Background: an optimization exercise with open tools, aiming at a short achievable clock period and few clock cycles. Do not read the settings as production practice. At most, simulation tests tie the RTL to the original design; equivalence was not proved. The series may have gaps, and a smaller design here may also do less where the tests do not look. Only the layout flow was run in run 2; the RTL was not checked for function there. Power is estimated from default activity; no workload was simulated.

$ cat run.sh
#!/bin/bash
# synth_recipe.tcl (not shown) runs the flow's synth.tcl, then flattens the netlist and writes it again
# the make line also repeats each setting of config.mk as NAME=value (left out here)
make -C /OpenROAD-flow-scripts/flow DESIGN_CONFIG=/design/flow/config.mk WORK_HOME=/design/flow/orfs CLKGATE_MAP_FILE= SYNTH_SCRIPT=/design/flow/synth_recipe.tcl finish
$ cat config.mk
export PLATFORM = sky130hd
export DESIGN_NAME = single_cycle_mips_32
export DESIGN_NICKNAME = single_cycle_mips_32
export VERILOG_FILES = /design/flow/design.v
export SDC_FILE = /design/flow/constraint.sdc
export NUM_CORES = 4
export LEC_CHECK = 0
export CAP_MARGIN = 20
export CORE_MARGIN = 2
export CORE_UTILIZATION = 40
export SLEW_MARGIN = 20
$ cat constraint.sdc
create_clock -name core_clock -period 12.0 [get_ports {clk}]
set_input_delay 2.4000 -clock core_clock [delete_from_list [all_inputs] [get_ports {clk}]]
set_output_delay 2.4000 -clock core_clock [all_outputs]
set_load 0.01 [all_outputs]
$ cat design.v
`timescale 1 ns / 100 ps
module sign_ext_16_32(d, q);
	input [15:0] d;
	output [31:0] q;
	assign q = { {16{d[15]}}, d};
endmodule
`timescale 1ns/1ps
module alu(alucont, rd1, rd2, res, zero);
	input [3:0] alucont;
	input [31:0] rd1;
	input [31:0] rd2;
	output reg [31:0] res;
	output wire zero;
	localparam AND 	= 4'b0000;
	localparam OR 	= 4'b0001;
	localparam ADD 	= 4'b0010;
	localparam SUB 	= 4'b0110;
	localparam SLT 	= 4'b0111;
	localparam NOR 	= 4'b1100;
	always @(*) begin
		case(alucont)
			AND		: begin
				res = rd1 & rd2;
			end
			OR 		: begin
				res = rd1 | rd2;
			end
			ADD 	: begin
				res = rd1 + rd2;
			end
			SUB 	: begin
				res = rd1 - rd2;
			end
			SLT 	: begin
				res = (rd1 < rd2) ? 1 : 0;
			end
			NOR 	: begin
				res = ~(rd1 | rd2);
			end
			default	: begin
				res = 32'b0;
			end
		endcase
	end
	assign zero = ~(|res);
endmodule
`timescale 1ns/1ns
module register_file(clk, ra1, ra2, wa, wd, rd1, rd2, regwrite);
	input clk;
	input [4:0] ra1;
	input [4:0] ra2;
	input [4:0] wa;
	input [31:0] wd;
	output reg [31:0] rd1;
	output reg [31:0] rd2;
	input regwrite;
	reg [31:0] memory [1:31];
	always @(*) begin
		rd1 = (ra1 == 5'd0) ? 32'b0 : memory[ra1];
		rd2 = (ra2 == 5'd0) ? 32'b0 : memory[ra2];
	end
	always @(posedge clk) begin
		if(regwrite && (wa != 5'd0))
			memory[wa] <= wd;	
	end
endmodule
`timescale 1ns/1ns
module single_cycle_mips_32(clk, rst, imem_addr, imem_rdata, dmem_addr,
	dmem_wdata, dmem_we, dmem_rdata);
	input clk;
	input rst;
	output [31:0] imem_addr;
	input [31:0] imem_rdata;
	output [31:0] dmem_addr;
	output [31:0] dmem_wdata;
	output dmem_we;
	input [31:0] dmem_rdata;
	localparam R_TYPE 		= 6'b000000;
	localparam LOAD_WORD 	= 6'b100011;
	localparam STORE_WORD 	= 6'b101011;
	localparam BRANCH_EQ	= 6'b000100;
	localparam JUMP 		= 6'b000010;
	reg RegDst;
	reg Branch;
	reg MemRead;
	reg MemToReg;
	reg [1:0] AluOP;
	reg MemWrite;
	reg ALUSrc;
	reg RegWrite;
	reg Jump;
	wire [31:0] instruction;
	always @(*) begin
		case(instruction[31:26])
			R_TYPE 	: begin
				RegDst <= 1'b1;
				ALUSrc <= 1'b0;
				MemToReg <= 1'b0;
				RegWrite <= 1'b1;
				MemRead <= 1'b0;
				MemWrite <= 1'b0;
				Branch <= 1'b0;
				AluOP <= 2'b10;
				Jump <= 1'b0;
			end
			LOAD_WORD 	: begin
				RegDst <= 1'b0;
				ALUSrc <= 1'b1;
				MemToReg <= 1'b1;
				RegWrite <= 1'b1;
				MemRead <= 1'b1;
				MemWrite <= 1'b0;
				Branch <= 1'b0;
				AluOP <= 2'b00;
				Jump <= 1'b0;
			end
			STORE_WORD 	: begin
				RegDst <= 1'b0;
				ALUSrc <= 1'b1;
				MemToReg <= 1'b0;
				RegWrite <= 1'b0;
				MemRead <= 1'b0;
				MemWrite <= 1'b1; 
				Branch <= 1'b0;
				AluOP <= 2'b00;
				Jump <= 1'b0;
			end
			BRANCH_EQ 	: begin
				RegDst <= 1'b0;
				ALUSrc <= 1'b0;
				MemToReg <= 1'b0;
				RegWrite <= 1'b0;
				MemRead <= 1'b0;
				MemWrite <= 1'b0;
				Branch = 1'b1;
				AluOP <= 2'b01;
				Jump <= 1'b0;
			end
			JUMP 	: begin
				RegDst <= 1'b0;
				ALUSrc <= 1'b0;
				MemToReg <= 1'b0;
				RegWrite <= 1'b0;
				MemRead <= 1'b0;
				MemWrite <= 1'b0;
				Branch = 1'b0;
				AluOP <= 2'b00;
				Jump <= 1'b1;
			end
			default begin
				RegDst <= 1'b0;
				ALUSrc <= 1'b0;
				MemToReg <= 1'b0;
				RegWrite <= 1'b0;
				MemRead <= 1'b0;
				MemWrite <= 1'b0;
				Branch = 1'b0;
				AluOP <= 2'b00;
				Jump <= 1'b0;
			end
		endcase
	end
	wire [31:0] next_instruction;
	reg [31:0] program_counter;
	always @(posedge clk or posedge rst) begin
		if (rst) begin
			program_counter <= 32'b0;
		end
		else begin
			program_counter <= next_instruction;	
		end
	end
	wire [31:0] program_counter_plus_4;
	assign program_counter_plus_4 = program_counter + 4;
	assign imem_addr = program_counter;
	assign instruction = imem_rdata;
	wire [4:0] write_address;
	assign write_address = RegDst ? instruction[15:11] : instruction[20:16];
	wire [31:0] write_data;
	wire [31:0] read_data_1;
	wire [31:0] read_data_2;
	register_file reg_file(
		.clk(clk),
		.ra1(instruction[25:21]),
		.ra2(instruction[20:16]),
		.wa(write_address),
		.wd(write_data),
		.rd1(read_data_1),
		.rd2(read_data_2),
		.regwrite(RegWrite)
		);
	wire [31:0] sign_extended_immediate_16;
	sign_ext_16_32 sign_ext(
		.d(instruction[15:0]),
		.q(sign_extended_immediate_16)
		);
	reg [3:0] alu_control;
	localparam AND 	= 4'b0000;
	localparam OR 	= 4'b0001;
	localparam ADD 	= 4'b0010;
	localparam SUB 	= 4'b0110;
	localparam SLT 	= 4'b0111;
	localparam NOR 	= 4'b1100;
	wire [5:0] funct_control;
	assign funct_control = instruction[5:0];
	always @(*) begin
		if (~AluOP[1] && ~AluOP[0]) begin
			alu_control <= ADD;
		end
		else if (AluOP[0]) begin
			alu_control <= SUB;
		end
		else if(AluOP[1]) begin
			if(funct_control[3:0] == 4'b0000)
				alu_control <= ADD;
			else if(funct_control[3:0] == 4'b0010)
				alu_control <= SUB;
			else if(funct_control[3:0] == 4'b0100)
				alu_control <= AND;
			else if(funct_control[3:0] == 4'b0101)
				alu_control <= OR;
			else if(funct_control[3:0] == 4'b1010)
				alu_control <= SLT;
			else if(funct_control[3:0] == 4'b0111)
				alu_control <= NOR;
			else
				alu_control <= 4'b0000;
		end
		else
			alu_control <= 4'b0000;
	end
	wire [31:0] alu_input_1;
	wire [31:0] alu_input_2;
	wire [31:0] alu_result;
	wire alu_zero;
	assign alu_input_1 = read_data_1;
	assign alu_input_2 = ALUSrc ? sign_extended_immediate_16 : read_data_2;
	alu alu(
		.alucont(alu_control),
		.rd1(alu_input_1),
		.rd2(alu_input_2),
		.res(alu_result),
		.zero(alu_zero)
		);
	wire [31:0] address_calc;
	wire [31:0] immediate_shift_left_2;
	wire PCSrc;
	wire [31:0] pre_jump_inst;
	wire [31:0] jump_address;
	assign jump_address = {program_counter_plus_4[31:28], instruction[25:0], 2'b0};
	assign PCSrc = Branch & alu_zero;
	assign immediate_shift_left_2 = {sign_extended_immediate_16[29:0], 2'b0};
	assign address_calc = program_counter_plus_4 + immediate_shift_left_2;
	assign pre_jump_inst = PCSrc ? address_calc : program_counter_plus_4;
	assign next_instruction = Jump ? jump_address : pre_jump_inst;
	wire [31:0] data_mem_data;
	assign dmem_addr = alu_result;
	assign dmem_wdata = read_data_2;
	assign dmem_we = MemWrite;
	assign data_mem_data = dmem_rdata;
	assign write_data = MemToReg ? data_mem_data : alu_result;
endmodule
==> summary.txt, run 1 <==
status complete, no violations; fin area 63200 µm²; Cell variety after synth 86; worst skew pair latency roughly 730 ps; hold_sp program_counter[31]; count leader, synth edfxtp_1; critical path depth in cells 22; busiest layer in global routing met2; Peak supply drop 0.116 mV; buffering overhead 0.0460; Worst R2R Setup Slack ~4200 ps; Resize count post-CTS 0; simple-gate share of the synthesized area 0.0500; Seq pwr share 0.432; CP max-delay cell clkdlybuf4s50_1; fin worst setup slack approximately 830 ps; Sw Share 0.298; CP Class in2out; seq pwr roughly 4.4 mW; f_max just under 0.09 GHz; Worst R2R Path Depth 20; Tap Cells 1794; Worst Clk Skew 40.7 ps; filler cell count 11900; largest family of logic cells by synthesized area multiplexers; period utilization 0.931; Biggest register reg_file.memory; leakage between 20 and 25 nW; fin crit period approximately 11000 ps; post-synthesis register bit count about 1000; worst r2r src reg_file.memory[15][6]; htree depth 3; commonest cells in the netlist 992 x edfxtp_1, 468 x mux4_2, 242 x a21oi_1; CTS Hold Bufs 0; Clock Path Buffers 3; largest net degree at the start of global routing 90; Avg Inst Size Synth 15.0 µm²; core footprint between 100000 and 150000 µm²; Clk power around 3.3 mW; worst-margin pin slew 1090 ps; Layout area overhead 14.4%; Cell Area, Synth ~55000 µm²; worst setup path endpoint dmem_addr[31]; HP Class reg2reg; Final nets 4031; clock tree sinks just over 1000; first-pass GRT wire length 264000 µm; Setup TNS Final 0 ps; Routed Antenna Nets 0; combinational cell power between 2 and 3 mW; Multi-input gate area roughly 24000 µm²; max reg flops ~990; switching power between 3 and 4 mW; xor/xnor share of the synthesized area 0.0147; sequential fraction of the synthesis area 0.552; GP Congestion about 0.93; die width approximately 380 µm; asr flop ratio synth 0.0294; Reg2Reg Capture Point program_counter[30]; Hold Path Stages 2; Mapped Cells about 3700; drt initial violations around 5000; placed instance area ~60000 µm²; DIE HEIGHT 376 µm; slowest stage delay, CP around 520 ps; vias in the first global route ~36000; final setup violation count 0; worst path bufs/invs 6; Signal buffers ~310; fraction of area in multi-input gates 0.373; clock buffer count between 100 and 150; Placed Cells about 5500; # diodes 2; grt ovf 0; max-slew violations 0; biggest regs reg_file.memory (992), program_counter (30); TritonCTS Buffers between 100 and 150; DP HPWL around 120000 µm; Final clock-cell share 0.0550; final core utilization 0.461; CP Data Required Time about 9600 ps; met2 Usage GRT 0.419; Worst setup EP type output pin; initial antenna violation count 4; CP delay by family, top compound AO/OA/AOI/OAI gates; GRT met1 Usage 0.358; Setup Buffers After CTS 0; Synth Area in Compound Gates 0.0831; DRT Pass-1 Iters 6; cell mode on critical path a21oi_1; total track usage 0.260; clock-pin slew on the worst setup and hold paths around 50 ps; critical-path maximum fanout 50; P per Cell Area between 150 and 200 nW/µm²; Seq Cell Count around 1000; Max power group sequential cells; Vias per Instance ~6.5; inverter count around 120; Starting Density 0.403; Synth Area in Adders 0.0296; Seq. cell area 30500 µm²; fraction of area in registers 0.483; Rows between 100 and 150; Clock Tree Root clkbuf_16; leading area contributor after synthesis edfxtp_1; Slew HR 0.271; M3 GR Usage 0.0433; via count 36900; commonest cells after routing, fill and taps aside 992 x edfxtp_1, 468 x mux4_2, 238 x a21oi_1; Comb power frac 0.243; Final Hold Violating Endpoints 0; RSZ-0062 raised after global routing no; Setup crit start kind input pin; CP arrival between 8000 and 9000 ps; Synth top area share 0.539; pre-CTS setup slack approximately 940 ps; hold slack 612 ps; met2 wire length 88200 µm; drt drc 0; multi-input gates between 2000 and 2500; worst hold path endpoint program_counter[31]; Worst Setup SP imem_rdata[16]; Post-synth EDFFs slightly below 1000; CTS tree done; Max-Cap Viols 0; crit-path cells buf_8 > buf_12 > buf_4 > mux2_2 > a21oi_1 > o21ai_0 > a21oi_1 > nor3b_1 > o21ai_0 > inv_1 > a21oi_1 > ha_1 > inv_1 > a21oi_1 > o31ai_1 > a211oi_1 > o31ai_1 > a311oi_1 > o21bai_1 > mux2i_1 > a211o_1 > clkdlybuf4s50_1; mux share of post-synthesis cell area 0.244; layout cells sized above 1 0.241; P_int 7.22 mW; synth warn 3; die area 141000 µm²; top cells by area, synth edfxtp_1 54%, mux4_2 19%, mux2i_1 3.6%; total power between 10 and 15 mW; max layer used met5; ys flop type edfxtp_1; largest cell class by area sequential cells; Clk pwr share 0.325
Testbench counts for the RTL of run 1, summed over its fixed seeds: cycles 44,232.
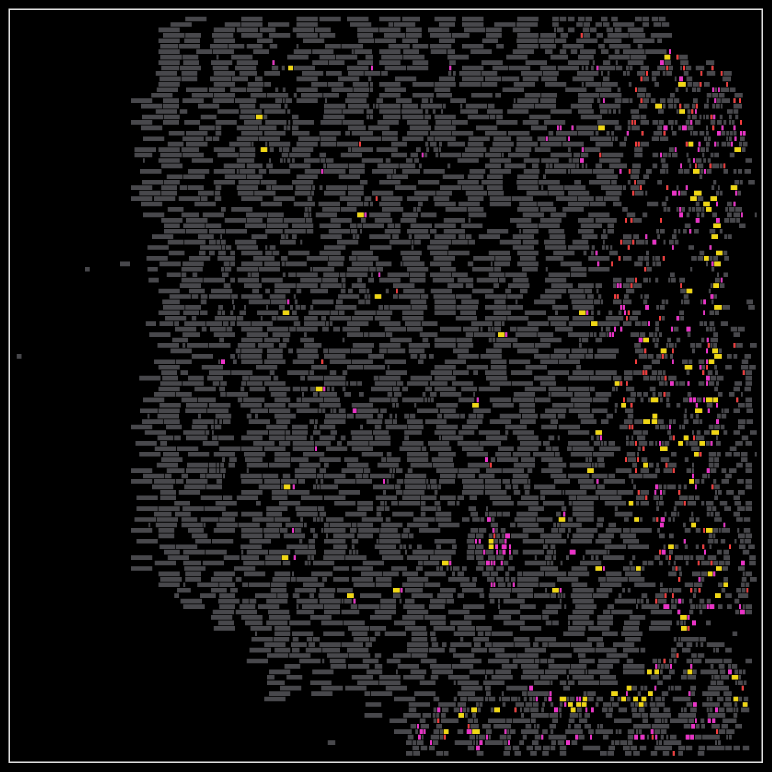
Run 1: selected gate families
Scale: 2 px per µm.
Key: yellow = non-inverting ao/oa cells [cells 104, most used a21o_1]; magenta = nand cells [cells 213, most used nand2_1]; red = inv cells [cells 123, most used inv_1, where a column on the right]
leading cell type in the layout, fill and taps excluded: edfxtp_1
non-filler cells, final: 5717

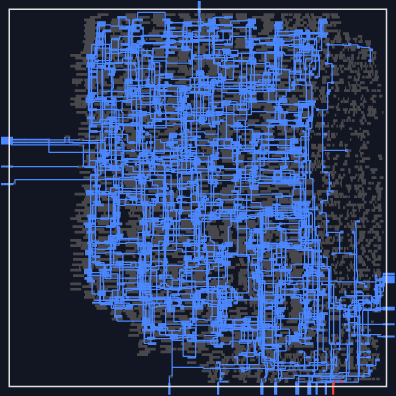
Run 1: I/O nets highlighted
Scale: 1 px per µm.
Key: red = rst [bits 1, direction input, edge south, end cells 1, buffers 1, wire 8.80 µm]; blue = imem_rdata [bits 32, direction input, edge 13 south, 10 east, 7 west, 2 north, end cells 1090, buffers 86, wire 34.6 mm]
input/output buffers: 160
Top Ports: 163

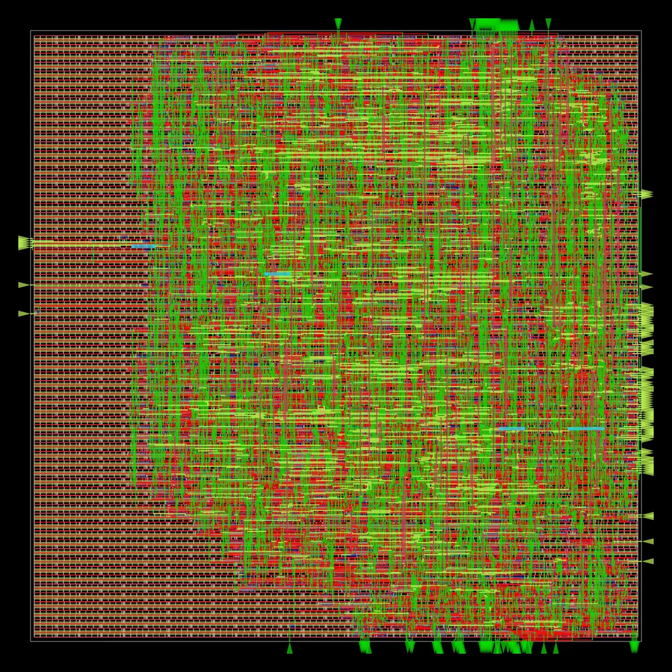
Run 1: signal routing as the flow saved it
Routed wire per std cell: 32.5 µm
WL met3: 16400 µm
Metal-1 WL: 74600 µm
drt total wl: 186000 µm

==> run 2: a larger rewrite; changed files in full <==
removed: run.sh
==> design.v <==
`timescale 1 ns / 100 ps
module sign_ext_16_32(d, q);
	input [15:0] d;
	output [31:0] q;
	assign q = { {16{d[15]}}, d};
endmodule
`timescale 1ns/1ps
module alu(op_sub, sel_sum, sel_slt, sel_and, sel_or, sel_nor, rd1, rd2, res);
	input op_sub;
	input sel_sum;
	input sel_slt;
	input sel_and;
	input sel_or;
	input sel_nor;
	input [31:0] rd1;
	input [31:0] rd2;
	output [31:0] res;
	wire [32:0] sum;
	assign sum = {1'b0, rd1} + {1'b0, rd2 ^ {32{op_sub}}} + {32'b0, op_sub};
	wire [31:0] orv = rd1 | rd2;
	assign res = ({32{sel_sum}} & sum[31:0])
		| {31'b0, sel_slt & ~sum[32]}
		| ({32{sel_and}} & (rd1 & rd2))
		| ({32{sel_or}} & orv)
		| ({32{sel_nor}} & ~orv);
endmodule
`timescale 1ns/1ns
module register_file(clk, rsel1, rsel2, we, wd, rd1, rd2);
	input clk;
	input [31:1] rsel1;
	input [31:1] rsel2;
	input [31:1] we;
	input [31:0] wd;
	output reg [31:0] rd1;
	output reg [31:0] rd2;
	reg [31:0] memory [1:31];
	integer i;
	always @(*) begin
		rd1 = 32'b0;
		rd2 = 32'b0;
		for (i = 1; i < 32; i = i + 1) begin
			rd1 = rd1 | ({32{rsel1[i]}} & memory[i]);
			rd2 = rd2 | ({32{rsel2[i]}} & memory[i]);
		end
	end
	genvar g;
	generate
		for (g = 1; g < 32; g = g + 1) begin : regs
			always @(posedge clk) begin
				if (we[g])
					memory[g] <= wd;
			end
		end
	endgenerate
endmodule
`timescale 1ns/1ns
module single_cycle_mips_32(clk, rst, imem_addr, imem_rdata, dmem_addr,
	dmem_wdata, dmem_we, dmem_rdata);
	input clk;
	input rst;
	output [31:0] imem_addr;
	input [31:0] imem_rdata;
	output [31:0] dmem_addr;
	output [31:0] dmem_wdata;
	output dmem_we;
	input [31:0] dmem_rdata;
	localparam R_TYPE 		= 6'b000000;
	localparam LOAD_WORD 	= 6'b100011;
	localparam STORE_WORD 	= 6'b101011;
	localparam BRANCH_EQ	= 6'b000100;
	localparam JUMP 		= 6'b000010;
	reg [31:0] pc;
	reg x_valid;
	reg [31:0] x_pc4;
	reg [15:0] x_imm;
	reg [31:1] x_rs_oh;
	reg [31:1] x_rt_oh;
	reg [31:1] x_wd_oh;		 
	reg x_lw;
	reg x_sw;
	reg x_beq;
	reg x_imm_b;			 
	reg x_sub;
	reg x_sel_sum, x_sel_slt, x_sel_and, x_sel_or, x_sel_nor;
	reg x_fwd_rs;			 
	reg x_fwd_rt;
	reg x_luse;				 
	reg [31:0] m_res;
	reg [31:0] m_wdata;
	reg m_we;
	reg m_lw;
	reg [31:1] m_wd_oh;
	assign imem_addr = pc;
	wire [31:0] fi = imem_rdata;
	wire [31:0] pc4 = pc + 32'd4;
	wire [5:0] f_op = fi[31:26];
	wire [4:0] f_rs = fi[25:21];
	wire [4:0] f_rt = fi[20:16];
	wire [4:0] f_rd = fi[15:11];
	wire [3:0] f_fn = fi[3:0];
	wire f_rtype = f_op == R_TYPE;
	wire f_lw = f_op == LOAD_WORD;
	wire f_sw = f_op == STORE_WORD;
	wire f_beq = f_op == BRANCH_EQ;
	wire f_j = f_op == JUMP;
	wire [4:0] f_dst = f_rtype ? f_rd : f_rt;
	wire f_wen = (f_rtype | f_lw) & (f_dst != 5'd0);
	wire f_add = f_lw | f_sw | (f_rtype & (f_fn == 4'b0000));
	wire f_subf = f_rtype & (f_fn == 4'b0010);
	wire f_and = f_rtype & (f_fn == 4'b0100);
	wire f_or = f_rtype & (f_fn == 4'b0101);
	wire f_slt = f_rtype & (f_fn == 4'b1010);
	wire f_nor = f_rtype & (f_fn == 4'b0111);
	wire f_and_other = f_rtype & ~((f_fn == 4'b0000) | (f_fn == 4'b0010) |
		(f_fn == 4'b0101) | (f_fn == 4'b1010) | (f_fn == 4'b0111));
	wire f_use_rt = f_rtype | f_sw | f_beq;
	wire f_use_rs = f_rtype | f_sw | f_beq | f_lw;
	wire [4:0] x_dst;
	wire x_wen;
	wire f_hit_rs = x_valid & x_wen & (x_dst == f_rs);
	wire f_hit_rt = x_valid & x_wen & (x_dst == f_rt);
	integer k;
	reg [31:1] f_rs_oh, f_rt_oh, f_wd_oh;
	always @(*) begin
		for (k = 1; k < 32; k = k + 1) begin
			f_rs_oh[k] = f_rs == k;
			f_rt_oh[k] = f_rt == k;
			f_wd_oh[k] = f_wen & (f_dst == k);
		end
	end
	reg [4:0] x_dst_r;
	reg x_wen_r;
	assign x_dst = x_dst_r;
	assign x_wen = x_wen_r;
	wire [31:0] rf_rd1, rf_rd2;
	wire [31:0] wd;
	register_file reg_file(
		.clk(clk),
		.rsel1(x_rs_oh),
		.rsel2(x_rt_oh),
		.we(m_wd_oh),
		.wd(wd),
		.rd1(rf_rd1),
		.rd2(rf_rd2)
		);
	wire [31:0] rs_val = x_fwd_rs ? m_res : rf_rd1;
	wire [31:0] rt_val = x_fwd_rt ? m_res : rf_rd2;
	wire [31:0] x_sext;
	sign_ext_16_32 sign_ext(
		.d(x_imm),
		.q(x_sext)
		);
	wire [31:0] alu_b = x_imm_b ? x_sext : rt_val;
	wire [31:0] alu_res;
	alu alu(
		.op_sub(x_sub),
		.sel_sum(x_sel_sum),
		.sel_slt(x_sel_slt),
		.sel_and(x_sel_and),
		.sel_or(x_sel_or),
		.sel_nor(x_sel_nor),
		.rd1(rs_val),
		.rd2(alu_b),
		.res(alu_res)
		);
	wire stall = x_valid & x_luse;
	wire x_go = x_valid & ~x_luse;
	wire x_taken = x_go & x_beq & (rs_val == rt_val);
	wire [31:0] x_target = x_pc4 + {x_sext[29:0], 2'b00};
	always @(posedge clk or posedge rst) begin
		if (rst)
			pc <= 32'b0;
		else if (x_taken)
			pc <= x_target;
		else if (stall)
			pc <= pc;
		else if (f_j)
			pc <= {pc4[31:28], fi[25:0], 2'b00};
		else
			pc <= pc4;
	end
	always @(posedge clk or posedge rst) begin
		if (rst) begin
			x_valid <= 1'b0;
			x_luse <= 1'b0;
			x_fwd_rs <= 1'b0;
			x_fwd_rt <= 1'b0;
		end
		else if (stall) begin
			x_luse <= 1'b0;
			x_fwd_rs <= 1'b0;
			x_fwd_rt <= 1'b0;
		end
		else begin
			x_valid <= ~x_taken & ~f_j;
			x_luse <= x_lw & ((f_use_rs & f_hit_rs) | (f_use_rt & f_hit_rt));
			x_fwd_rs <= ~x_lw & f_hit_rs;
			x_fwd_rt <= ~x_lw & f_hit_rt;
		end
	end
	always @(posedge clk) begin
		if (~stall) begin
			x_pc4 <= pc4;
			x_imm <= fi[15:0];
			x_rs_oh <= f_rs_oh;
			x_rt_oh <= f_rt_oh;
			x_wd_oh <= f_wd_oh;
			x_dst_r <= f_dst;
			x_wen_r <= f_wen;
			x_lw <= f_lw;
			x_sw <= f_sw;
			x_beq <= f_beq;
			x_imm_b <= f_lw | f_sw;
			x_sub <= f_subf | f_slt;
			x_sel_sum <= f_add | f_subf;
			x_sel_slt <= f_slt;
			x_sel_and <= f_and | f_and_other;
			x_sel_or <= f_or;
			x_sel_nor <= f_nor;
		end
	end
	always @(posedge clk or posedge rst) begin
		if (rst) begin
			m_we <= 1'b0;
			m_wd_oh <= 31'b0;
		end
		else begin
			m_we <= x_go & x_sw;
			m_wd_oh <= x_go ? x_wd_oh : 31'b0;
		end
	end
	always @(posedge clk) begin
		m_res <= alu_res;
		m_wdata <= rt_val;
		m_lw <= x_lw;
	end
	assign dmem_addr = m_res;
	assign dmem_wdata = m_wdata;
	assign dmem_we = m_we;
	assign wd = m_lw ? dmem_rdata : m_res;
endmodule
==> flow/run.sh <==
#!/bin/bash
# Standard synthesis and layout; the timing repair steps aim for a larger
# setup margin than the 12 ns clock needs, so that the achieved period shrinks.
set -euo pipefail
bash standard.sh synth > synth.log 2>&1
bash standard.sh SETUP_SLACK_MARGIN=${MARGIN:-8.2} finish > layout.log 2>&1
==> standard.sh <==
#!/bin/bash
# synth_recipe.tcl (not shown) runs the flow's synth.tcl, then flattens the netlist and writes it again
# the make line also repeats each setting of config.mk as NAME=value (left out here)
make -C /OpenROAD-flow-scripts/flow DESIGN_CONFIG=/design/flow/config.mk WORK_HOME=/design/flow/orfs CLKGATE_MAP_FILE= SYNTH_SCRIPT=/design/flow/synth_recipe.tcl "${@:-finish}"
==> config.mk <==
export PLATFORM = sky130hd
export DESIGN_NAME = single_cycle_mips_32
export DESIGN_NICKNAME = single_cycle_mips_32
export VERILOG_FILES = /design/flow/design.v
export SDC_FILE = /design/flow/constraint.sdc
export NUM_CORES = 4
export LEC_CHECK = 0
export ABC_CLOCK_PERIOD_IN_PS = 3000
export CAP_MARGIN = 20
export CORE_MARGIN = 2
export CORE_UTILIZATION = 40
export SLEW_MARGIN = 20
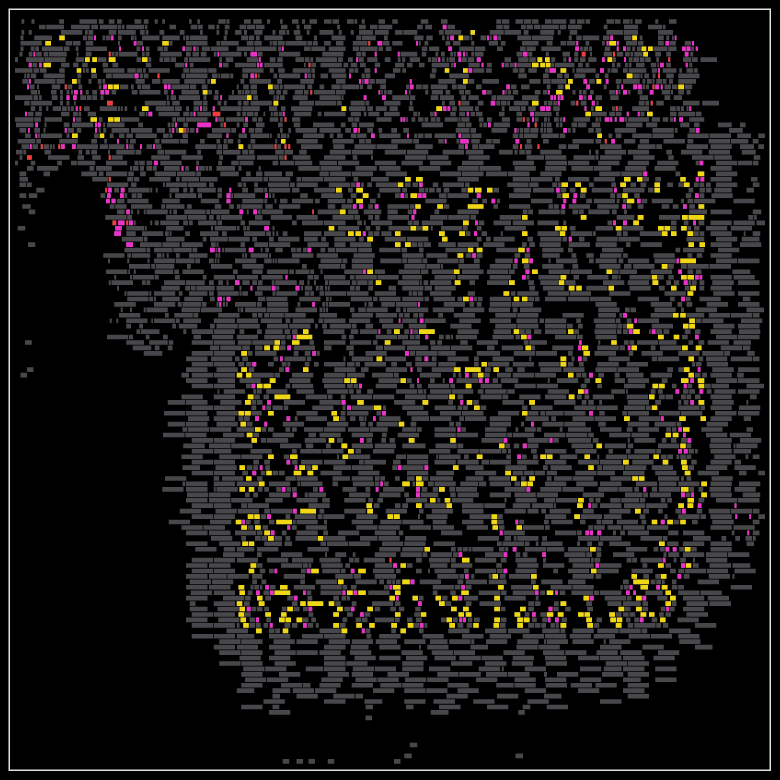
Run 2: selected gate families
Scale: 2 px per µm.
fraction of area in multi-input gates: 0.276
non-filler cells, final: 6343

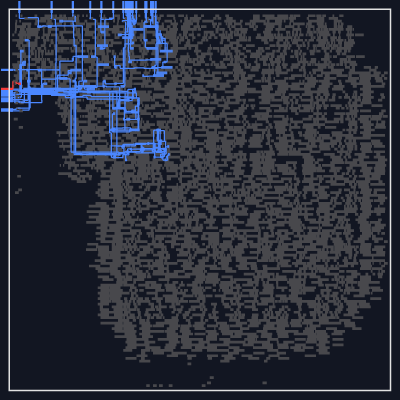
Run 2: I/O nets highlighted
Scale: 1 px per µm.
input/output buffers: 162

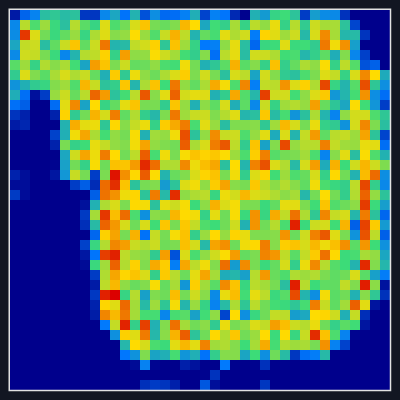
Run 2: placement density heat map
Scale: 1 px per µm. The die is cut into 38 by 38 equal tiles; dark blue is low, red is high, 0 to 100% covered.
16% of the tiles are over 75% full. 21% of the tiles are nearly empty. The fullest tile reaches 100%.
final core utilization: 0.486
Starting Density: 0.404

==> summary.txt, run 2 <==
status complete, no violations; Clock Tree Root clkbuf_16; largest net degree at the start of global routing 106 (+18%); leading cell type in the layout, fill and taps excluded edfxtp_1; fin crit period 4960 ps (-6210 ps); Multi-input gate area 18800 µm² (-20%); largest cell class by area sequential cells; Max-Cap Viols 0 (unchanged); initial antenna violation count 5 (+1); ys flop type edfxtp_1; clock buffer count 173 (+35%); grt ovf 0 (unchanged); # diodes 14 (+12); Hold Path Stages 0 (-2); combinational cell power 1.60 mW (-36%); Vias per Instance 7.50 (+16%); via count 47600 (+29%); M3 GR Usage 0.168 (+0.125); leakage 23.6 nW (+11%); total track usage 0.368 (+0.108); cell mode on critical path buf_4; Cell Area, Synth 56500 µm² (+2.1%); TritonCTS Buffers 137 (+30%); Routed wire per std cell 43.4 µm (+33%); first-pass GRT wire length 367000 µm (+39%); worst path bufs/invs 3 (-3); core footprint 140000 µm² (+1.9%); f_max 0.202 GHz (+130%); Setup Buffers After CTS 110 (+110); RSZ-0062 raised after global routing yes; Clk power 4.29 mW (+28%); DP HPWL 151000 µm (+27%); vias in the first global route 44200 (+23%); Worst Clk Skew 39.7 ps (-1.01 ps); P per Cell Area 161 nW/µm² (-1.2%); CP max-delay cell o32a_1; met2 Usage GRT 0.500 (+0.0815); worst hold path endpoint m_lw; Placed Cells 5948 (+7.7%); Biggest register reg_file.memory; worst setup path endpoint m_res[0]; leading area contributor after synthesis edfxtp_1; sequential fraction of the synthesis area 0.664 (+0.112); mux share of post-synthesis cell area 0.0176 (-0.226); Signal buffers 466 (+48%); worst skew pair latency 810 ps (+80 ps); multi-input gates 2421 (+6.7%); busiest layer in global routing met2; Worst R2R Setup Slack 7040 ps (+2850 ps); CTS tree done; fin worst setup slack 7040 ps (+6210 ps); drt initial violations 11100 (+120%); CP delay by family, top compound AO/OA/AOI/OAI gates; Metal-1 WL 94100 µm (+26%); fraction of area in registers 0.554 (+0.0712); simple-gate share of the synthesized area 0.0665 (+0.0165); Reg2Reg Capture Point m_res[0]; Sw Share 0.263 (-0.0351); Worst setup EP type register; GP Congestion 0.983 (+5.6%); Slew HR 0.230 (-0.0414); commonest cells after routing, fill and taps aside 1149 x edfxtp_1, 331 x a22oi_1, 317 x a22o_1; Setup crit start kind register; CP Class reg2reg; clock tree sinks 1282 (+25%); Final nets 4479 (+11%); P_int 8.05 mW (+12%); DIE HEIGHT 380 µm (+1.1%); Cell variety after synth 75 (-13%); Layout area overhead 20.4%; Post-synth EDFFs 1149 (+16%); top cells by area, synth edfxtp_1 61%, a22o_1 4.9%, a221oi_1 4.9%; filler cell count 12000 (+1.5%); Worst Setup SP x_fwd_rt; Clk pwr share 0.393 (+0.068); drt total wl 275000 µm (+48%); Rows 137 (+0.74%); max layer used met5; Setup TNS Final 0 ps (unchanged); drt drc 0 (unchanged); hold_sp x_lw; Final clock-cell share 0.0655 (+0.0105); layout cells sized above 1 0.198 (-0.0432); buffering overhead 0.0665 (+0.0204); hold slack 436 ps (-176 ps); WL met3 47800 µm (+190%); CP arrival 5620 ps (-3150 ps); Top Ports 163 (unchanged); critical path depth in cells 17 (-23%); CTS Hold Bufs 0 (unchanged); Seq. cell area 37700 µm² (+23%); fin area 68000 µm² (+7.5%); xor/xnor share of the synthesized area 0.0220 (+0.00729); seq pwr 5.03 mW (+13%); period utilization 0.413 (-0.518); die area 144000 µm² (+2.1%); htree depth 4 (+1); max-slew violations 0 (unchanged); pre-CTS setup slack 6120 ps (+5180 ps); Peak supply drop 0.151 mV (+30%); switching power 2.87 mW (-6.3%); Routed Antenna Nets 0 (unchanged); met2 wire length 108000 µm (+22%); clock-pin slew on the worst setup and hold paths 60 ps (about the same); Max power group sequential cells; commonest cells in the netlist 1149 x edfxtp_1, 331 x a22oi_1, 317 x a22o_1; post-synthesis register bit count 1282 (+25%); synth warn 3 (unchanged); Comb power frac 0.147 (-0.096); Synth top area share 0.611 (+0.0722); worst r2r src x_fwd_rt; total power 10.9 mW (+6.2%); critical-path maximum fanout 19 (-62%); Seq Cell Count 1282 (+25%); Clock Path Buffers 3 (unchanged); largest family of logic cells by synthesized area compound AO/OA/AOI/OAI gates; Final Hold Violating Endpoints 0 (unchanged); Mapped Cells 4008 (+9.0%); die width 380 µm (+1.1%); Resize count post-CTS 591 (+591); Avg Inst Size Synth 14.1 µm² (-6.3%); DRT Pass-1 Iters 14 (+8); Synth Area in Adders 0.0142 (-0.0154); slowest stage delay, CP 570 ps (+50 ps); final setup violation count 0 (unchanged); placed instance area 60900 µm² (+2.0%); max reg flops 992 (unchanged); worst-margin pin slew 1160 ps (+64.6 ps); crit-path cells buf_4 > inv_2 > buf_4 > o32a_1 > a21oi_4 > xnor2_1 > ha_1 > and3_2 > nand2_1 > o21ai_1 > a41oi_4 > o21ai_2 > a31o_2 > a41o_1 > nor2_2 > a211oi_1 > o22ai_1; inverter count 42 (-66%); Tap Cells 1876 (+4.6%); HP Class reg2reg; count leader, synth edfxtp_1; CP Data Required Time 12660 ps (+3060 ps); Seq pwr share 0.461 (+0.029); asr flop ratio synth 0.0530 (+0.0237); Worst R2R Path Depth 17 (-15%); GRT met1 Usage 0.463 (+0.105); Synth Area in Compound Gates 0.194 (+0.111)
## Run 3: files that changed since run 2, shown whole
==> design.v <==
`timescale 1 ns / 100 ps
module sign_ext_16_32(d, q);
	input [15:0] d;
	output [31:0] q;
	assign q = { {16{d[15]}}, d};
endmodule
`timescale 1ns/1ps
module alu(op_sub, sel_sum, sel_slt, sel_and, sel_or, sel_nor, rd1, rd2, res);
	input op_sub;
	input sel_sum;
	input sel_slt;
	input sel_and;
	input sel_or;
	input sel_nor;
	input [31:0] rd1;
	input [31:0] rd2;
	output [31:0] res;
	wire [31:0] bx = rd2 ^ {32{op_sub}};
	wire [31:0] sum;
	wire cout;
	ks_add #(.W(32)) adder(.a(rd1), .b(bx), .cin(op_sub), .sum(sum), .cout(cout));
	wire [31:0] orv = rd1 | rd2;
	assign res = ({32{sel_sum}} & sum)
		| {31'b0, sel_slt & ~cout}
		| ({32{sel_and}} & (rd1 & rd2))
		| ({32{sel_or}} & orv)
		| ({32{sel_nor}} & ~orv);
endmodule
module ks_add(a, b, cin, sum, cout);
	parameter W = 32;
	localparam L = (W > 16) ? 5 : (W > 8) ? 4 : (W > 4) ? 3 : (W > 2) ? 2 : 1;
	input [W-1:0] a;
	input [W-1:0] b;
	input cin;
	output [W-1:0] sum;
	output cout;
	wire [W-1:0] p0 = a ^ b;
	wire [W-1:0] g0 = a & b;
	wire [W-1:0] g [0:L];
	wire [W-1:0] p [0:L];
	assign g[0] = {g0[W-1:1], g0[0] | (p0[0] & cin)};
	assign p[0] = p0;
	genvar l, i;
	generate
		for (l = 0; l < L; l = l + 1) begin : lvl
			for (i = 0; i < W; i = i + 1) begin : bt
				if (i >= (1 << l)) begin : comb
					if (l % 2 == 0) begin : t
						pg_aoi c(.g1(g[l][i]), .p1(p[l][i]),
							.g0(g[l][i - (1 << l)]), .p0(p[l][i - (1 << l)]),
							.gn(g[l+1][i]), .pn(p[l+1][i]));
					end
					else begin : n
						pg_oai c(.gn1(g[l][i]), .pn1(p[l][i]),
							.gn0(g[l][i - (1 << l)]), .pn0(p[l][i - (1 << l)]),
							.g(g[l+1][i]), .p(p[l+1][i]));
					end
				end
				else begin : pass
					pg_inv c(.g(g[l][i]), .p(p[l][i]),
						.gn(g[l+1][i]), .pn(p[l+1][i]));
				end
			end
		end
	endgenerate
	wire [W-1:0] gl = (L % 2 == 1) ? ~g[L] : g[L];
	assign sum = p0 ^ {gl[W-2:0], cin};
	assign cout = gl[W-1];
endmodule
module pg_aoi(g1, p1, g0, p0, gn, pn);
	input g1;
	input p1;
	input g0;
	input p0;
	output gn;
	output pn;
	assign gn = ~(g1 | (p1 & g0));
	assign pn = ~(p1 & p0);
endmodule
module pg_oai(gn1, pn1, gn0, pn0, g, p);
	input gn1;
	input pn1;
	input gn0;
	input pn0;
	output g;
	output p;
	assign g = ~(gn1 & (pn1 | gn0));
	assign p = ~(pn1 | pn0);
endmodule
module pg_inv(g, p, gn, pn);
	input g;
	input p;
	output gn;
	output pn;
	assign gn = ~g;
	assign pn = ~p;
endmodule
`timescale 1ns/1ns
module register_file(clk, ra1, ra2, we, wd, rd1, rd2);
	input clk;
	input [4:0] ra1;
	input [4:0] ra2;
	input [31:1] we;
	input [31:0] wd;
	output [31:0] rd1;
	output [31:0] rd2;
	reg [31:0] memory [1:31];
	reg [31:1] s1, s2;
	integer i;
	always @(*) begin
		for (i = 1; i < 32; i = i + 1) begin
			s1[i] = ra1 == i;
			s2[i] = ra2 == i;
		end
	end
	genvar g, b;
	generate
		for (g = 1; g < 32; g = g + 1) begin : regs
			always @(posedge clk) begin
				if (we[g])
					memory[g] <= wd;
			end
		end
		for (b = 0; b < 32; b = b + 1) begin : rd
			wire [31:1] col;
			for (g = 1; g < 32; g = g + 1) begin : c
				assign col[g] = memory[g][b];
			end
			rf_read_bit r1(.s(s1), .d(col), .q(rd1[b]));
			rf_read_bit r2(.s(s2), .d(col), .q(rd2[b]));
		end
	endgenerate
endmodule
module rf_read_bit(s, d, q);
	input [31:1] s;
	input [31:1] d;
	output q;
	wire [15:0] pn;
	rf_nand2 p0(.a(s[1]), .b(d[1]), .y(pn[0]));
	genvar k;
	generate
		for (k = 1; k < 16; k = k + 1) begin : pr
			rf_aoi22 p(.a0(s[2*k]), .b0(d[2*k]), .a1(s[2*k+1]), .b1(d[2*k+1]),
				.y(pn[k]));
		end
	endgenerate
	wire [3:0] o;
	rf_nand4 n0(.a(pn[0]), .b(pn[1]), .c(pn[2]), .d(pn[3]), .y(o[0]));
	rf_nand4 n1(.a(pn[4]), .b(pn[5]), .c(pn[6]), .d(pn[7]), .y(o[1]));
	rf_nand4 n2(.a(pn[8]), .b(pn[9]), .c(pn[10]), .d(pn[11]), .y(o[2]));
	rf_nand4 n3(.a(pn[12]), .b(pn[13]), .c(pn[14]), .d(pn[15]), .y(o[3]));
	wire [1:0] on;
	rf_nor2 r0(.a(o[0]), .b(o[1]), .y(on[0]));
	rf_nor2 r1(.a(o[2]), .b(o[3]), .y(on[1]));
	rf_nand2 f(.a(on[0]), .b(on[1]), .y(q));
endmodule
module rf_aoi22(a0, b0, a1, b1, y);
	input a0;
	input b0;
	input a1;
	input b1;
	output y;
	assign y = ~((a0 & b0) | (a1 & b1));
endmodule
module rf_nand2(a, b, y);
	input a;
	input b;
	output y;
	assign y = ~(a & b);
endmodule
module rf_nand4(a, b, c, d, y);
	input a;
	input b;
	input c;
	input d;
	output y;
	assign y = ~(a & b & c & d);
endmodule
module rf_nor2(a, b, y);
	input a;
	input b;
	output y;
	assign y = ~(a | b);
endmodule
`timescale 1ns/1ns
module single_cycle_mips_32(clk, rst, imem_addr, imem_rdata, dmem_addr,
	dmem_wdata, dmem_we, dmem_rdata);
	input clk;
	input rst;
	output [31:0] imem_addr;
	input [31:0] imem_rdata;
	output [31:0] dmem_addr;
	output [31:0] dmem_wdata;
	output dmem_we;
	input [31:0] dmem_rdata;
	localparam R_TYPE 		= 6'b000000;
	localparam LOAD_WORD 	= 6'b100011;
	localparam STORE_WORD 	= 6'b101011;
	localparam BRANCH_EQ	= 6'b000100;
	localparam JUMP 		= 6'b000010;
	reg [31:0] pc_o;		 
	reg [31:0] pc_n;		 
	wire [31:0] pc = ~pc_n;
	reg x_valid;
	reg [31:0] x_target;		 
	reg [15:0] x_imm;
	reg [31:0] x_a;			 
	reg [31:0] x_b;			 
	reg x_fm_a, x_fm_b;		 
	reg x_lu_a, x_lu_b;		 
	reg [4:0] x_dst;
	reg x_wen;
	reg x_lw;
	reg x_sw;
	reg x_beq;				 
	reg x_sub;
	reg x_sel_sum, x_sel_slt, x_sel_and, x_sel_or, x_sel_nor;
	reg [31:0] m_res;
	reg [31:0] m_addr;
	reg [31:0] m_wdata;
	reg m_we;
	reg m_lw;
	reg [31:1] m_wd_oh;
	reg [4:0] m_dst;
	reg m_wen;
	assign imem_addr = pc_o;
	wire [31:0] fi = imem_rdata;
	wire [31:0] pc4 = pc + 32'd4;
	wire [5:0] f_op = fi[31:26];
	wire [4:0] f_rs = fi[25:21];
	wire [4:0] f_rt = fi[20:16];
	wire [4:0] f_rd = fi[15:11];
	wire [3:0] f_fn = fi[3:0];
	wire f_rtype = f_op == R_TYPE;
	wire f_lw = f_op == LOAD_WORD;
	wire f_sw = f_op == STORE_WORD;
	wire f_beq = f_op == BRANCH_EQ;
	wire f_j = f_op == JUMP;
	wire f_same = f_rs == f_rt;
	wire f_bsame = f_beq & f_same;
	wire [4:0] f_dst = f_rtype ? f_rd : f_rt;
	wire f_wen = (f_rtype | f_lw) & (f_dst != 5'd0);
	wire fn_add = f_fn == 4'b0000;
	wire fn_sub = f_fn == 4'b0010;
	wire fn_or = f_fn == 4'b0101;
	wire fn_slt = f_fn == 4'b1010;
	wire fn_nor = f_fn == 4'b0111;
	wire fn_and = ~(fn_add | fn_sub | fn_or | fn_slt | fn_nor);
	wire f_use_rs = f_rtype | f_sw | f_beq | f_lw;
	wire f_use_rt = f_rtype | f_sw | f_beq;
	wire hx_a = x_valid & x_wen & (x_dst == f_rs);
	wire hx_b = x_valid & x_wen & (x_dst == f_rt);
	wire hm_a = m_wen & (m_dst == f_rs);
	wire hm_b = m_wen & (m_dst == f_rt);
	wire [31:0] rf_rd1, rf_rd2;
	wire [31:0] wd;
	register_file reg_file(
		.clk(clk),
		.ra1(f_rs),
		.ra2(f_rt),
		.we(m_wd_oh),
		.wd(wd),
		.rd1(rf_rd1),
		.rd2(rf_rd2)
		);
	wire f_tnear = (fi[15:7] == 9'h000) | (fi[15:7] == 9'h1ff);
	wire [8:0] f_tlo;
	ks_add #(.W(8)) f_tadd(.a(pc4[9:2]), .b(fi[7:0]), .cin(1'b0),
		.sum(f_tlo[7:0]), .cout(f_tlo[8]));
	wire [21:0] pc4_hi = pc4[31:10];
	wire [21:0] pc4_hi_p1 = pc4_hi + 22'd1;
	wire [21:0] pc4_hi_m1 = pc4_hi - 22'd1;
	wire [21:0] f_thi;
	near_hi f_tsel(.c(f_tlo[8]), .s(fi[15]), .hi(pc4_hi), .hi_p1(pc4_hi_p1),
		.hi_m1(pc4_hi_m1), .q(f_thi));
	wire [31:0] f_target = {f_thi, f_tlo[7:0], pc4[1:0]};
	wire f_bnear = f_bsame & f_tnear;
	wire [16:0] f_blo;
	ks_add #(.W(16)) f_badd(.a(pc4[17:2]), .b(fi[15:0]), .cin(1'b0),
		.sum(f_blo[15:0]), .cout(f_blo[16]));
	wire [13:0] f_bhi;
	wire [13:0] pc4_bhi_p1 = pc4[31:18] + 14'd1;
	wire [13:0] pc4_bhi_m1 = pc4[31:18] - 14'd1;
	near_hi #(.W(14)) f_bsel(.c(f_blo[16]), .s(fi[15]), .hi(pc4[31:18]),
		.hi_p1(pc4_bhi_p1), .hi_m1(pc4_bhi_m1), .q(f_bhi));
	wire [31:0] f_btarget = {f_bhi, f_blo[15:0], pc4[1:0]};
	wire [31:0] rs_val = x_fm_a ? m_res : x_a;
	wire [31:0] rt_val = x_fm_b ? m_res : x_b;
	wire [31:0] x_sext;
	sign_ext_16_32 x_sign_ext(
		.d(x_imm),
		.q(x_sext)
		);
	wire [31:0] alu_res;
	alu alu(
		.op_sub(x_sub),
		.sel_sum(x_sel_sum),
		.sel_slt(x_sel_slt),
		.sel_and(x_sel_and),
		.sel_or(x_sel_or),
		.sel_nor(x_sel_nor),
		.rd1(rs_val),
		.rd2(rt_val),
		.res(alu_res)
		);
	wire [31:0] agu;
	wire agu_c;
	ks_add #(.W(32)) agu_add(.a(rs_val), .b(x_sext), .cin(1'b0),
		.sum(agu), .cout(agu_c));
	integer k;
	reg [31:1] x_wd_oh;
	always @(*) begin
		for (k = 1; k < 32; k = k + 1)
			x_wd_oh[k] = x_wen & (x_dst == k);
	end
	wire stall = x_valid & (x_lu_a | x_lu_b);
	wire x_go = x_valid & ~(x_lu_a | x_lu_b);
	wire x_taken = x_go & x_beq & (rs_val == rt_val);
	wire [31:0] pc_base = x_taken ? x_target : stall ? pc : pc4;
	wire pc_use_ft = f_bnear & ~x_taken & ~stall;
	wire pc_use_j = f_j & ~x_taken & ~stall;
	wire [31:0] pc_next;
	pc_pick pick(.sel_ft(pc_use_ft), .ft(f_target), .sel_j(pc_use_j),
		.jt({pc4[31:28], fi[25:0], 2'b00}), .base(pc_base), .q(pc_next));
	always @(posedge clk or posedge rst) begin
		if (rst) begin
			pc_o <= 32'b0;
			pc_n <= 32'hffffffff;
		end
		else begin
			pc_o <= pc_next;
			pc_n <= ~pc_next;
		end
	end
	always @(posedge clk or posedge rst) begin
		if (rst)
			x_valid <= 1'b0;
		else if (~stall)
			x_valid <= ~x_taken & ~f_j & ~f_bnear;
	end
	always @(posedge clk) begin
		if (stall) begin
			x_a <= x_lu_a ? wd : rs_val;
			x_b <= x_lu_b ? wd : rt_val;
			x_fm_a <= 1'b0;
			x_fm_b <= 1'b0;
			x_lu_a <= 1'b0;
			x_lu_b <= 1'b0;
		end
		else begin
			x_a <= hm_a ? wd : rf_rd1;
			x_b <= hm_b ? wd : rf_rd2;
			x_fm_a <= hx_a & ~x_lw;
			x_fm_b <= hx_b & ~x_lw;
			x_lu_a <= hx_a & x_lw & f_use_rs;
			x_lu_b <= hx_b & x_lw & f_use_rt;
			x_target <= f_btarget;
			x_imm <= fi[15:0];
			x_dst <= f_dst;
			x_wen <= f_wen;
			x_lw <= f_lw;
			x_sw <= f_sw;
			x_beq <= f_beq & ~f_bnear;
			x_sub <= f_rtype & (fn_sub | fn_slt);
			x_sel_sum <= f_rtype & (fn_add | fn_sub);
			x_sel_slt <= f_rtype & fn_slt;
			x_sel_and <= f_rtype & fn_and;
			x_sel_or <= f_rtype & fn_or;
			x_sel_nor <= f_rtype & fn_nor;
		end
	end
	always @(posedge clk or posedge rst) begin
		if (rst) begin
			m_we <= 1'b0;
			m_wen <= 1'b0;
			m_wd_oh <= 31'b0;
		end
		else begin
			m_we <= x_go & x_sw;
			m_wen <= x_go & x_wen;
			m_wd_oh <= x_go ? x_wd_oh : 31'b0;
		end
	end
	always @(posedge clk) begin
		m_res <= alu_res;
		m_addr <= agu;
		m_wdata <= rt_val;
		m_lw <= x_lw;
		m_dst <= x_dst;
	end
	assign dmem_addr = m_addr;
	assign dmem_wdata = m_wdata;
	assign dmem_we = m_we;
	assign wd = m_lw ? dmem_rdata : m_res;
endmodule
module near_hi(c, s, hi, hi_p1, hi_m1, q);
	parameter W = 22;
	input c;
	input s;
	input [W-1:0] hi;
	input [W-1:0] hi_p1;
	input [W-1:0] hi_m1;
	output [W-1:0] q;
	assign q = (c == s) ? hi : (c ? hi_p1 : hi_m1);
endmodule
module pc_pick(sel_ft, ft, sel_j, jt, base, q);
	input sel_ft;
	input [31:0] ft;
	input sel_j;
	input [31:0] jt;
	input [31:0] base;
	output [31:0] q;
	assign q = sel_ft ? ft : (sel_j ? jt : base);
endmodule
==> flow/run.sh <==
#!/bin/bash
# Standard synthesis, except that full/half adders are not extracted (ABC maps
# the adders' gates for speed); then the standard layout, with strong port
# buffers and timing repair aiming for a larger setup margin than the 12 ns
# clock needs, so that the achieved period shrinks.
set -euo pipefail
bash standard.sh ADDER_MAP_FILE= synth > synth.log 2>&1
bash standard.sh SETUP_SLACK_MARGIN=${MARGIN:-8.8} \
  "BUFFER_PORTS_ARGS=-buffer_cell sky130_fd_sc_hd__buf_4" finish > layout.log 2>&1
==> config.mk <==
export PLATFORM = sky130hd
export DESIGN_NAME = single_cycle_mips_32
export DESIGN_NICKNAME = single_cycle_mips_32
export VERILOG_FILES = /design/flow/design.v
export SDC_FILE = /design/flow/constraint.sdc
export NUM_CORES = 4
export LEC_CHECK = 0
export CAP_MARGIN = 20
export CELL_PAD_IN_SITES_DETAIL_PLACEMENT = 1
export CELL_PAD_IN_SITES_GLOBAL_PLACEMENT = 2
export CORE_MARGIN = 2
export CORE_UTILIZATION = 40
export SLEW_MARGIN = 20
export SYNTH_HIERARCHICAL = 1
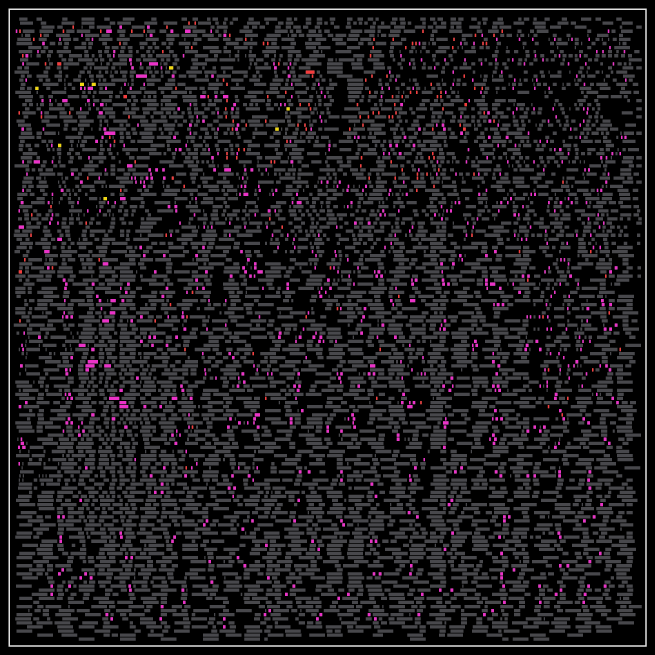
Run 3: selected gate families
Scale: 1.5 px per µm.
Key: yellow = non-inverting ao/oa cells [cells 8, most used o21a_1, where north-west]; magenta = nand cells [cells 860, most used nand2_1, where all over the die]; red = inv cells [cells 169, most used inv_1]
fraction of area in multi-input gates: 0.381
non-filler cells, final: 8722

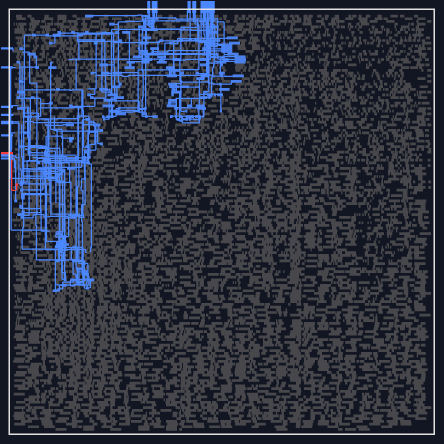
Run 3: I/O nets highlighted
Scale: 1 px per µm.
Key: blue = imem_rdata [bits 32, direction input, edge 22 north, 10 west, end cells 231, buffers 68, wire 10500 µm]; red = rst [bits 1, direction input, edge west, end cells 1, buffers 1, wire 48.2 µm]

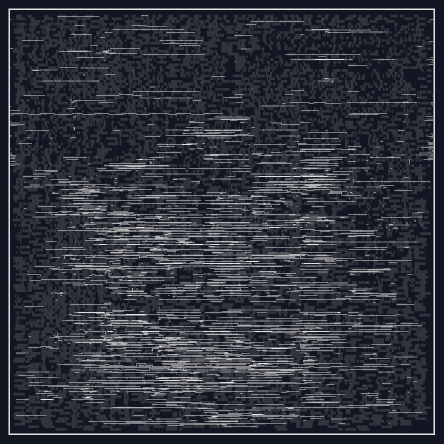
Run 3: met3 routing
Scale: 1 px per µm. Cells faint in the background.
The layer holds 8.6% of the routed length. 747 nets have wire on it. The layer carries 28.9 mm of wire. The longest straight run is 204 µm.
via count: 55600
M3 GR Usage: 0.0696
drt total wl: 334000 µm

==> summary.txt, run 3 <==
status complete, no violations; final core utilization 0.539 (+0.0534); critical path depth in cells 14 (-3); initial antenna violation count 8 (+3); Layout area overhead 33.6%; largest cell class by area sequential cells; CTS tree done; vias in the first global route 55700 (+26%); worst-margin pin slew 1000 ps (-153 ps); commonest cells after routing, fill and taps aside 1055 x edfxtp_1, 961 x a22oi_2, 392 x buf_4; Starting Density 0.404 (about the same); worst hold path endpoint m_lw; f_max 0.261 GHz (+30%); total track usage 0.362 (-0.00615); switching power 4.47 mW (+56%); Setup Buffers After CTS 375 (+240%); GP Congestion 0.845 (-14%); Clock Path Buffers 3 (unchanged); Peak supply drop 0.117 mV (-22%); Sw Share 0.314 (+0.0514); Clock Tree Root clkbuf_16; Worst R2R Path Depth 17 (unchanged); Worst setup EP type register; placed instance area 75600 µm² (+24%); CP delay by family, top simple AND/OR/NAND/NOR gates; worst skew pair latency 830 ps (+20 ps); fin crit period 3830 ps (-1130 ps); largest net degree at the start of global routing 145 (+37%); met2 wire length 149000 µm (+37%); Routed wire per std cell 38.3 µm (-12%); inverter count 169 (+300%); Max power group sequential cells; CP max-delay cell or3b_4; Rows 153 (+12%); CP arrival 4560 ps (-1060 ps); CTS Hold Bufs 0 (unchanged); total power 14.2 mW (+30%); Signal buffers 883 (+89%); multi-input gates 3728 (+54%); Biggest register reg_file.memory; clock-pin slew on the worst setup and hold paths 60 ps (about the same); P_int 9.75 mW (+21%); input/output buffers 162 (unchanged); CP Class in2reg; hold_sp x_lw; Slew HR 0.331 (+0.102); max layer used met5; Routed Antenna Nets 0 (unchanged); slowest stage delay, CP 450 ps (-120 ps); clock tree sinks 1323 (+3.2%); TritonCTS Buffers 156 (+14%); Final clock-cell share 0.0551 (-0.0104); max reg flops 992 (unchanged); combinational cell power 3.94 mW (+150%); synth warn 12 (+9); Metal-1 WL 143000 µm (+52%); Vias per Instance 6.37 (-15%); P per Cell Area 151 nW/µm² (-5.9%); worst r2r src x_fm_b; core footprint 174000 µm² (+25%); worst path bufs/invs 6 (+3); grt ovf 0 (unchanged); buffering overhead 0.125 (+0.0588); leading cell type in the layout, fill and taps excluded edfxtp_1; crit-path cells buf_16 > buf_6 > or3b_4 > buf_6 > buf_6 > nor2_4 > buf_6 > buf_12 > nand2_4 > nand4_1 > nor2_2 > nand2_2 > o21ai_4 > o21ai_2; max-slew violations 0 (unchanged); filler cell count 16800 (+40%); worst setup path endpoint x_b[20]; Seq pwr share 0.379 (-0.082); Comb power frac 0.277 (+0.130); first-pass GRT wire length 455000 µm (+24%); cell mode on critical path buf_6; clock buffer count 213 (+23%); GRT met1 Usage 0.516 (+0.0528); seq pwr 5.39 mW (+7.2%); leakage 31.9 nW (+35%); Avg Inst Size Synth 13.1 µm² (-7.1%); DIE HEIGHT 424 µm (+12%); Tap Cells 2325 (+24%); Seq Cell Count 1323 (+3.2%); layout cells sized above 1 0.512 (+0.314); DP HPWL 180000 µm (+19%); Resize count post-CTS 1206 (+100%); CP Data Required Time 12730 ps (+70 ps); drt initial violations 6532 (-41%); Reg2Reg Capture Point pc_o[2]; pre-CTS setup slack 6240 ps (+120 ps); Max-Cap Viols 0 (unchanged); fin area 94100 µm² (+38%); Multi-input gate area 35800 µm² (+91%); Clk pwr share 0.344 (-0.049); die width 424 µm (+12%); Worst Clk Skew 47.7 ps (+7.98 ps); Setup TNS Final 0 ps (unchanged); critical-path maximum fanout 8 (-11); busiest layer in global routing met2; Placed Cells 7854 (+32%); htree depth 4 (unchanged); met2 Usage GRT 0.552 (+0.0516); Hold Path Stages 0 (unchanged); fin worst setup slack 8170 ps (+1130 ps); Top Ports 163 (unchanged)
Testbench counts for the RTL of run 3, summed over its fixed seeds: cycles 45,670.
## Run 4: what changed since run 3
--- a/design.v
+++ b/design.v
@@ -106,14 +106,16 @@
 	output [31:0] rd2;
 	reg [31:0] memory [1:31];
-	reg [31:1] s1, s2;
-	integer i;
-	always @(*) begin
-		for (i = 1; i < 32; i = i + 1) begin
-			s1[i] = ra1 == i;
-			s2[i] = ra2 == i;
-		end
-	end
+	wire [7:0] lo1 [0:3];
+	wire [3:0] hi1 [0:3];
+	wire [7:0] lo2 [0:3];
+	wire [3:0] hi2 [0:3];
 	genvar g, b;
 	generate
+		for (b = 0; b < 4; b = b + 1) begin : dec
+			rf_dec3 l1(.a(ra1[2:0]), .s(lo1[b]));
+			rf_dec2 h1(.a(ra1[4:3]), .s(hi1[b]));
+			rf_dec3 l2(.a(ra2[2:0]), .s(lo2[b]));
+			rf_dec2 h2(.a(ra2[4:3]), .s(hi2[b]));
+		end
 		for (g = 1; g < 32; g = g + 1) begin : regs
 			always @(posedge clk) begin
@@ -127,31 +129,50 @@
 				assign col[g] = memory[g][b];
 			end
-			rf_read_bit r1(.s(s1), .d(col), .q(rd1[b]));
-			rf_read_bit r2(.s(s2), .d(col), .q(rd2[b]));
+			rf_read_bit r1(.lo(lo1[b / 8]), .hi(hi1[b / 8]), .d(col), .q(rd1[b]));
+			rf_read_bit r2(.lo(lo2[b / 8]), .hi(hi2[b / 8]), .d(col), .q(rd2[b]));
 		end
 	endgenerate
 endmodule
-module rf_read_bit(s, d, q);
-	input [31:1] s;
+module rf_dec3(a, s);
+	input [2:0] a;
+	output reg [7:0] s;
+	integer i;
+	always @(*) begin
+		for (i = 0; i < 8; i = i + 1)
+			s[i] = a == i;
+	end
+endmodule
+module rf_dec2(a, s);
+	input [1:0] a;
+	output reg [3:0] s;
+	integer i;
+	always @(*) begin
+		for (i = 0; i < 4; i = i + 1)
+			s[i] = a == i;
+	end
+endmodule
+module rf_read_bit(lo, hi, d, q);
+	input [7:0] lo;
+	input [3:0] hi;
 	input [31:1] d;
 	output q;
 	wire [15:0] pn;
-	rf_nand2 p0(.a(s[1]), .b(d[1]), .y(pn[0]));
+	rf_nand2 p0(.a(lo[1]), .b(d[1]), .y(pn[0]));
 	genvar k;
 	generate
 		for (k = 1; k < 16; k = k + 1) begin : pr
-			rf_aoi22 p(.a0(s[2*k]), .b0(d[2*k]), .a1(s[2*k+1]), .b1(d[2*k+1]),
-				.y(pn[k]));
+			rf_aoi22 p(.a0(lo[(2*k) % 8]), .b0(d[2*k]), .a1(lo[(2*k+1) % 8]),
+				.b1(d[2*k+1]), .y(pn[k]));
 		end
 	endgenerate
-	wire [3:0] o;
-	rf_nand4 n0(.a(pn[0]), .b(pn[1]), .c(pn[2]), .d(pn[3]), .y(o[0]));
-	rf_nand4 n1(.a(pn[4]), .b(pn[5]), .c(pn[6]), .d(pn[7]), .y(o[1]));
-	rf_nand4 n2(.a(pn[8]), .b(pn[9]), .c(pn[10]), .d(pn[11]), .y(o[2]));
-	rf_nand4 n3(.a(pn[12]), .b(pn[13]), .c(pn[14]), .d(pn[15]), .y(o[3]));
-	wire [1:0] on;
-	rf_nor2 r0(.a(o[0]), .b(o[1]), .y(on[0]));
-	rf_nor2 r1(.a(o[2]), .b(o[3]), .y(on[1]));
-	rf_nand2 f(.a(on[0]), .b(on[1]), .y(q));
+	wire [3:0] grp;
+	rf_nand4 n0(.a(pn[0]), .b(pn[1]), .c(pn[2]), .d(pn[3]), .y(grp[0]));
+	rf_nand4 n1(.a(pn[4]), .b(pn[5]), .c(pn[6]), .d(pn[7]), .y(grp[1]));
+	rf_nand4 n2(.a(pn[8]), .b(pn[9]), .c(pn[10]), .d(pn[11]), .y(grp[2]));
+	rf_nand4 n3(.a(pn[12]), .b(pn[13]), .c(pn[14]), .d(pn[15]), .y(grp[3]));
+	wire [1:0] hn;
+	rf_aoi22 h0(.a0(hi[0]), .b0(grp[0]), .a1(hi[1]), .b1(grp[1]), .y(hn[0]));
+	rf_aoi22 h1(.a0(hi[2]), .b0(grp[2]), .a1(hi[3]), .b1(grp[3]), .y(hn[1]));
+	rf_nand2 f(.a(hn[0]), .b(hn[1]), .y(q));
 endmodule
 module rf_aoi22(a0, b0, a1, b1, y);
@@ -177,10 +198,4 @@
 	assign y = ~(a & b & c & d);
 endmodule
-module rf_nor2(a, b, y);
-	input a;
-	input b;
-	output y;
-	assign y = ~(a | b);
-endmodule
 `timescale 1ns/1ns
 module single_cycle_mips_32(clk, rst, imem_addr, imem_rdata, dmem_addr,
@@ -276,4 +291,5 @@
 	wire [31:0] f_target = {f_thi, f_tlo[7:0], pc4[1:0]};
 	wire f_bnear = f_bsame & f_tnear;
+	wire f_take = f_bnear;
 	wire [16:0] f_blo;
 	ks_add #(.W(16)) f_badd(.a(pc4[17:2]), .b(fi[15:0]), .cin(1'b0),
@@ -316,11 +332,24 @@
 	wire stall = x_valid & (x_lu_a | x_lu_b);
 	wire x_go = x_valid & ~(x_lu_a | x_lu_b);
-	wire x_taken = x_go & x_beq & (rs_val == rt_val);
-	wire [31:0] pc_base = x_taken ? x_target : stall ? pc : pc4;
-	wire pc_use_ft = f_bnear & ~x_taken & ~stall;
-	wire pc_use_j = f_j & ~x_taken & ~stall;
-	wire [31:0] pc_next;
-	pc_pick pick(.sel_ft(pc_use_ft), .ft(f_target), .sel_j(pc_use_j),
-		.jt({pc4[31:28], fi[25:0], 2'b00}), .base(pc_base), .q(pc_next));
+	wire x_eq = rs_val == rt_val;
+	wire x_taken = x_go & x_beq & x_eq;
+	wire x_bgo = x_go & x_beq;
+	wire [31:0] pc_jt = {pc4[31:28], fi[25:0], 2'b00};
+	wire [31:0] pc_next, pc_next_n;
+	genvar h;
+	generate
+		for (h = 0; h < 2; h = h + 1) begin : pk
+			pc_pick po(.bgo(x_bgo), .a(rs_val), .b(rt_val),
+				.xtarget(x_target[16*h+15:16*h]), .st(stall), .pc(pc[16*h+15:16*h]),
+				.bnear(f_take), .ft(f_target[16*h+15:16*h]), .j(f_j),
+				.jt(pc_jt[16*h+15:16*h]), .pc4(pc4[16*h+15:16*h]),
+				.q(pc_next[16*h+15:16*h]));
+			pc_pick pn(.bgo(x_bgo), .a(rs_val), .b(rt_val),
+				.xtarget(x_target[16*h+15:16*h]), .st(stall), .pc(pc[16*h+15:16*h]),
+				.bnear(f_take), .ft(f_target[16*h+15:16*h]), .j(f_j),
+				.jt(pc_jt[16*h+15:16*h]), .pc4(pc4[16*h+15:16*h]),
+				.q(pc_next_n[16*h+15:16*h]));
+		end
+	endgenerate
 	always @(posedge clk or posedge rst) begin
 		if (rst) begin
@@ -330,5 +359,5 @@
 		else begin
 			pc_o <= pc_next;
-			pc_n <= ~pc_next;
+			pc_n <= ~pc_next_n;
 		end
 	end
@@ -337,5 +366,5 @@
 			x_valid <= 1'b0;
 		else if (~stall)
-			x_valid <= ~x_taken & ~f_j & ~f_bnear;
+			x_valid <= ~x_taken & ~f_j & ~f_take;
 	end
 	always @(posedge clk) begin
@@ -361,5 +390,5 @@
 			x_lw <= f_lw;
 			x_sw <= f_sw;
-			x_beq <= f_beq & ~f_bnear;
+			x_beq <= f_beq & ~f_take;
 			x_sub <= f_rtype & (fn_sub | fn_slt);
 			x_sel_sum <= f_rtype & (fn_add | fn_sub);
@@ -404,11 +433,19 @@
 	assign q = (c == s) ? hi : (c ? hi_p1 : hi_m1);
 endmodule
-module pc_pick(sel_ft, ft, sel_j, jt, base, q);
-	input sel_ft;
-	input [31:0] ft;
-	input sel_j;
-	input [31:0] jt;
-	input [31:0] base;
-	output [31:0] q;
-	assign q = sel_ft ? ft : (sel_j ? jt : base);
+module pc_pick(bgo, a, b, xtarget, st, pc, bnear, ft, j, jt, pc4, q);
+	input bgo;
+	input [31:0] a;
+	input [31:0] b;
+	input [15:0] xtarget;
+	input st;
+	input [15:0] pc;
+	input bnear;
+	input [15:0] ft;
+	input j;
+	input [15:0] jt;
+	input [15:0] pc4;
+	output [15:0] q;
+	wire xt = bgo & (a == b);
+	wire [15:0] f = bnear ? ft : (j ? jt : pc4);
+	assign q = xt ? xtarget : (st ? pc : f);
 endmodule
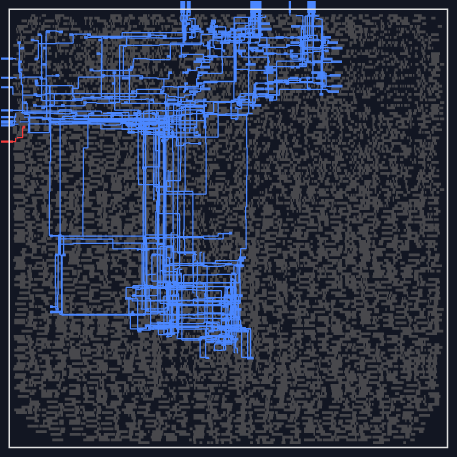
Run 4: I/O nets highlighted
Scale: 1 px per µm.

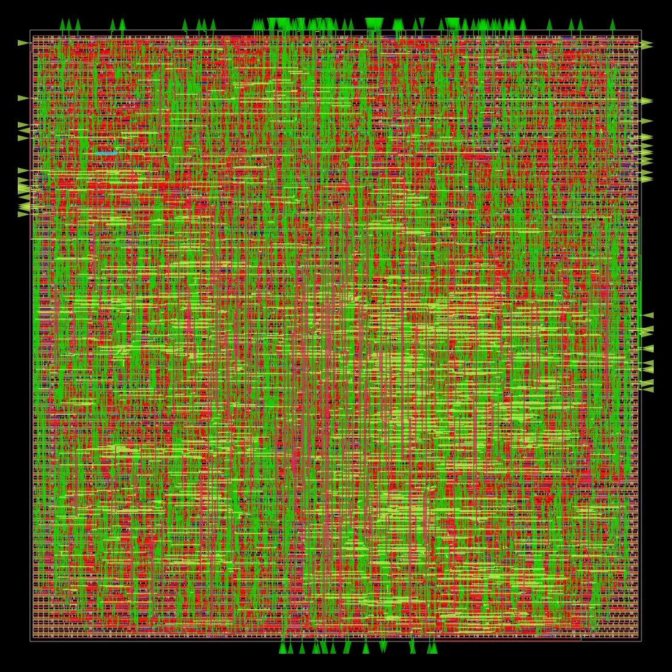
Run 4: signal routing as the flow saved it
max layer used: met5
via count: 58600
met2 wire length: 156000 µm

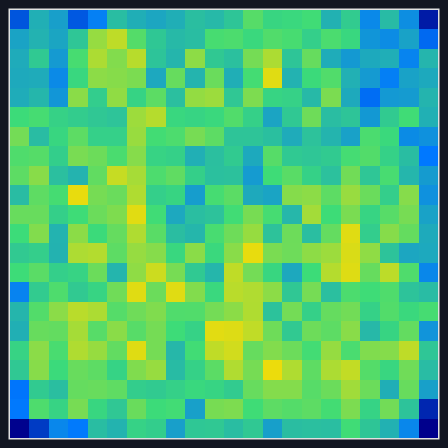
Run 4: placement density heat map
The die is cut into 22 by 22 equal tiles; dark blue is low, red is high, 0 to 100% covered.
0.40% of the tiles are nearly empty. The mean over all tiles is 49%. The fullest tile reaches 73%. The emptiest ninth of the die: north-east.
Starting Density: 0.403
final core utilization: 0.521
core footprint: 186000 µm²

==> summary.txt, run 4 <==
critical path depth in cells 14 (unchanged); layout cells sized above 1 0.482 (-0.0299); htree depth 4 (unchanged); first-pass GRT wire length 474000 µm (+4.1%); max reg flops 992 (unchanged); CP arrival 4760 ps (+200 ps); Layout area overhead 29.3%; pre-CTS setup slack 5520 ps (-711 ps); leakage 32.8 nW (+2.8%); total power 14.6 mW (+2.9%); drt total wl 347000 µm (+4.0%); Seq pwr share 0.367 (-0.012); switching power 4.77 mW (+6.6%); drt drc 0; Signal buffers 788 (-11%); met2 Usage GRT 0.539 (-0.0124); inverter count 215 (+27%); Vias per Instance 6.34 (-0.45%); DP HPWL 188000 µm (+4.3%); clock tree sinks 1323 (unchanged); DIE HEIGHT 437 µm (+3.1%); P_int 9.87 mW (+1.2%); Avg Inst Size Synth 12.8 µm² (-2.0%); clock-pin slew on the worst setup and hold paths 60 ps (about the same); TritonCTS Buffers 159 (+1.9%); busiest layer in global routing met2; status complete, no violations; M3 GR Usage 0.0604 (-0.00916); CP Data Required Time 12780 ps (+50 ps); clock buffer count 230 (+8.0%); largest cell class by area multi-input gates; Routed Antenna Nets 0 (unchanged); CP Class in2reg; Clock Tree Root clkbuf_16; critical-path maximum fanout 8 (unchanged); CP max-delay cell maj3_2; Seq Cell Count 1323 (unchanged); initial antenna violation count 14 (+6); CTS Hold Bufs 0 (unchanged); Top Ports 163 (unchanged); crit-path cells buf_12 > maj3_2 > a21oi_4 > o21ai_2 > a21oi_4 > inv_8 > buf_12 > buf_16 > mux2i_1 > mux2i_1 > a21oi_1 > o21ai_1 > mux2_4 > inv_2; hold slack about 480 ps; total track usage 0.352 (-0.0101); fraction of area in multi-input gates 0.405 (+0.0248); Max power group sequential cells; worst setup path endpoint pc_n[31]; multi-input gates 4142 (+11%); Routed wire per std cell 37.6 µm (-1.8%); Reg2Reg Capture Point pc_n[31]; Final clock-cell share 0.0523 (-0.00281); Hold Path Stages 0 (unchanged); largest net degree at the start of global routing 126 (-13%); Worst Clk Skew 34.1 ps (-13.6 ps); grt ovf 0 (unchanged); CTS tree done; max-slew violations 0 (unchanged); Placed Cells 8475 (+7.9%); slowest stage delay, CP 330 ps (-120 ps); worst r2r src pc_n[2]; Max-Cap Viols 0 (unchanged); Setup TNS Final 0 ps (unchanged); input/output buffers 162 (unchanged); die width 437 µm (+3.1%); Biggest register reg_file.memory; Rows 158 (+3.3%); non-filler cells, final 9239 (+5.9%); worst hold path endpoint m_lw; leading cell type in the layout, fill and taps excluded a22oi_2; Resize count post-CTS 1084 (-10%); Worst R2R Path Depth 17 (unchanged); Worst Setup SP imem_rdata[0]; Setup Buffers After CTS 264 (-30%); Worst setup EP type register; drt initial violations 5913 (-9.5%); Metal-1 WL 147000 µm (+2.7%); hold_sp x_lw; GRT met1 Usage 0.487 (-0.0286); P per Cell Area 151 nW/µm² (about the same); Comb power frac 0.305 (+0.028); CP delay by family, top compound AO/OA/AOI/OAI gates; placed instance area 80300 µm² (+6.2%); seq pwr 5.37 mW (about the same); worst skew pair latency 840 ps (about the same); vias in the first global route 59100 (+6.1%); filler cell count 18200 (+8.2%); Clock Path Buffers 3 (unchanged); f_max 0.251 GHz (-3.8%); fin worst setup slack 8020 ps (-150 ps); buffering overhead 0.111 (-0.0139); Sw Share 0.326 (+0.0114); commonest cells after routing, fill and taps aside 1089 x a22oi_2, 1055 x edfxtp_1, 450 x nand2_1
Testbench counts for the RTL of run 4, summed over its fixed seeds: cycles 45,670.
## Run 5: what changed since run 4
--- a/design.v
+++ b/design.v
@@ -291,5 +291,7 @@
 	wire [31:0] f_target = {f_thi, f_tlo[7:0], pc4[1:0]};
 	wire f_bnear = f_bsame & f_tnear;
-	wire f_take = f_bnear;
+	wire f_bzc;
+	wire x_zero;
+	wire f_take = f_bnear | (f_bzc & x_zero);
 	wire [16:0] f_blo;
 	ks_add #(.W(16)) f_badd(.a(pc4[17:2]), .b(fi[15:0]), .cin(1'b0),
@@ -332,5 +334,8 @@
 	wire stall = x_valid & (x_lu_a | x_lu_b);
 	wire x_go = x_valid & ~(x_lu_a | x_lu_b);
-	wire x_eq = rs_val == rt_val;
+	wire x_eq;
+	zero32 x_eqz(.t(rs_val ^ rt_val), .z(x_eq));
+	assign f_bzc = f_beq & f_tnear & (f_rt == 5'd0) & hx_a & ~x_lw & x_sel_sum;
+	zero_res x_zr(.a(rs_val), .b(rt_val), .sub(x_sub), .z(x_zero));
 	wire x_taken = x_go & x_beq & x_eq;
 	wire x_bgo = x_go & x_beq;
@@ -340,12 +345,12 @@
 	generate
 		for (h = 0; h < 2; h = h + 1) begin : pk
-			pc_pick po(.bgo(x_bgo), .a(rs_val), .b(rt_val),
+			pc_pick po(.bgo(x_bgo), .a(rs_val), .b(rt_val), .bzc(f_bzc), .sub(x_sub),
 				.xtarget(x_target[16*h+15:16*h]), .st(stall), .pc(pc[16*h+15:16*h]),
-				.bnear(f_take), .ft(f_target[16*h+15:16*h]), .j(f_j),
+				.bnear(f_bnear), .ft(f_target[16*h+15:16*h]), .j(f_j),
 				.jt(pc_jt[16*h+15:16*h]), .pc4(pc4[16*h+15:16*h]),
 				.q(pc_next[16*h+15:16*h]));
-			pc_pick pn(.bgo(x_bgo), .a(rs_val), .b(rt_val),
+			pc_pick pn(.bgo(x_bgo), .a(rs_val), .b(rt_val), .bzc(f_bzc), .sub(x_sub),
 				.xtarget(x_target[16*h+15:16*h]), .st(stall), .pc(pc[16*h+15:16*h]),
-				.bnear(f_take), .ft(f_target[16*h+15:16*h]), .j(f_j),
+				.bnear(f_bnear), .ft(f_target[16*h+15:16*h]), .j(f_j),
 				.jt(pc_jt[16*h+15:16*h]), .pc4(pc4[16*h+15:16*h]),
 				.q(pc_next_n[16*h+15:16*h]));
@@ -433,8 +438,10 @@
 	assign q = (c == s) ? hi : (c ? hi_p1 : hi_m1);
 endmodule
-module pc_pick(bgo, a, b, xtarget, st, pc, bnear, ft, j, jt, pc4, q);
+module pc_pick(bgo, a, b, bzc, sub, xtarget, st, pc, bnear, ft, j, jt, pc4, q);
 	input bgo;
 	input [31:0] a;
 	input [31:0] b;
+	input bzc;
+	input sub;
 	input [15:0] xtarget;
 	input st;
@@ -446,6 +453,56 @@
 	input [15:0] pc4;
 	output [15:0] q;
-	wire xt = bgo & (a == b);
-	wire [15:0] f = bnear ? ft : (j ? jt : pc4);
+	wire eq;
+	zero32 eqz(.t(a ^ b), .z(eq));
+	wire xt = bgo & eq;
+	wire z;
+	zero_res zr(.a(a), .b(b), .sub(sub), .z(z));
+	wire take = bnear | (bzc & z);
+	wire [15:0] f = take ? ft : (j ? jt : pc4);
 	assign q = xt ? xtarget : (st ? pc : f);
 endmodule
+module zero_res(a, b, sub, z);
+	input [31:0] a;
+	input [31:0] b;
+	input sub;
+	output z;
+	wire [31:0] t_add = (a ^ b) ^ {a[30:0] | b[30:0], 1'b0};
+	wire [31:0] t = sub ? (a ^ b) : t_add;
+	zero32 tz(.t(t), .z(z));
+endmodule
+module zero32(t, z);
+	input [31:0] t;
+	output z;
+	wire [15:0] l1;
+	wire [7:0] l2;
+	wire [3:0] l3;
+	wire [1:0] l4;
+	genvar i;
+	generate
+		for (i = 0; i < 16; i = i + 1) begin : a1
+			z_nor2 g(.a(t[2*i]), .b(t[2*i+1]), .y(l1[i]));
+		end
+		for (i = 0; i < 8; i = i + 1) begin : a2
+			z_nand2 g(.a(l1[2*i]), .b(l1[2*i+1]), .y(l2[i]));
+		end
+		for (i = 0; i < 4; i = i + 1) begin : a3
+			z_nor2 g(.a(l2[2*i]), .b(l2[2*i+1]), .y(l3[i]));
+		end
+		for (i = 0; i < 2; i = i + 1) begin : a4
+			z_nand2 g(.a(l3[2*i]), .b(l3[2*i+1]), .y(l4[i]));
+		end
+	endgenerate
+	z_nor2 g5(.a(l4[0]), .b(l4[1]), .y(z));
+endmodule
+module z_nor2(a, b, y);
+	input a;
+	input b;
+	output y;
+	assign y = ~(a | b);
+endmodule
+module z_nand2(a, b, y);
+	input a;
+	input b;
+	output y;
+	assign y = ~(a & b);
+endmodule
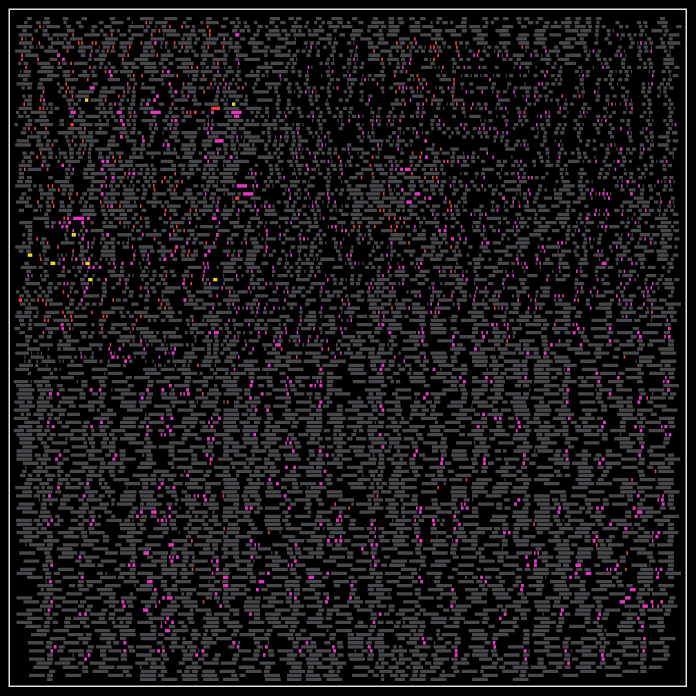
Run 5: selected gate families
Scale: 1.5 px per µm.
fraction of area in multi-input gates: 0.437
leading cell type in the layout, fill and taps excluded: a22oi_2
non-filler cells, final: 9984

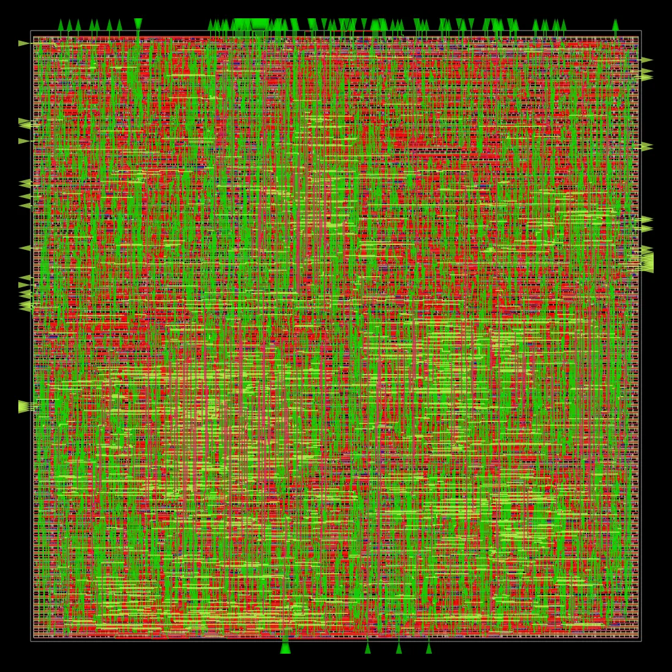
Run 5: signal routing as the flow saved it
total track usage: 0.337
WL met3: 23900 µm

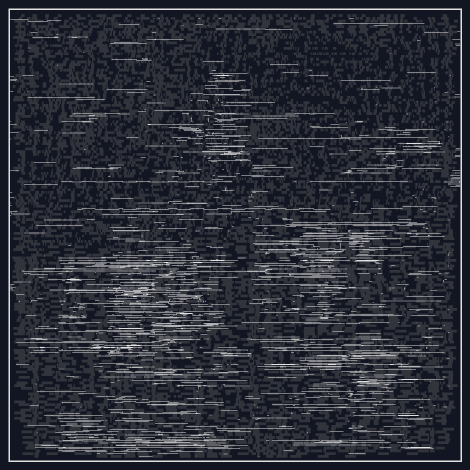
Run 5: met3 routing
Scale: 1 px per µm. Cells faint in the background.
The wires run mostly horizontal. 672 nets have wire on it. The layer carries 23.9 mm of wire.
via count: 62700
drt total wl: 361000 µm

==> summary.txt, run 5 <==
RSZ-0062 raised after global routing yes; period utilization 0.320; CP Data Required Time 9600 ps (-3180 ps); max layer used met4; CP max-delay cell dfrtp_2; Rows 163 (+3.2%); Setup TNS Final 0 ps (unchanged); Biggest register reg_file.memory; core footprint 198000 µm² (+6.5%); GRT met1 Usage 0.468 (-0.0193); vias in the first global route 63600 (+7.6%); worst setup path endpoint imem_addr[19]; met2 Usage GRT 0.527 (-0.0120); CTS tree done; Setup Buffers After CTS 174 (-34%); fin worst setup slack 8160 ps (+136 ps); fin crit period roughly 3800 ps; Clock Path Buffers 3 (unchanged); met2 wire length 164000 µm (+5.1%); CP arrival 1440 ps (-3320 ps); switching power 5.07 mW (+6.3%); pre-CTS setup slack 6290 ps (+765 ps); critical path depth in cells 1 (-13); HP Class reg2reg; Vias per Instance 6.28 (-1.0%); busiest layer in global routing met2; worst hold path endpoint m_we; total power 15.0 mW (+2.1%); P per Cell Area 148 nW/µm² (-2.2%); Starting Density 0.403 (about the same); seq pwr 5.36 mW (about the same); clock-pin slew on the worst setup and hold paths 60 ps (about the same); DIE HEIGHT 450 µm (+3.2%); die area 203000 µm²; Metal-1 WL 157000 µm (+6.8%); Seq Cell Count 1323 (unchanged); die width 450 µm (+3.2%); fin area about 100000 µm²; filler cell count 19700 (+8.6%); critical-path maximum fanout 1 (-7); Avg Inst Size Synth 12.3 µm² (-3.9%); Final nets 7280; Peak supply drop 0.140 mV; Sw Share 0.339 (+0.0132); htree depth 4 (unchanged); layout cells sized above 1 0.432 (-0.0505); Seq pwr share 0.358 (-0.009); worst r2r src x_fm_a; Tap Cells ~2600; CP Class reg2out; Routed Antenna Nets 0 (unchanged); DP HPWL 187000 µm (-0.74%); crit-path cells buf_6; Seq. cell area around 38000 µm²; GP Congestion ~0.82; Top Ports 163 (unchanged); Slew HR 0.288; leakage 34.8 nW (+6.2%); Placed Cells 9262 (+9.3%); Worst setup EP type output pin; TritonCTS Buffers 156 (-1.9%); Max-Cap Viols 0 (unchanged); clock buffer count 202 (-12%); inverter count 258 (+20%); grt ovf 0 (unchanged); max-slew violations 0 (unchanged); CTS Hold Bufs 0 (unchanged); f_max 0.260 GHz (+3.5%); commonest cells after routing, fill and taps aside 1089 x a22oi_2, 1055 x edfxtp_1, 481 x nand2_1; Hold Path Stages 1 (+1); initial antenna violation count 6 (-8); Worst Setup SP pc_o[19]; worst-margin pin slew around 1100 ps; Final clock-cell share 0.0483 (-0.00394); Worst R2R Setup Slack approximately 8300 ps; Routed wire per std cell 36.1 µm (-3.9%); Layout area overhead 26.8%; P_int 9.88 mW (+0.15%); worst skew pair latency 840 ps (about the same); drt drc 0 (unchanged); Resize count post-CTS 902 (-17%); fraction of area in registers 0.373; hold slack 492 ps (+15.6 ps); combinational cell power between 4 and 5 mW; multi-input gates 4752 (+15%); final setup violation count 0; clock tree sinks 1323 (unchanged); max reg flops 992 (unchanged); Clk power between 4 and 5 mW; first-pass GRT wire length 492000 µm (+3.8%); drt initial violations 6122 (+3.5%); Setup crit start kind register; M3 GR Usage 0.0490 (-0.0114); Cell Area, Synth ~80000 µm²; Comb power frac 0.330 (+0.025); Signal buffers 723 (-8.2%); slowest stage delay, CP 470 ps (+140 ps); Clk pwr share 0.311; synth warn 15; Worst R2R Path Depth 15 (-2); CP delay by family, top flip-flops; Worst Clk Skew 48.8 ps (+14.6 ps); placed instance area 85200 µm² (+6.1%); worst path bufs/invs 1; Multi-input gate area roughly 44000 µm²; # diodes 1; input/output buffers 162 (unchanged); Max power group sequential cells; Clock Tree Root clkbuf_16; hold_sp x_sw; final core utilization 0.511 (-0.0101); buffering overhead 0.0984 (-0.0130); largest net degree at the start of global routing 117 (-7.1%); largest cell class by area multi-input gates; DRT Pass-1 Iters 5; Reg2Reg Capture Point pc_n[1]; Final Hold Violating Endpoints 0; status complete, no violations; Mapped Cells about 6500
Testbench counts for the RTL of run 5, summed over its fixed seeds: cycles 45,000.
## Run 6: what changed since run 5
--- a/design.v
+++ b/design.v
@@ -458,7 +458,8 @@
 	wire z;
 	zero_res zr(.a(a), .b(b), .sub(sub), .z(z));
-	wire take = bnear | (bzc & z);
-	wire [15:0] f = take ? ft : (j ? jt : pc4);
-	assign q = xt ? xtarget : (st ? pc : f);
+	wire take = (bnear | (bzc & z)) & ~st;
+	wire [15:0] other = st ? pc : (j ? jt : pc4);
+	wire [15:0] f = take ? ft : other;
+	assign q = xt ? xtarget : f;
 endmodule
 module zero_res(a, b, sub, z);
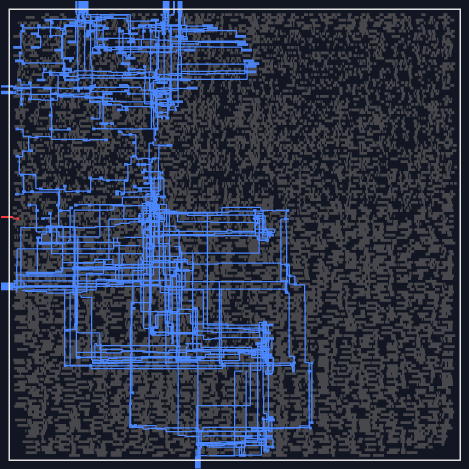
Run 6: I/O nets highlighted
Scale: 1 px per µm.

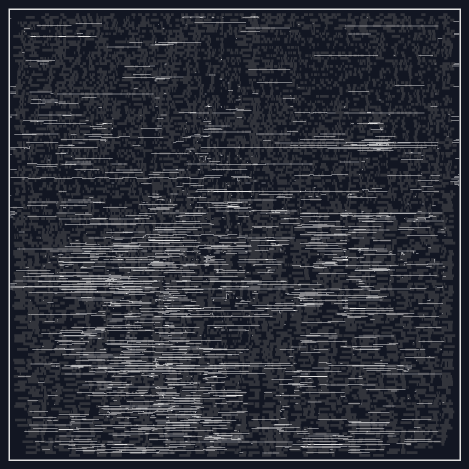
Run 6: met3 routing
Scale: 1 px per µm. Cells faint in the background.
via count: 62900
M3 GR Usage: 0.0555
drt total wl: 359000 µm

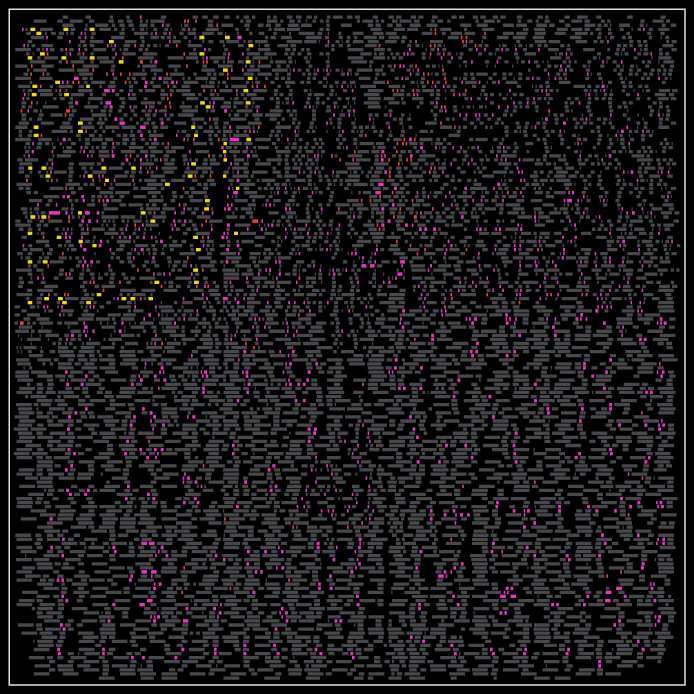
Run 6: selected gate families
Scale: 1.5 px per µm.
Key: red = inv cells [cells 198, most used inv_1]; yellow = non-inverting ao/oa cells [cells 76, most used a221o_1]; magenta = nand cells [cells 981, most used nand2_1, where all over the die]
non-filler cells, final: 9969
fraction of area in multi-input gates: 0.436

==> summary.txt, run 6 <==
status complete, no violations; Sw Share 0.336 (-0.00274); Max-Cap Viols 0 (unchanged); pre-CTS setup slack 6560 ps (+270 ps); fin worst setup slack 8120 ps (-36.7 ps); Signal buffers 705 (-2.5%); htree depth 4 (unchanged); slowest stage delay, CP 470 ps (about the same); critical-path maximum fanout 1 (unchanged); Final nets 7261 (-0.26%); CP arrival 1480 ps (+40 ps); Resize count post-CTS 904 (+0.22%); worst setup path endpoint imem_addr[20]; worst path bufs/invs 1 (unchanged); core footprint 197000 µm² (-0.21%); Rows 163 (unchanged); Biggest register reg_file.memory; die width 449 µm (-0.21%); final setup violation count 0 (unchanged); hold slack 468 ps (-23.1 ps); Top Ports 163 (unchanged); Seq pwr share 0.358 (about the same); Seq Cell Count 1323 (unchanged); Comb power frac 0.318 (-0.012); HP Class reg2reg; Routed Antenna Nets 0 (unchanged); clock tree sinks 1323 (unchanged); Worst Setup SP pc_o[20]; max layer used met4; GRT met1 Usage 0.469 (+0.00126); # diodes 3 (+2); Setup crit start kind register; leading cell type in the layout, fill and taps excluded a22oi_2; GP Congestion 0.820 (-0.41%); Multi-input gate area 43600 µm² (-1.3%); Layout area overhead 26.1%; Slew HR 0.202 (-0.0861); Cell Area, Synth 79400 µm² (-0.43%); layout cells sized above 1 0.434 (+0.00168); TritonCTS Buffers 157 (+0.64%); fin area 100000 µm² (-0.94%); buffering overhead 0.0954 (-0.00306); fin crit period 3880 ps (+36.7 ps); total track usage 0.342 (+0.00541); fraction of area in registers 0.377 (+0.00356); Max power group sequential cells; Worst setup EP type output pin; initial antenna violation count 4 (-2); total power 14.9 mW (-0.15%); Placed Cells 9286 (+0.26%); Reg2Reg Capture Point pc_o[30]; CTS tree done; input/output buffers 162 (unchanged); met2 Usage GRT 0.539 (+0.0111); filler cell count 19900 (+0.57%); DIE HEIGHT 449 µm (-0.21%); met2 wire length 163000 µm (-0.17%); worst skew pair latency 860 ps (+20 ps); combinational cell power 4.75 mW (-4%); Clk pwr share 0.324 (+0.013); WL met3 25800 µm (+8.1%); RSZ-0062 raised after global routing yes; Worst Clk Skew 64.3 ps (+15.5 ps); Final Hold Violating Endpoints 0 (unchanged); final core utilization 0.508 (-0.00374); Starting Density 0.402 (-0.000891); clock-pin slew on the worst setup and hold paths 70 ps (about the same); hold_sp x_sw; first-pass GRT wire length 496000 µm (+0.86%); CP max-delay cell dfrtp_2; Final clock-cell share 0.0512 (+0.00286); Mapped Cells 6493 (+0.37%); Seq. cell area 37700 µm² (about the same); clock buffer count 216 (+6.9%); Setup TNS Final 0 ps (unchanged)
Testbench counts for the RTL of run 6, summed over its fixed seeds: cycles 45,000.
## Run 7: what changed since run 6
--- a/config.mk
+++ b/config.mk
@@ -10,5 +10,5 @@
 export CELL_PAD_IN_SITES_GLOBAL_PLACEMENT = 2
 export CORE_MARGIN = 2
-export CORE_UTILIZATION = 40
+export CORE_UTILIZATION = 55
 export SLEW_MARGIN = 20
 export SYNTH_HIERARCHICAL = 1
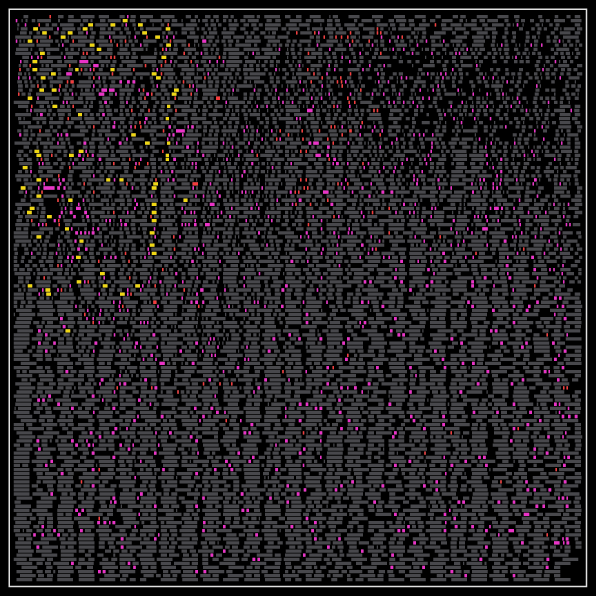
Run 7: selected gate families
Scale: 1.5 px per µm.
Key: red = inv cells [cells 198, most used inv_1]; yellow = non-inverting ao/oa cells [cells 76, most used a221o_1]; magenta = nand cells [cells 981, most used nand2_1, where all over the die]
non-filler cells, final: 9287
fraction of area in multi-input gates: 0.437

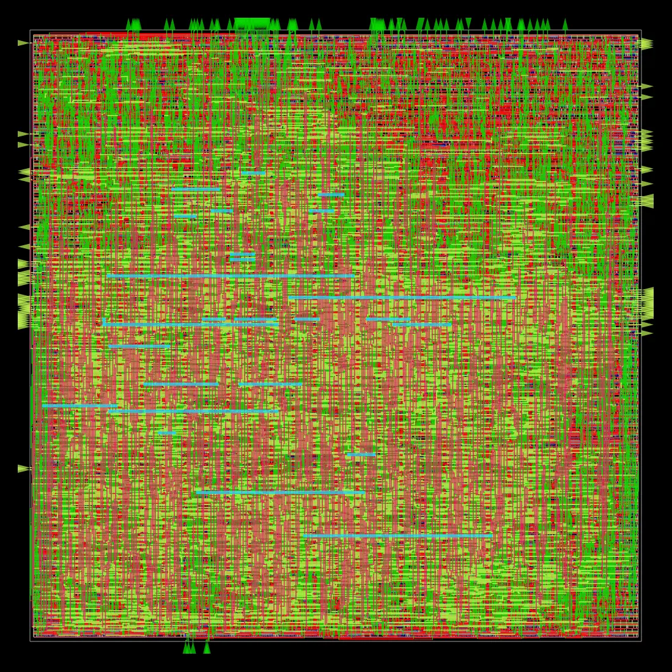
Run 7: signal routing as the flow saved it
Metal-1 WL: 134000 µm
via count: 74800
total track usage: 0.488

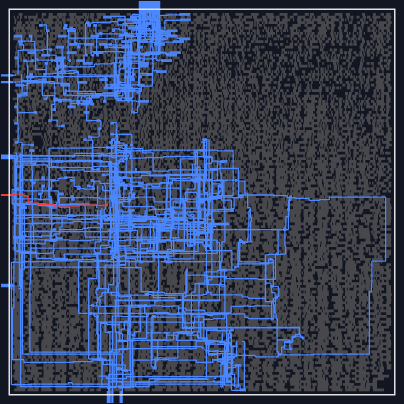
Run 7: I/O nets highlighted
Scale: 1 px per µm.
Key: blue = imem_rdata [bits 32, direction input, edge 20 north, 7 west, 5 south, end cells 333, buffers 126, wire 25.1 mm]; red = rst [bits 1, direction input, edge west, end cells 1, buffers 1, wire 107 µm]

==> summary.txt, run 7 <==
status complete, no violations; Worst setup EP type register; Placed Cells 8520 (-8.2%); M3 GR Usage 0.160 (+0.105); met2 Usage GRT 0.724 (+0.185); Slew HR 0.137 (-0.0648); Top Ports 163 (unchanged); Final Hold Violating Endpoints 0 (unchanged); die width 384 µm (-15%); Setup crit start kind register; Setup Buffers After CTS between 150 and 200; clock buffer count 200 (-7.4%); buffering overhead 0.104 (+0.00895); TritonCTS Buffers 145 (-7.6%); CTS Hold Bufs 0; Starting Density 0.553 (+0.151); Reg2Reg Capture Point pc_o[26]; # diodes 39 (+36); CP Data Required Time 12690 ps; Biggest register reg_file.memory; synth warn 15; P_int roughly 9.8 mW; leading cell type in the layout, fill and taps excluded a22oi_2; layout cells sized above 1 0.430 (-0.00384); initial antenna violation count 41 (+37); Resize count post-CTS 808 (-11%); Max-Cap Viols 0 (unchanged); max layer used met5; Clk pwr share 0.322 (-0.002); Final clock-cell share 0.0480 (-0.00316); final core utilization 0.697 (+0.189); GRT met1 Usage 0.592 (+0.123); hold slack 490 ps (+21.6 ps); Clock Tree Root clkbuf_16; Seq pwr share 0.350 (-0.008); GP Congestion 0.895 (+9.1%); total power 15.4 mW (+2.9%); DP HPWL 179000 µm; Layout area overhead 25.9%; Seq. cell area 37800 µm² (about the same); WL met3 67900 µm (+160%); CP Class reg2reg; Max power group sequential cells; Mapped Cells 6493 (unchanged); Multi-input gate area 43700 µm² (+0.20%); clock tree sinks 1323 (unchanged); Setup TNS Final 0 ps (unchanged); filler cell count 13200 (-33%); combinational cell power 5.04 mW (+6.1%); fraction of area in registers 0.378 (+0.000877); worst path bufs/invs 2 (+1); CP arrival 5090 ps (+3610 ps); met2 wire length 172000 µm (+5.5%); Cell Area, Synth 79400 µm² (unchanged); final setup violation count 0 (unchanged); Routed wire per std cell ~46 µm; Final nets 7291 (+0.41%); Worst Setup SP x_fm_a; htree depth 4 (unchanged); worst setup path endpoint pc_o[26]; Routed Antenna Nets 0 (unchanged); drt total wl 423000 µm (+18%); fin worst setup slack 7600 ps (-518 ps); grt ovf 0; DIE HEIGHT 384 µm (-15%); CP delay by family, top simple AND/OR/NAND/NOR gates; fin crit period 4400 ps (+518 ps); CP max-delay cell nor2_1; vias in the first global route between 60000 and 70000; Worst Clk Skew 74.6 ps (+10.3 ps); RSZ-0062 raised after global routing yes; clock-pin slew on the worst setup and hold paths 60 ps (about the same); CTS tree done; pre-CTS setup slack 6660 ps (+104 ps); Seq Cell Count 1323 (unchanged); critical-path maximum fanout 25 (+24); worst r2r src x_fm_a; Signal buffers 744 (+5.5%); first-pass GRT wire length 519000 µm (+4.6%); HP Class reg2reg; core footprint 143000 µm² (-27%); Rows 139 (-15%); hold_sp x_sw; slowest stage delay, CP 690 ps (+220 ps); input/output buffers 162 (unchanged); Comb power frac 0.328 (+0.010); worst skew pair latency 870 ps (about the same); Sw Share 0.361 (+0.0247); fin area 99900 µm² (-0.16%)
## Run 8: what changed since run 7
--- a/config.mk
+++ b/config.mk
@@ -10,5 +10,6 @@
 export CELL_PAD_IN_SITES_GLOBAL_PLACEMENT = 2
 export CORE_MARGIN = 2
-export CORE_UTILIZATION = 55
+export CORE_UTILIZATION = 40
+export PLACE_DENSITY = 0.7
 export SLEW_MARGIN = 20
 export SYNTH_HIERARCHICAL = 1
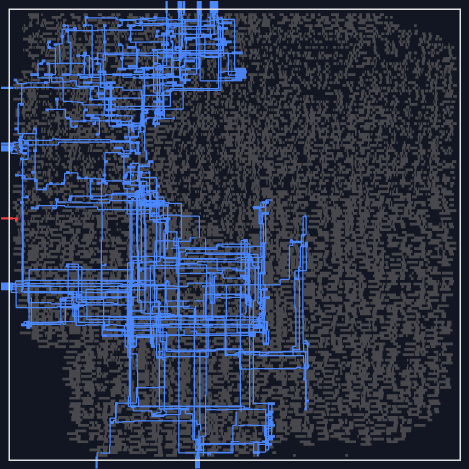
Run 8: I/O nets highlighted
Scale: 1 px per µm.
Key: blue = imem_rdata [bits 32, direction input, edge 16 north, 11 west, 5 south, end cells 334, buffers 105, wire 21.0 mm]; red = rst [bits 1, direction input, edge west, end cells 1, buffers 1, wire 12.2 µm]

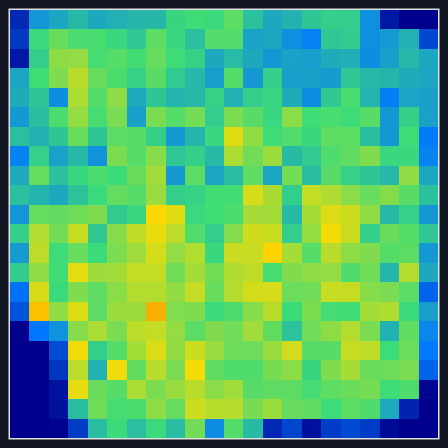
Run 8: placement density heat map
The die is cut into 22 by 22 equal tiles; dark blue is low, red is high, 0 to 100% covered.
core footprint: 197000 µm²
final core utilization: 0.510
Starting Density: 0.402

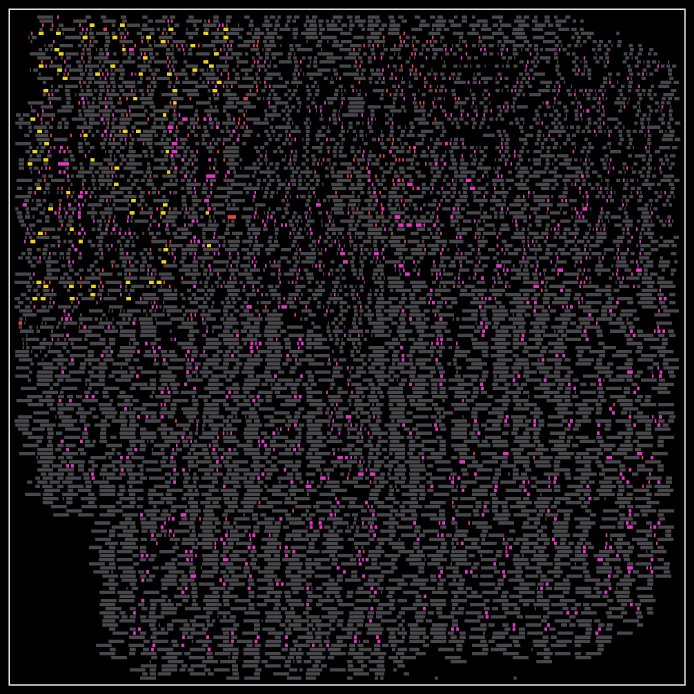
Run 8: selected gate families
Scale: 1.5 px per µm.
Key: magenta = nand cells [cells 981, most used nand2_1, where all over the die]; red = inv cells [cells 198, most used inv_1]; yellow = non-inverting ao/oa cells [cells 76, most used a221o_1, where north-west]
fraction of area in multi-input gates: 0.435
non-filler cells, final: 9977

==> summary.txt, run 8 <==
drt total wl 351000 µm (-17%); fin worst setup slack 8150 ps (+550 ps); Reg2Reg Capture Point x_target[19]; slowest stage delay, CP 460 ps (-230 ps); status complete, no violations; Final nets 7269 (-0.30%); Worst Clk Skew 49.3 ps (-25.3 ps); layout cells sized above 1 0.433 (+0.00331); P_int 10.0 mW (+2.2%); Comb power frac 0.317 (-0.011); Hold Path Stages 0; synth warn 15 (unchanged); fin crit period 3850 ps (-550 ps); vias in the first global route 64000 (-8.3%); Max power group sequential cells; CTS Hold Bufs 0 (unchanged); clock-pin slew on the worst setup and hold paths 60 ps (about the same); Clk pwr share 0.328 (+0.006); leading cell type in the layout, fill and taps excluded a22oi_2; final setup violation count 0 (unchanged); WL met3 25000 µm (-63%); Tap Cells ~2600; buffering overhead 0.0969 (-0.00739); fin area 101000 µm² (+0.64%); Worst R2R Setup Slack a little over 8000 ps; Clock Tree Root clkbuf_16; hold slack 490 ps (+0.117 ps); htree depth 4 (unchanged); Seq pwr share 0.355 (+0.005); worst skew pair latency 860 ps (about the same); met2 Usage GRT 0.519 (-0.205); Seq Cell Count 1323 (unchanged); clock tree sinks 1323 (unchanged); die width 449 µm (+17%); CP arrival 1450 ps (-3640 ps); RSZ-0062 raised after global routing yes; max layer used met5; worst hold path endpoint m_lw; total power 15.1 mW (-1.8%); initial antenna violation count 12 (-71%); filler cell count 19800 (+49%); total track usage 0.328 (-0.160); GRT met1 Usage 0.448 (-0.145); switching power 5.04 mW; TritonCTS Buffers 156 (+7.6%); Placed Cells 9279 (+8.9%); Seq. cell area 37700 µm² (about the same); combinational cell power 4.79 mW (-5.0%); Sw Share 0.334 (-0.0265); Metal-1 WL 149000 µm (+11%); Worst setup EP type output pin; GP Congestion 0.843 (-5.8%); worst path bufs/invs 1 (-1); met2 wire length 160000 µm (-7.3%); Layout area overhead 26.7%; Resize count post-CTS 813 (+0.62%); Setup crit start kind register; grt ovf 0 (unchanged); worst r2r src pc_n[5]; Routed Antenna Nets 0 (unchanged); Slew HR 0.244 (+0.107); DP HPWL 184000 µm (+3.0%); Top Ports 163 (unchanged); clock buffer count 202 (+1.0%); CP max-delay cell dfrtp_2; # diodes 2 (-95%); Mapped Cells 6493 (unchanged); Signal buffers 716 (-3.8%); first-pass GRT wire length 480000 µm (-7.4%); input/output buffers 162 (unchanged); Cell Area, Synth 79400 µm² (unchanged); hold_sp x_lw; CP delay by family, top flip-flops; Max-Cap Viols 0 (unchanged); CP Class reg2out; Rows 163 (+17%); HP Class reg2reg; critical-path maximum fanout 1 (-96%); Biggest register reg_file.memory; worst setup path endpoint imem_addr[1]; pre-CTS setup slack 6460 ps (-199 ps); Worst Setup SP pc_o[1]; leakage 34.3 nW; via count 63200 (-16%); Final clock-cell share 0.0523 (+0.00428); Routed wire per std cell 35.2 µm (-23%); fraction of area in registers 0.375 (-0.00269); M3 GR Usage 0.0463 (-0.114)
## Run 9: what changed since run 8
--- a/config.mk
+++ b/config.mk
@@ -8,8 +8,7 @@
 export CAP_MARGIN = 20
 export CELL_PAD_IN_SITES_DETAIL_PLACEMENT = 1
-export CELL_PAD_IN_SITES_GLOBAL_PLACEMENT = 2
+export CELL_PAD_IN_SITES_GLOBAL_PLACEMENT = 1
 export CORE_MARGIN = 2
 export CORE_UTILIZATION = 40
-export PLACE_DENSITY = 0.7
 export SLEW_MARGIN = 20
 export SYNTH_HIERARCHICAL = 1
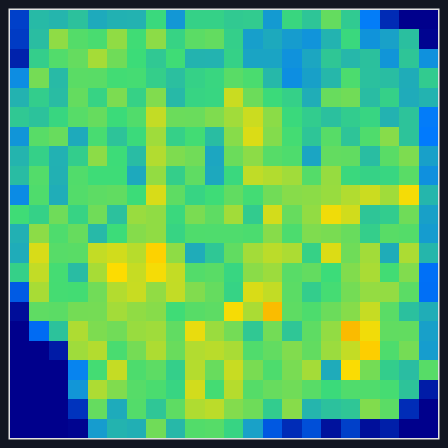
Run 9: placement density heat map
The die is cut into 22 by 22 equal tiles; dark blue is low, red is high, 0 to 100% covered.
The mean over all tiles is 48%. 4.5% of the tiles are nearly empty. The emptiest ninth of the die: south-west.
final core utilization: 0.509

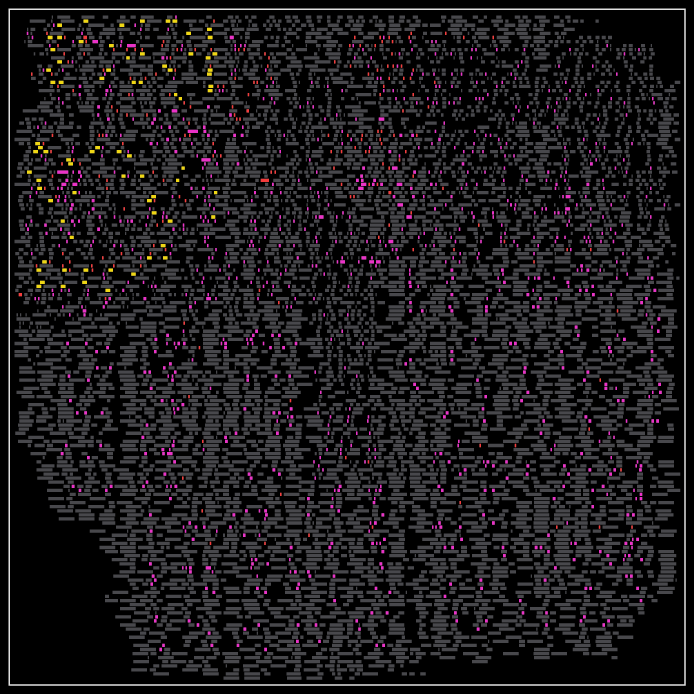
Run 9: selected gate families
Scale: 1.5 px per µm.
Key: yellow = non-inverting ao/oa cells [cells 76, most used a221o_1, where north-west]; red = inv cells [cells 198, most used inv_1]; magenta = nand cells [cells 981, most used nand2_1, where all over the die]
non-filler cells, final: 9964
fraction of area in multi-input gates: 0.437

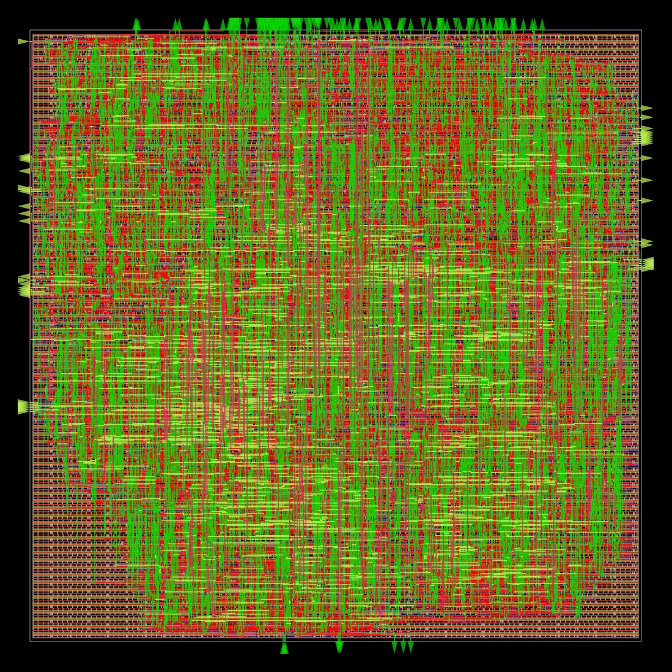
Run 9: signal routing as the flow saved it
drt total wl: 357000 µm
met2 wire length: 164000 µm
total track usage: 0.337
via count: 63600

==> summary.txt, run 9 <==
status complete, no violations; layout cells sized above 1 0.430 (-0.00319); largest net degree at the start of global routing between 100 and 150; met2 Usage GRT 0.535 (+0.0162); Final nets 7258 (-0.15%); Setup TNS Final 0 ps; Hold Path Stages 1 (+1); fin crit period 3870 ps (+22.1 ps); DIE HEIGHT between 400 and 500 µm; Reg2Reg Capture Point pc_n[2]; Multi-input gate area 43900 µm²; fin worst setup slack 8130 ps (-22.1 ps); worst-margin pin slew between 1000 and 1500 ps; DP HPWL 184000 µm (about the same); worst hold path endpoint m_we; Worst Clk Skew 49.4 ps (+0.0817 ps); total power 14.9 mW (-1.2%); Comb power frac 0.317 (about the same); CTS tree done; Resize count post-CTS 928 (+14%); Seq Cell Count 1323 (unchanged); filler cell count 19900 (+0.65%); Slew HR 0.235 (-0.00936); switching power 4.99 mW (-1.0%); Max-Cap Viols 0 (unchanged); max-slew violations 0; busiest layer in global routing met2; Clock Path Buffers 3; synth warn 15 (unchanged); worst setup path endpoint pc_n[17]; die width 449 µm (unchanged); Routed Antenna Nets 0 (unchanged); Top Ports 163 (unchanged); # diodes 2 (unchanged); critical path depth in cells 11; commonest cells after routing, fill and taps aside 1092 x a22oi_2, 1055 x edfxtp_1, 547 x nand2_1; max reg flops roughly 990; grt ovf 0 (unchanged); Avg Inst Size Synth ~12 µm²; HP Class reg2reg; worst r2r src x_fm_a; initial antenna violation count 8 (-4); largest cell class by area multi-input gates; Clk pwr share 0.323 (-0.005); slowest stage delay, CP 590 ps (+130 ps); CP arrival 4640 ps (+3190 ps); RSZ-0062 raised after global routing yes; CTS Hold Bufs 0 (unchanged); DRT Pass-1 Iters 5; CP delay by family, top simple AND/OR/NAND/NOR gates; Metal-1 WL 150000 µm (+0.55%); Biggest register reg_file.memory; Tap Cells 2640 (unchanged); Peak supply drop around 0.16 mV; TritonCTS Buffers 155 (-0.64%); leakage 34.2 nW (-0.36%); Starting Density 0.402 (unchanged); Final Hold Violating Endpoints 0; M3 GR Usage 0.0473 (+0.000951); core footprint 197000 µm² (unchanged); multi-input gates slightly below 5000; GP Congestion 0.852 (+1.1%); hold slack 480 ps (-10.3 ps); Clk power between 4 and 5 mW; Layout area overhead 26.5%; Cell Area, Synth 79400 µm² (unchanged); Worst R2R Path Depth 15; Seq pwr share 0.360 (+0.005); clock-pin slew on the worst setup and hold paths 60 ps (about the same); pre-CTS setup slack 6550 ps (+82.9 ps); WL met3 24600 µm (-1.7%); Placed Cells 9266 (-0.14%); clock buffer count 226 (+12%); CP Data Required Time roughly 13000 ps; Vias per Instance around 6.4; P_int 9.91 mW (-1.3%); Worst R2R Setup Slack 8330 ps (+80 ps); drt initial violations approximately 6500; CP Class in2reg; fin area 100000 µm² (-0.20%); Routed wire per std cell 35.8 µm (+1.7%); CP max-delay cell or4_4; leading cell type in the layout, fill and taps excluded a22oi_2; drt drc 0; crit-path cells buf_6 > or4_4 > buf_6 > nor3b_4 > buf_6 > buf_12 > buf_16 > mux2i_1 > o21ai_1 > a221o_1 > inv_1; Setup Buffers After CTS just over 200; Rows 163 (unchanged); input/output buffers 162 (unchanged); Setup crit start kind input pin; fraction of area in registers 0.376 (+0.000987); die area approximately 200000 µm²; clock tree sinks 1323 (unchanged); Mapped Cells 6493 (unchanged); Seq. cell area 37700 µm² (about the same); period utilization 0.322; Max power group sequential cells; Worst Setup SP imem_rdata[26]; cell mode on critical path buf_6; Final clock-cell share 0.0504 (-0.00194); combinational cell power 4.73 mW (-1%); GRT met1 Usage 0.456 (+0.00862); Worst setup EP type register; Signal buffers 698 (-2.5%); placed instance area about 85000 µm²; max layer used met4; inverter count between 150 and 200; vias in the first global route 64500 (+0.77%); P per Cell Area approximately 150 nW/µm²; final setup violation count 0 (unchanged); f_max ~0.26 GHz; Sw Share 0.335 (+0.000647); seq pwr 5.36 mW; Clock Tree Root clkbuf_16; htree depth 4 (unchanged); hold_sp x_sw; critical-path maximum fanout 6 (+5); buffering overhead 0.0961 (-0.000800); worst path bufs/invs 6 (+5); worst skew pair latency 840 ps (-20 ps); first-pass GRT wire length 493000 µm (+2.7%)
## Run 10: what changed since run 9
--- a/design.v
+++ b/design.v
@@ -218,5 +218,7 @@
 	wire [31:0] pc = ~pc_n;
 	reg x_valid;
-	reg [31:0] x_target;		 
+	reg [17:0] x_tlo;		 
+	reg x_tc;				 
+	reg [13:0] x_pc4hi;		 
 	reg [15:0] x_imm;
 	reg [31:0] x_a;			 
@@ -297,10 +299,4 @@
 	ks_add #(.W(16)) f_badd(.a(pc4[17:2]), .b(fi[15:0]), .cin(1'b0),
 		.sum(f_blo[15:0]), .cout(f_blo[16]));
-	wire [13:0] f_bhi;
-	wire [13:0] pc4_bhi_p1 = pc4[31:18] + 14'd1;
-	wire [13:0] pc4_bhi_m1 = pc4[31:18] - 14'd1;
-	near_hi #(.W(14)) f_bsel(.c(f_blo[16]), .s(fi[15]), .hi(pc4[31:18]),
-		.hi_p1(pc4_bhi_p1), .hi_m1(pc4_bhi_m1), .q(f_bhi));
-	wire [31:0] f_btarget = {f_bhi, f_blo[15:0], pc4[1:0]};
 	wire [31:0] rs_val = x_fm_a ? m_res : x_a;
 	wire [31:0] rt_val = x_fm_b ? m_res : x_b;
@@ -339,4 +335,10 @@
 	zero_res x_zr(.a(rs_val), .b(rt_val), .sub(x_sub), .z(x_zero));
 	wire x_taken = x_go & x_beq & x_eq;
+	wire [13:0] x_pc4hi_p1 = x_pc4hi + 14'd1;
+	wire [13:0] x_pc4hi_m1 = x_pc4hi - 14'd1;
+	wire [13:0] x_thi;
+	near_hi #(.W(14)) x_tsel(.c(x_tc), .s(x_imm[15]), .hi(x_pc4hi),
+		.hi_p1(x_pc4hi_p1), .hi_m1(x_pc4hi_m1), .q(x_thi));
+	wire [31:0] x_target = {x_thi, x_tlo};
 	wire x_bgo = x_go & x_beq;
 	wire [31:0] pc_jt = {pc4[31:28], fi[25:0], 2'b00};
@@ -389,5 +391,7 @@
 			x_lu_a <= hx_a & x_lw & f_use_rs;
 			x_lu_b <= hx_b & x_lw & f_use_rt;
-			x_target <= f_btarget;
+			x_tlo <= {f_blo[15:0], pc4[1:0]};
+			x_tc <= f_blo[16];
+			x_pc4hi <= pc4[31:18];
 			x_imm <= fi[15:0];
 			x_dst <= f_dst;
--- a/config.mk
+++ b/config.mk
@@ -8,5 +8,5 @@
 export CAP_MARGIN = 20
 export CELL_PAD_IN_SITES_DETAIL_PLACEMENT = 1
-export CELL_PAD_IN_SITES_GLOBAL_PLACEMENT = 1
+export CELL_PAD_IN_SITES_GLOBAL_PLACEMENT = 2
 export CORE_MARGIN = 2
 export CORE_UTILIZATION = 40
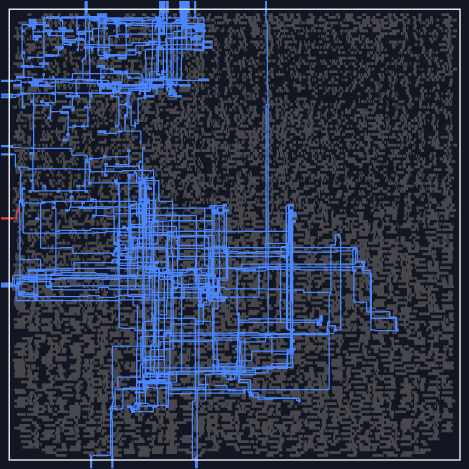
Run 10: I/O nets highlighted
Scale: 1 px per µm.
Key: red = rst [bits 1, direction input, edge west, end cells 1, buffers 1, wire 13.3 µm]; blue = imem_rdata [bits 32, direction input, edge 20 north, 8 west, 4 south, end cells 325, buffers 86, wire 22.0 mm]

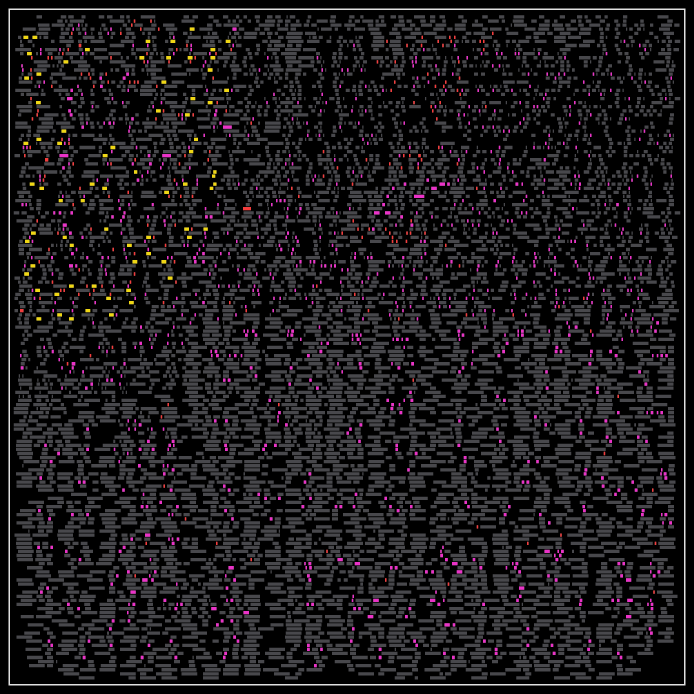
Run 10: selected gate families
Scale: 1.5 px per µm.
fraction of area in multi-input gates: 0.436
non-filler cells, final: 9922

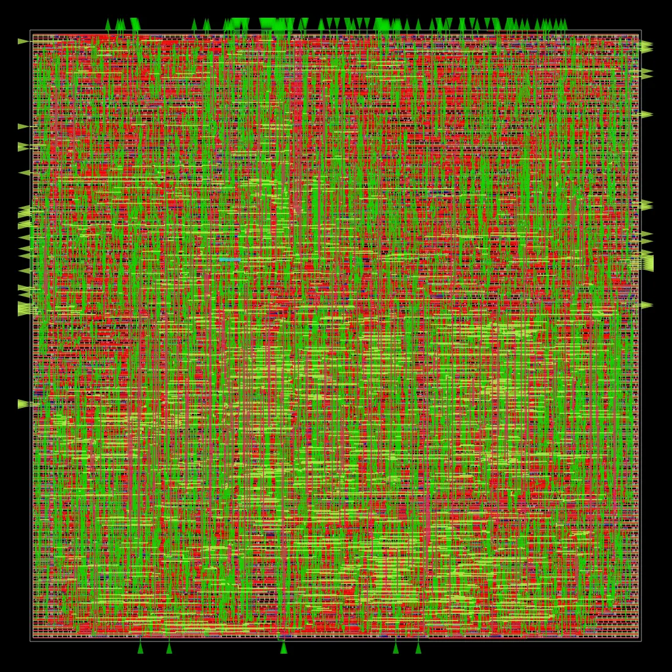
Run 10: signal routing as the flow saved it
WL met3: 24300 µm
Routed wire per std cell: 36.0 µm
Metal-1 WL: 153000 µm
total track usage: 0.340
drt total wl: 357000 µm

==> summary.txt, run 10 <==
Worst Setup SP pc_o[18]; clock-pin slew on the worst setup and hold paths 60 ps (about the same); worst path bufs/invs 1 (-5); clock buffer count 188 (-17%); Clock Tree Root clkbuf_16; DP HPWL 190000 µm (+3.3%); synth warn 15 (unchanged); Sw Share 0.334 (-0.000937); CP Data Required Time 9600 ps (-3180 ps); fin crit period 3820 ps (-50.2 ps); Slew HR 0.231 (-0.00423); Hold Path Stages 0 (-1); CP max-delay cell dfrtp_2; M3 GR Usage 0.0454 (-0.00193); Starting Density 0.402 (about the same); fin area 99400 µm² (-1.0%); Seq pwr share 0.365 (+0.005); CTS Hold Bufs 0 (unchanged); Worst setup EP type output pin; slowest stage delay, CP 450 ps (-140 ps); grt ovf 0 (unchanged); Worst Clk Skew 50.8 ps (+1.41 ps); Signal buffers 656 (-6.0%); pre-CTS setup slack 6620 ps (+73.3 ps); Comb power frac 0.311 (-0.006); Worst R2R Path Depth 14 (-1); Rows 163 (unchanged); Max power group sequential cells; Final clock-cell share 0.0506 (+0.000202); die area 202000 µm² (about the same); commonest cells after routing, fill and taps aside 1093 x a22oi_2, 1056 x edfxtp_1, 560 x nand2_1; Worst R2R Setup Slack 8290 ps (-40 ps); inverter count 200 (+1.0%); GRT met1 Usage 0.470 (+0.0138); Peak supply drop 0.151 mV (-7.6%); status complete, no violations; Final nets 7216 (-0.58%); Seq Cell Count 1324 (+0.076%); CTS tree done; leading cell type in the layout, fill and taps excluded a22oi_2; CP delay by family, top flip-flops; HP Class reg2reg; filler cell count 19900 (+0.17%); multi-input gates 4813 (-0.062%); Vias per Instance 6.34 (-0.73%); DRT Pass-1 Iters 6 (+1); Clock Path Buffers 3 (unchanged); worst setup path endpoint imem_addr[18]; drt initial violations 6311 (-3.4%); Layout area overhead 25.2%; Routed Antenna Nets 0 (unchanged); P per Cell Area 148 nW/µm² (-0.28%); crit-path cells buf_6; drt drc 0 (unchanged); CP Class reg2out; Biggest register reg_file.memory; fraction of area in registers 0.380 (+0.00383); Setup crit start kind register; Cell Area, Synth 79300 µm² (about the same); seq pwr 5.37 mW (about the same); Multi-input gate area 43400 µm² (-1.1%); final setup violation count 0 (unchanged); core footprint 197000 µm² (unchanged); total power 14.7 mW (-1.3%); Final Hold Violating Endpoints 0 (unchanged); max reg flops 992 (unchanged); P_int 9.80 mW (-1.2%); period utilization 0.318 (-0.00418); input/output buffers 162 (unchanged); GP Congestion 0.836 (-1.9%); critical path depth in cells 1 (-10); buffering overhead 0.0918 (-0.00430); busiest layer in global routing met2; switching power 4.92 mW (-1.6%); clock tree sinks 1324 (+0.076%); Seq. cell area 37700 µm² (about the same); fin worst setup slack 8180 ps (+50.2 ps); Setup Buffers After CTS 148 (-27%); layout cells sized above 1 0.422 (-0.00775); Max-Cap Viols 0 (unchanged); htree depth 4 (unchanged); final core utilization 0.504 (-0.00517); CP arrival 1420 ps (-3220 ps); Mapped Cells 6495 (+0.031%); Clk pwr share 0.325 (+0.002); vias in the first global route 63400 (-1.8%); hold_sp x_lw; worst skew pair latency 830 ps (about the same); worst-margin pin slew 1150 ps (+9.33 ps); Tap Cells 2640 (unchanged); Reg2Reg Capture Point pc_o[22]; largest cell class by area multi-input gates; max layer used met5; max-slew violations 0 (unchanged); f_max 0.262 GHz (+1.3%); DIE HEIGHT 449 µm (about the same); die width 449 µm (about the same); Clk power 4.78 mW (about the same); first-pass GRT wire length 494000 µm (+0.15%); hold slack 487 ps (+7.04 ps); Setup TNS Final 0 ps (unchanged); Avg Inst Size Synth 12.2 µm² (about the same); met2 wire length 161000 µm (-1.6%); # diodes 8 (+6); via count 62900 (-1.2%); Top Ports 163 (unchanged); Resize count post-CTS 827 (-11%); worst hold path endpoint m_lw; RSZ-0062 raised after global routing yes; critical-path maximum fanout 1 (-5); combinational cell power 4.57 mW (-3%); initial antenna violation count 7 (-1); placed instance area 84700 µm² (about the same); largest net degree at the start of global routing 178 (+51%); met2 Usage GRT 0.531 (-0.00402); leakage 33.9 nW (-0.86%); TritonCTS Buffers 155 (unchanged); Placed Cells 9274 (+0.086%); worst r2r src x_fm_a
Testbench counts for the RTL of run 10, summed over its fixed seeds: cycles 45,000.

==> screenshots <==
Placement density heat map.
shot_01.png
Scale: 1 px per µm. The die is cut into 38 by 38 equal tiles; dark blue is low, red is high, 0 to 100% covered.
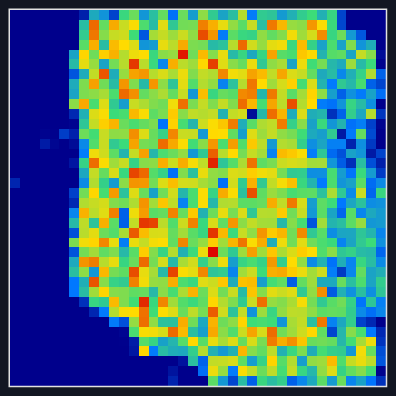
shot_02.png
Scale: 1 px per µm. The die is cut into 21 by 21 equal tiles; dark blue is low, red is high, 0 to 100% covered.
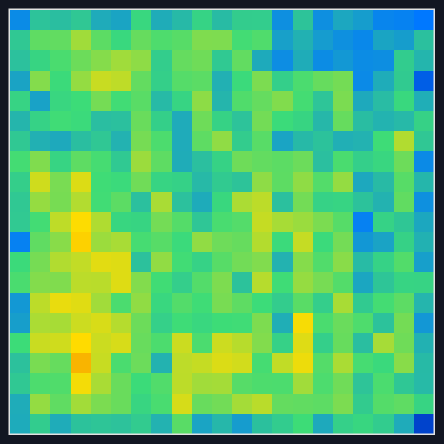
shot_03.png
The die is cut into 22 by 22 equal tiles; dark blue is low, red is high, 0 to 100% covered.
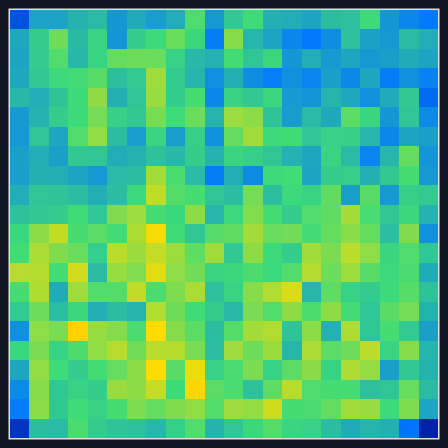
shot_04.png
Scale: 1 px per µm. The die is cut into 38 by 38 equal tiles; dark blue is low, red is high, 0 to 100% covered.
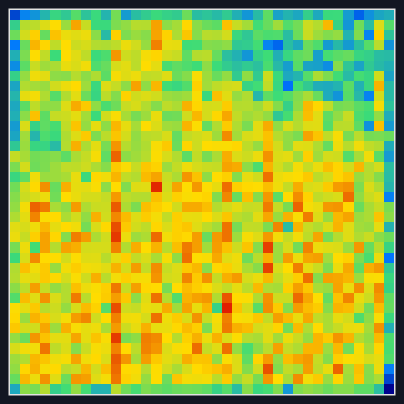
shot_05.png
The die is cut into 22 by 22 equal tiles; dark blue is low, red is high, 0 to 100% covered.
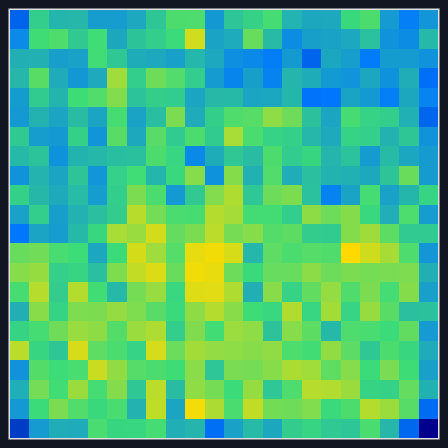
| from | picture |
|---|---|
| run 7 | shot_04.png |
| run 10 | shot_05.png |
| run 3 | shot_02.png |
| run 6 | shot_03.png |
| run 1 | shot_01.png |
The one with the highest utilization is shot_04.png.

Key to shot_04.png:
0.10% of the tiles are nearly empty. The emptiest ninth of the die: north-east. 26% of the tiles are over 75% full. The fullest tile reaches 97%.


==> notes/layouts.md <==
Pictures saved along the way, in no particular order.

Signal routing as the flow saved it.
Plate I
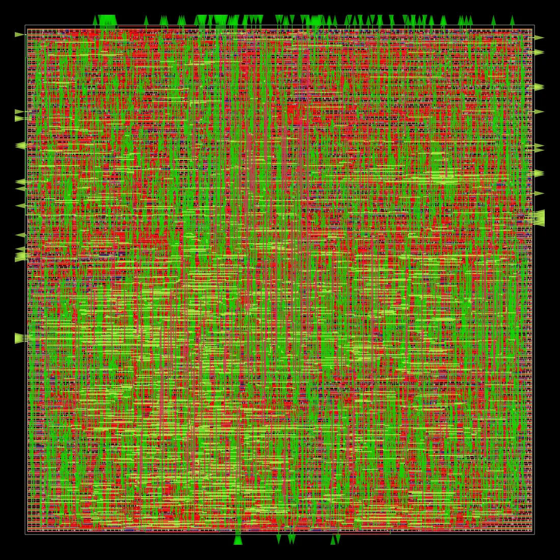
Plate II
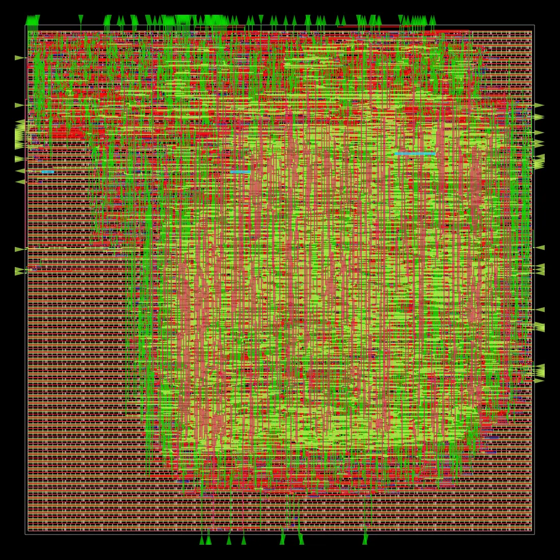
The one with the most wire is Plate I.
The one with the most wire per cell is Plate II.
| picture | from |
|---|---|
| Plate II | run 2 |
| Plate I | run 6 |

## what the ideal ports hide
Ports are ideal in the flow. The routed layouts listed here were re-timed in OpenROAD. Step 1: set_driving_cell puts a clkbuf_16 on clk and a buf_2 on each other input, an assumption about the parent block. Step 2, shift: input delay + t, output delay - t, t = (earliest + latest rising clock arrival at the registers) / 2. This alone moves slack from input paths to output paths. Slacks: ideal / step 1 / step 2; pairs: ideal / step 1.
run | t, ns | setup WS [ns] | hold WS [ns] | worst setup path after step 2 | worst data-port slew with drivers (ns)
run 1 | 0.780 | 0.829 / 0.746 / 0.746 | 0.612 / 0.612 / 0.612 | input to output | 0.10
run 2 | 0.865 | 7.040 / 7.040 / 7.040 | 0.436 / 0.436 / 0.436 | register to register | 0.05
run 3 | 0.901 | 8.172 / 8.098 / 7.226 | 0.440 / 0.440 / 0.440 | input to register | 0.24
run 4 | 0.913 | 8.022 / 8.066 / 7.153 | 0.476 / 0.476 / 0.476 | input to register | 0.33
run 5 | 0.919 | 8.157 / 8.054 / 7.180 | 0.492 / 0.492 / 0.492 | input to register | 0.56
run 6 | 0.914 | 8.121 / 8.035 / 7.120 | 0.468 / 0.468 / 0.468 | input to register | 0.49
run 7 | 0.911 | 7.603 / 7.076 / 6.164 | 0.490 / 0.490 / 0.490 | input to register | 1.13
run 8 | 0.931 | 8.153 / 7.948 / 7.017 | 0.490 / 0.490 / 0.490 | input to register | 0.62
run 9 | 0.906 | 8.131 / 8.075 / 7.195 | 0.480 / 0.480 / 0.480 | input to register | 0.62
run 10 | 0.901 | 8.181 / 8.010 / 7.108 | 0.487 / 0.487 / 0.487 | input to register | 0.50
After both steps every run listed still meets setup and hold. For run 7, which loses most, drivers alone change the setup slack by -0.527 ns; drivers and shift together by -1.439 ns.
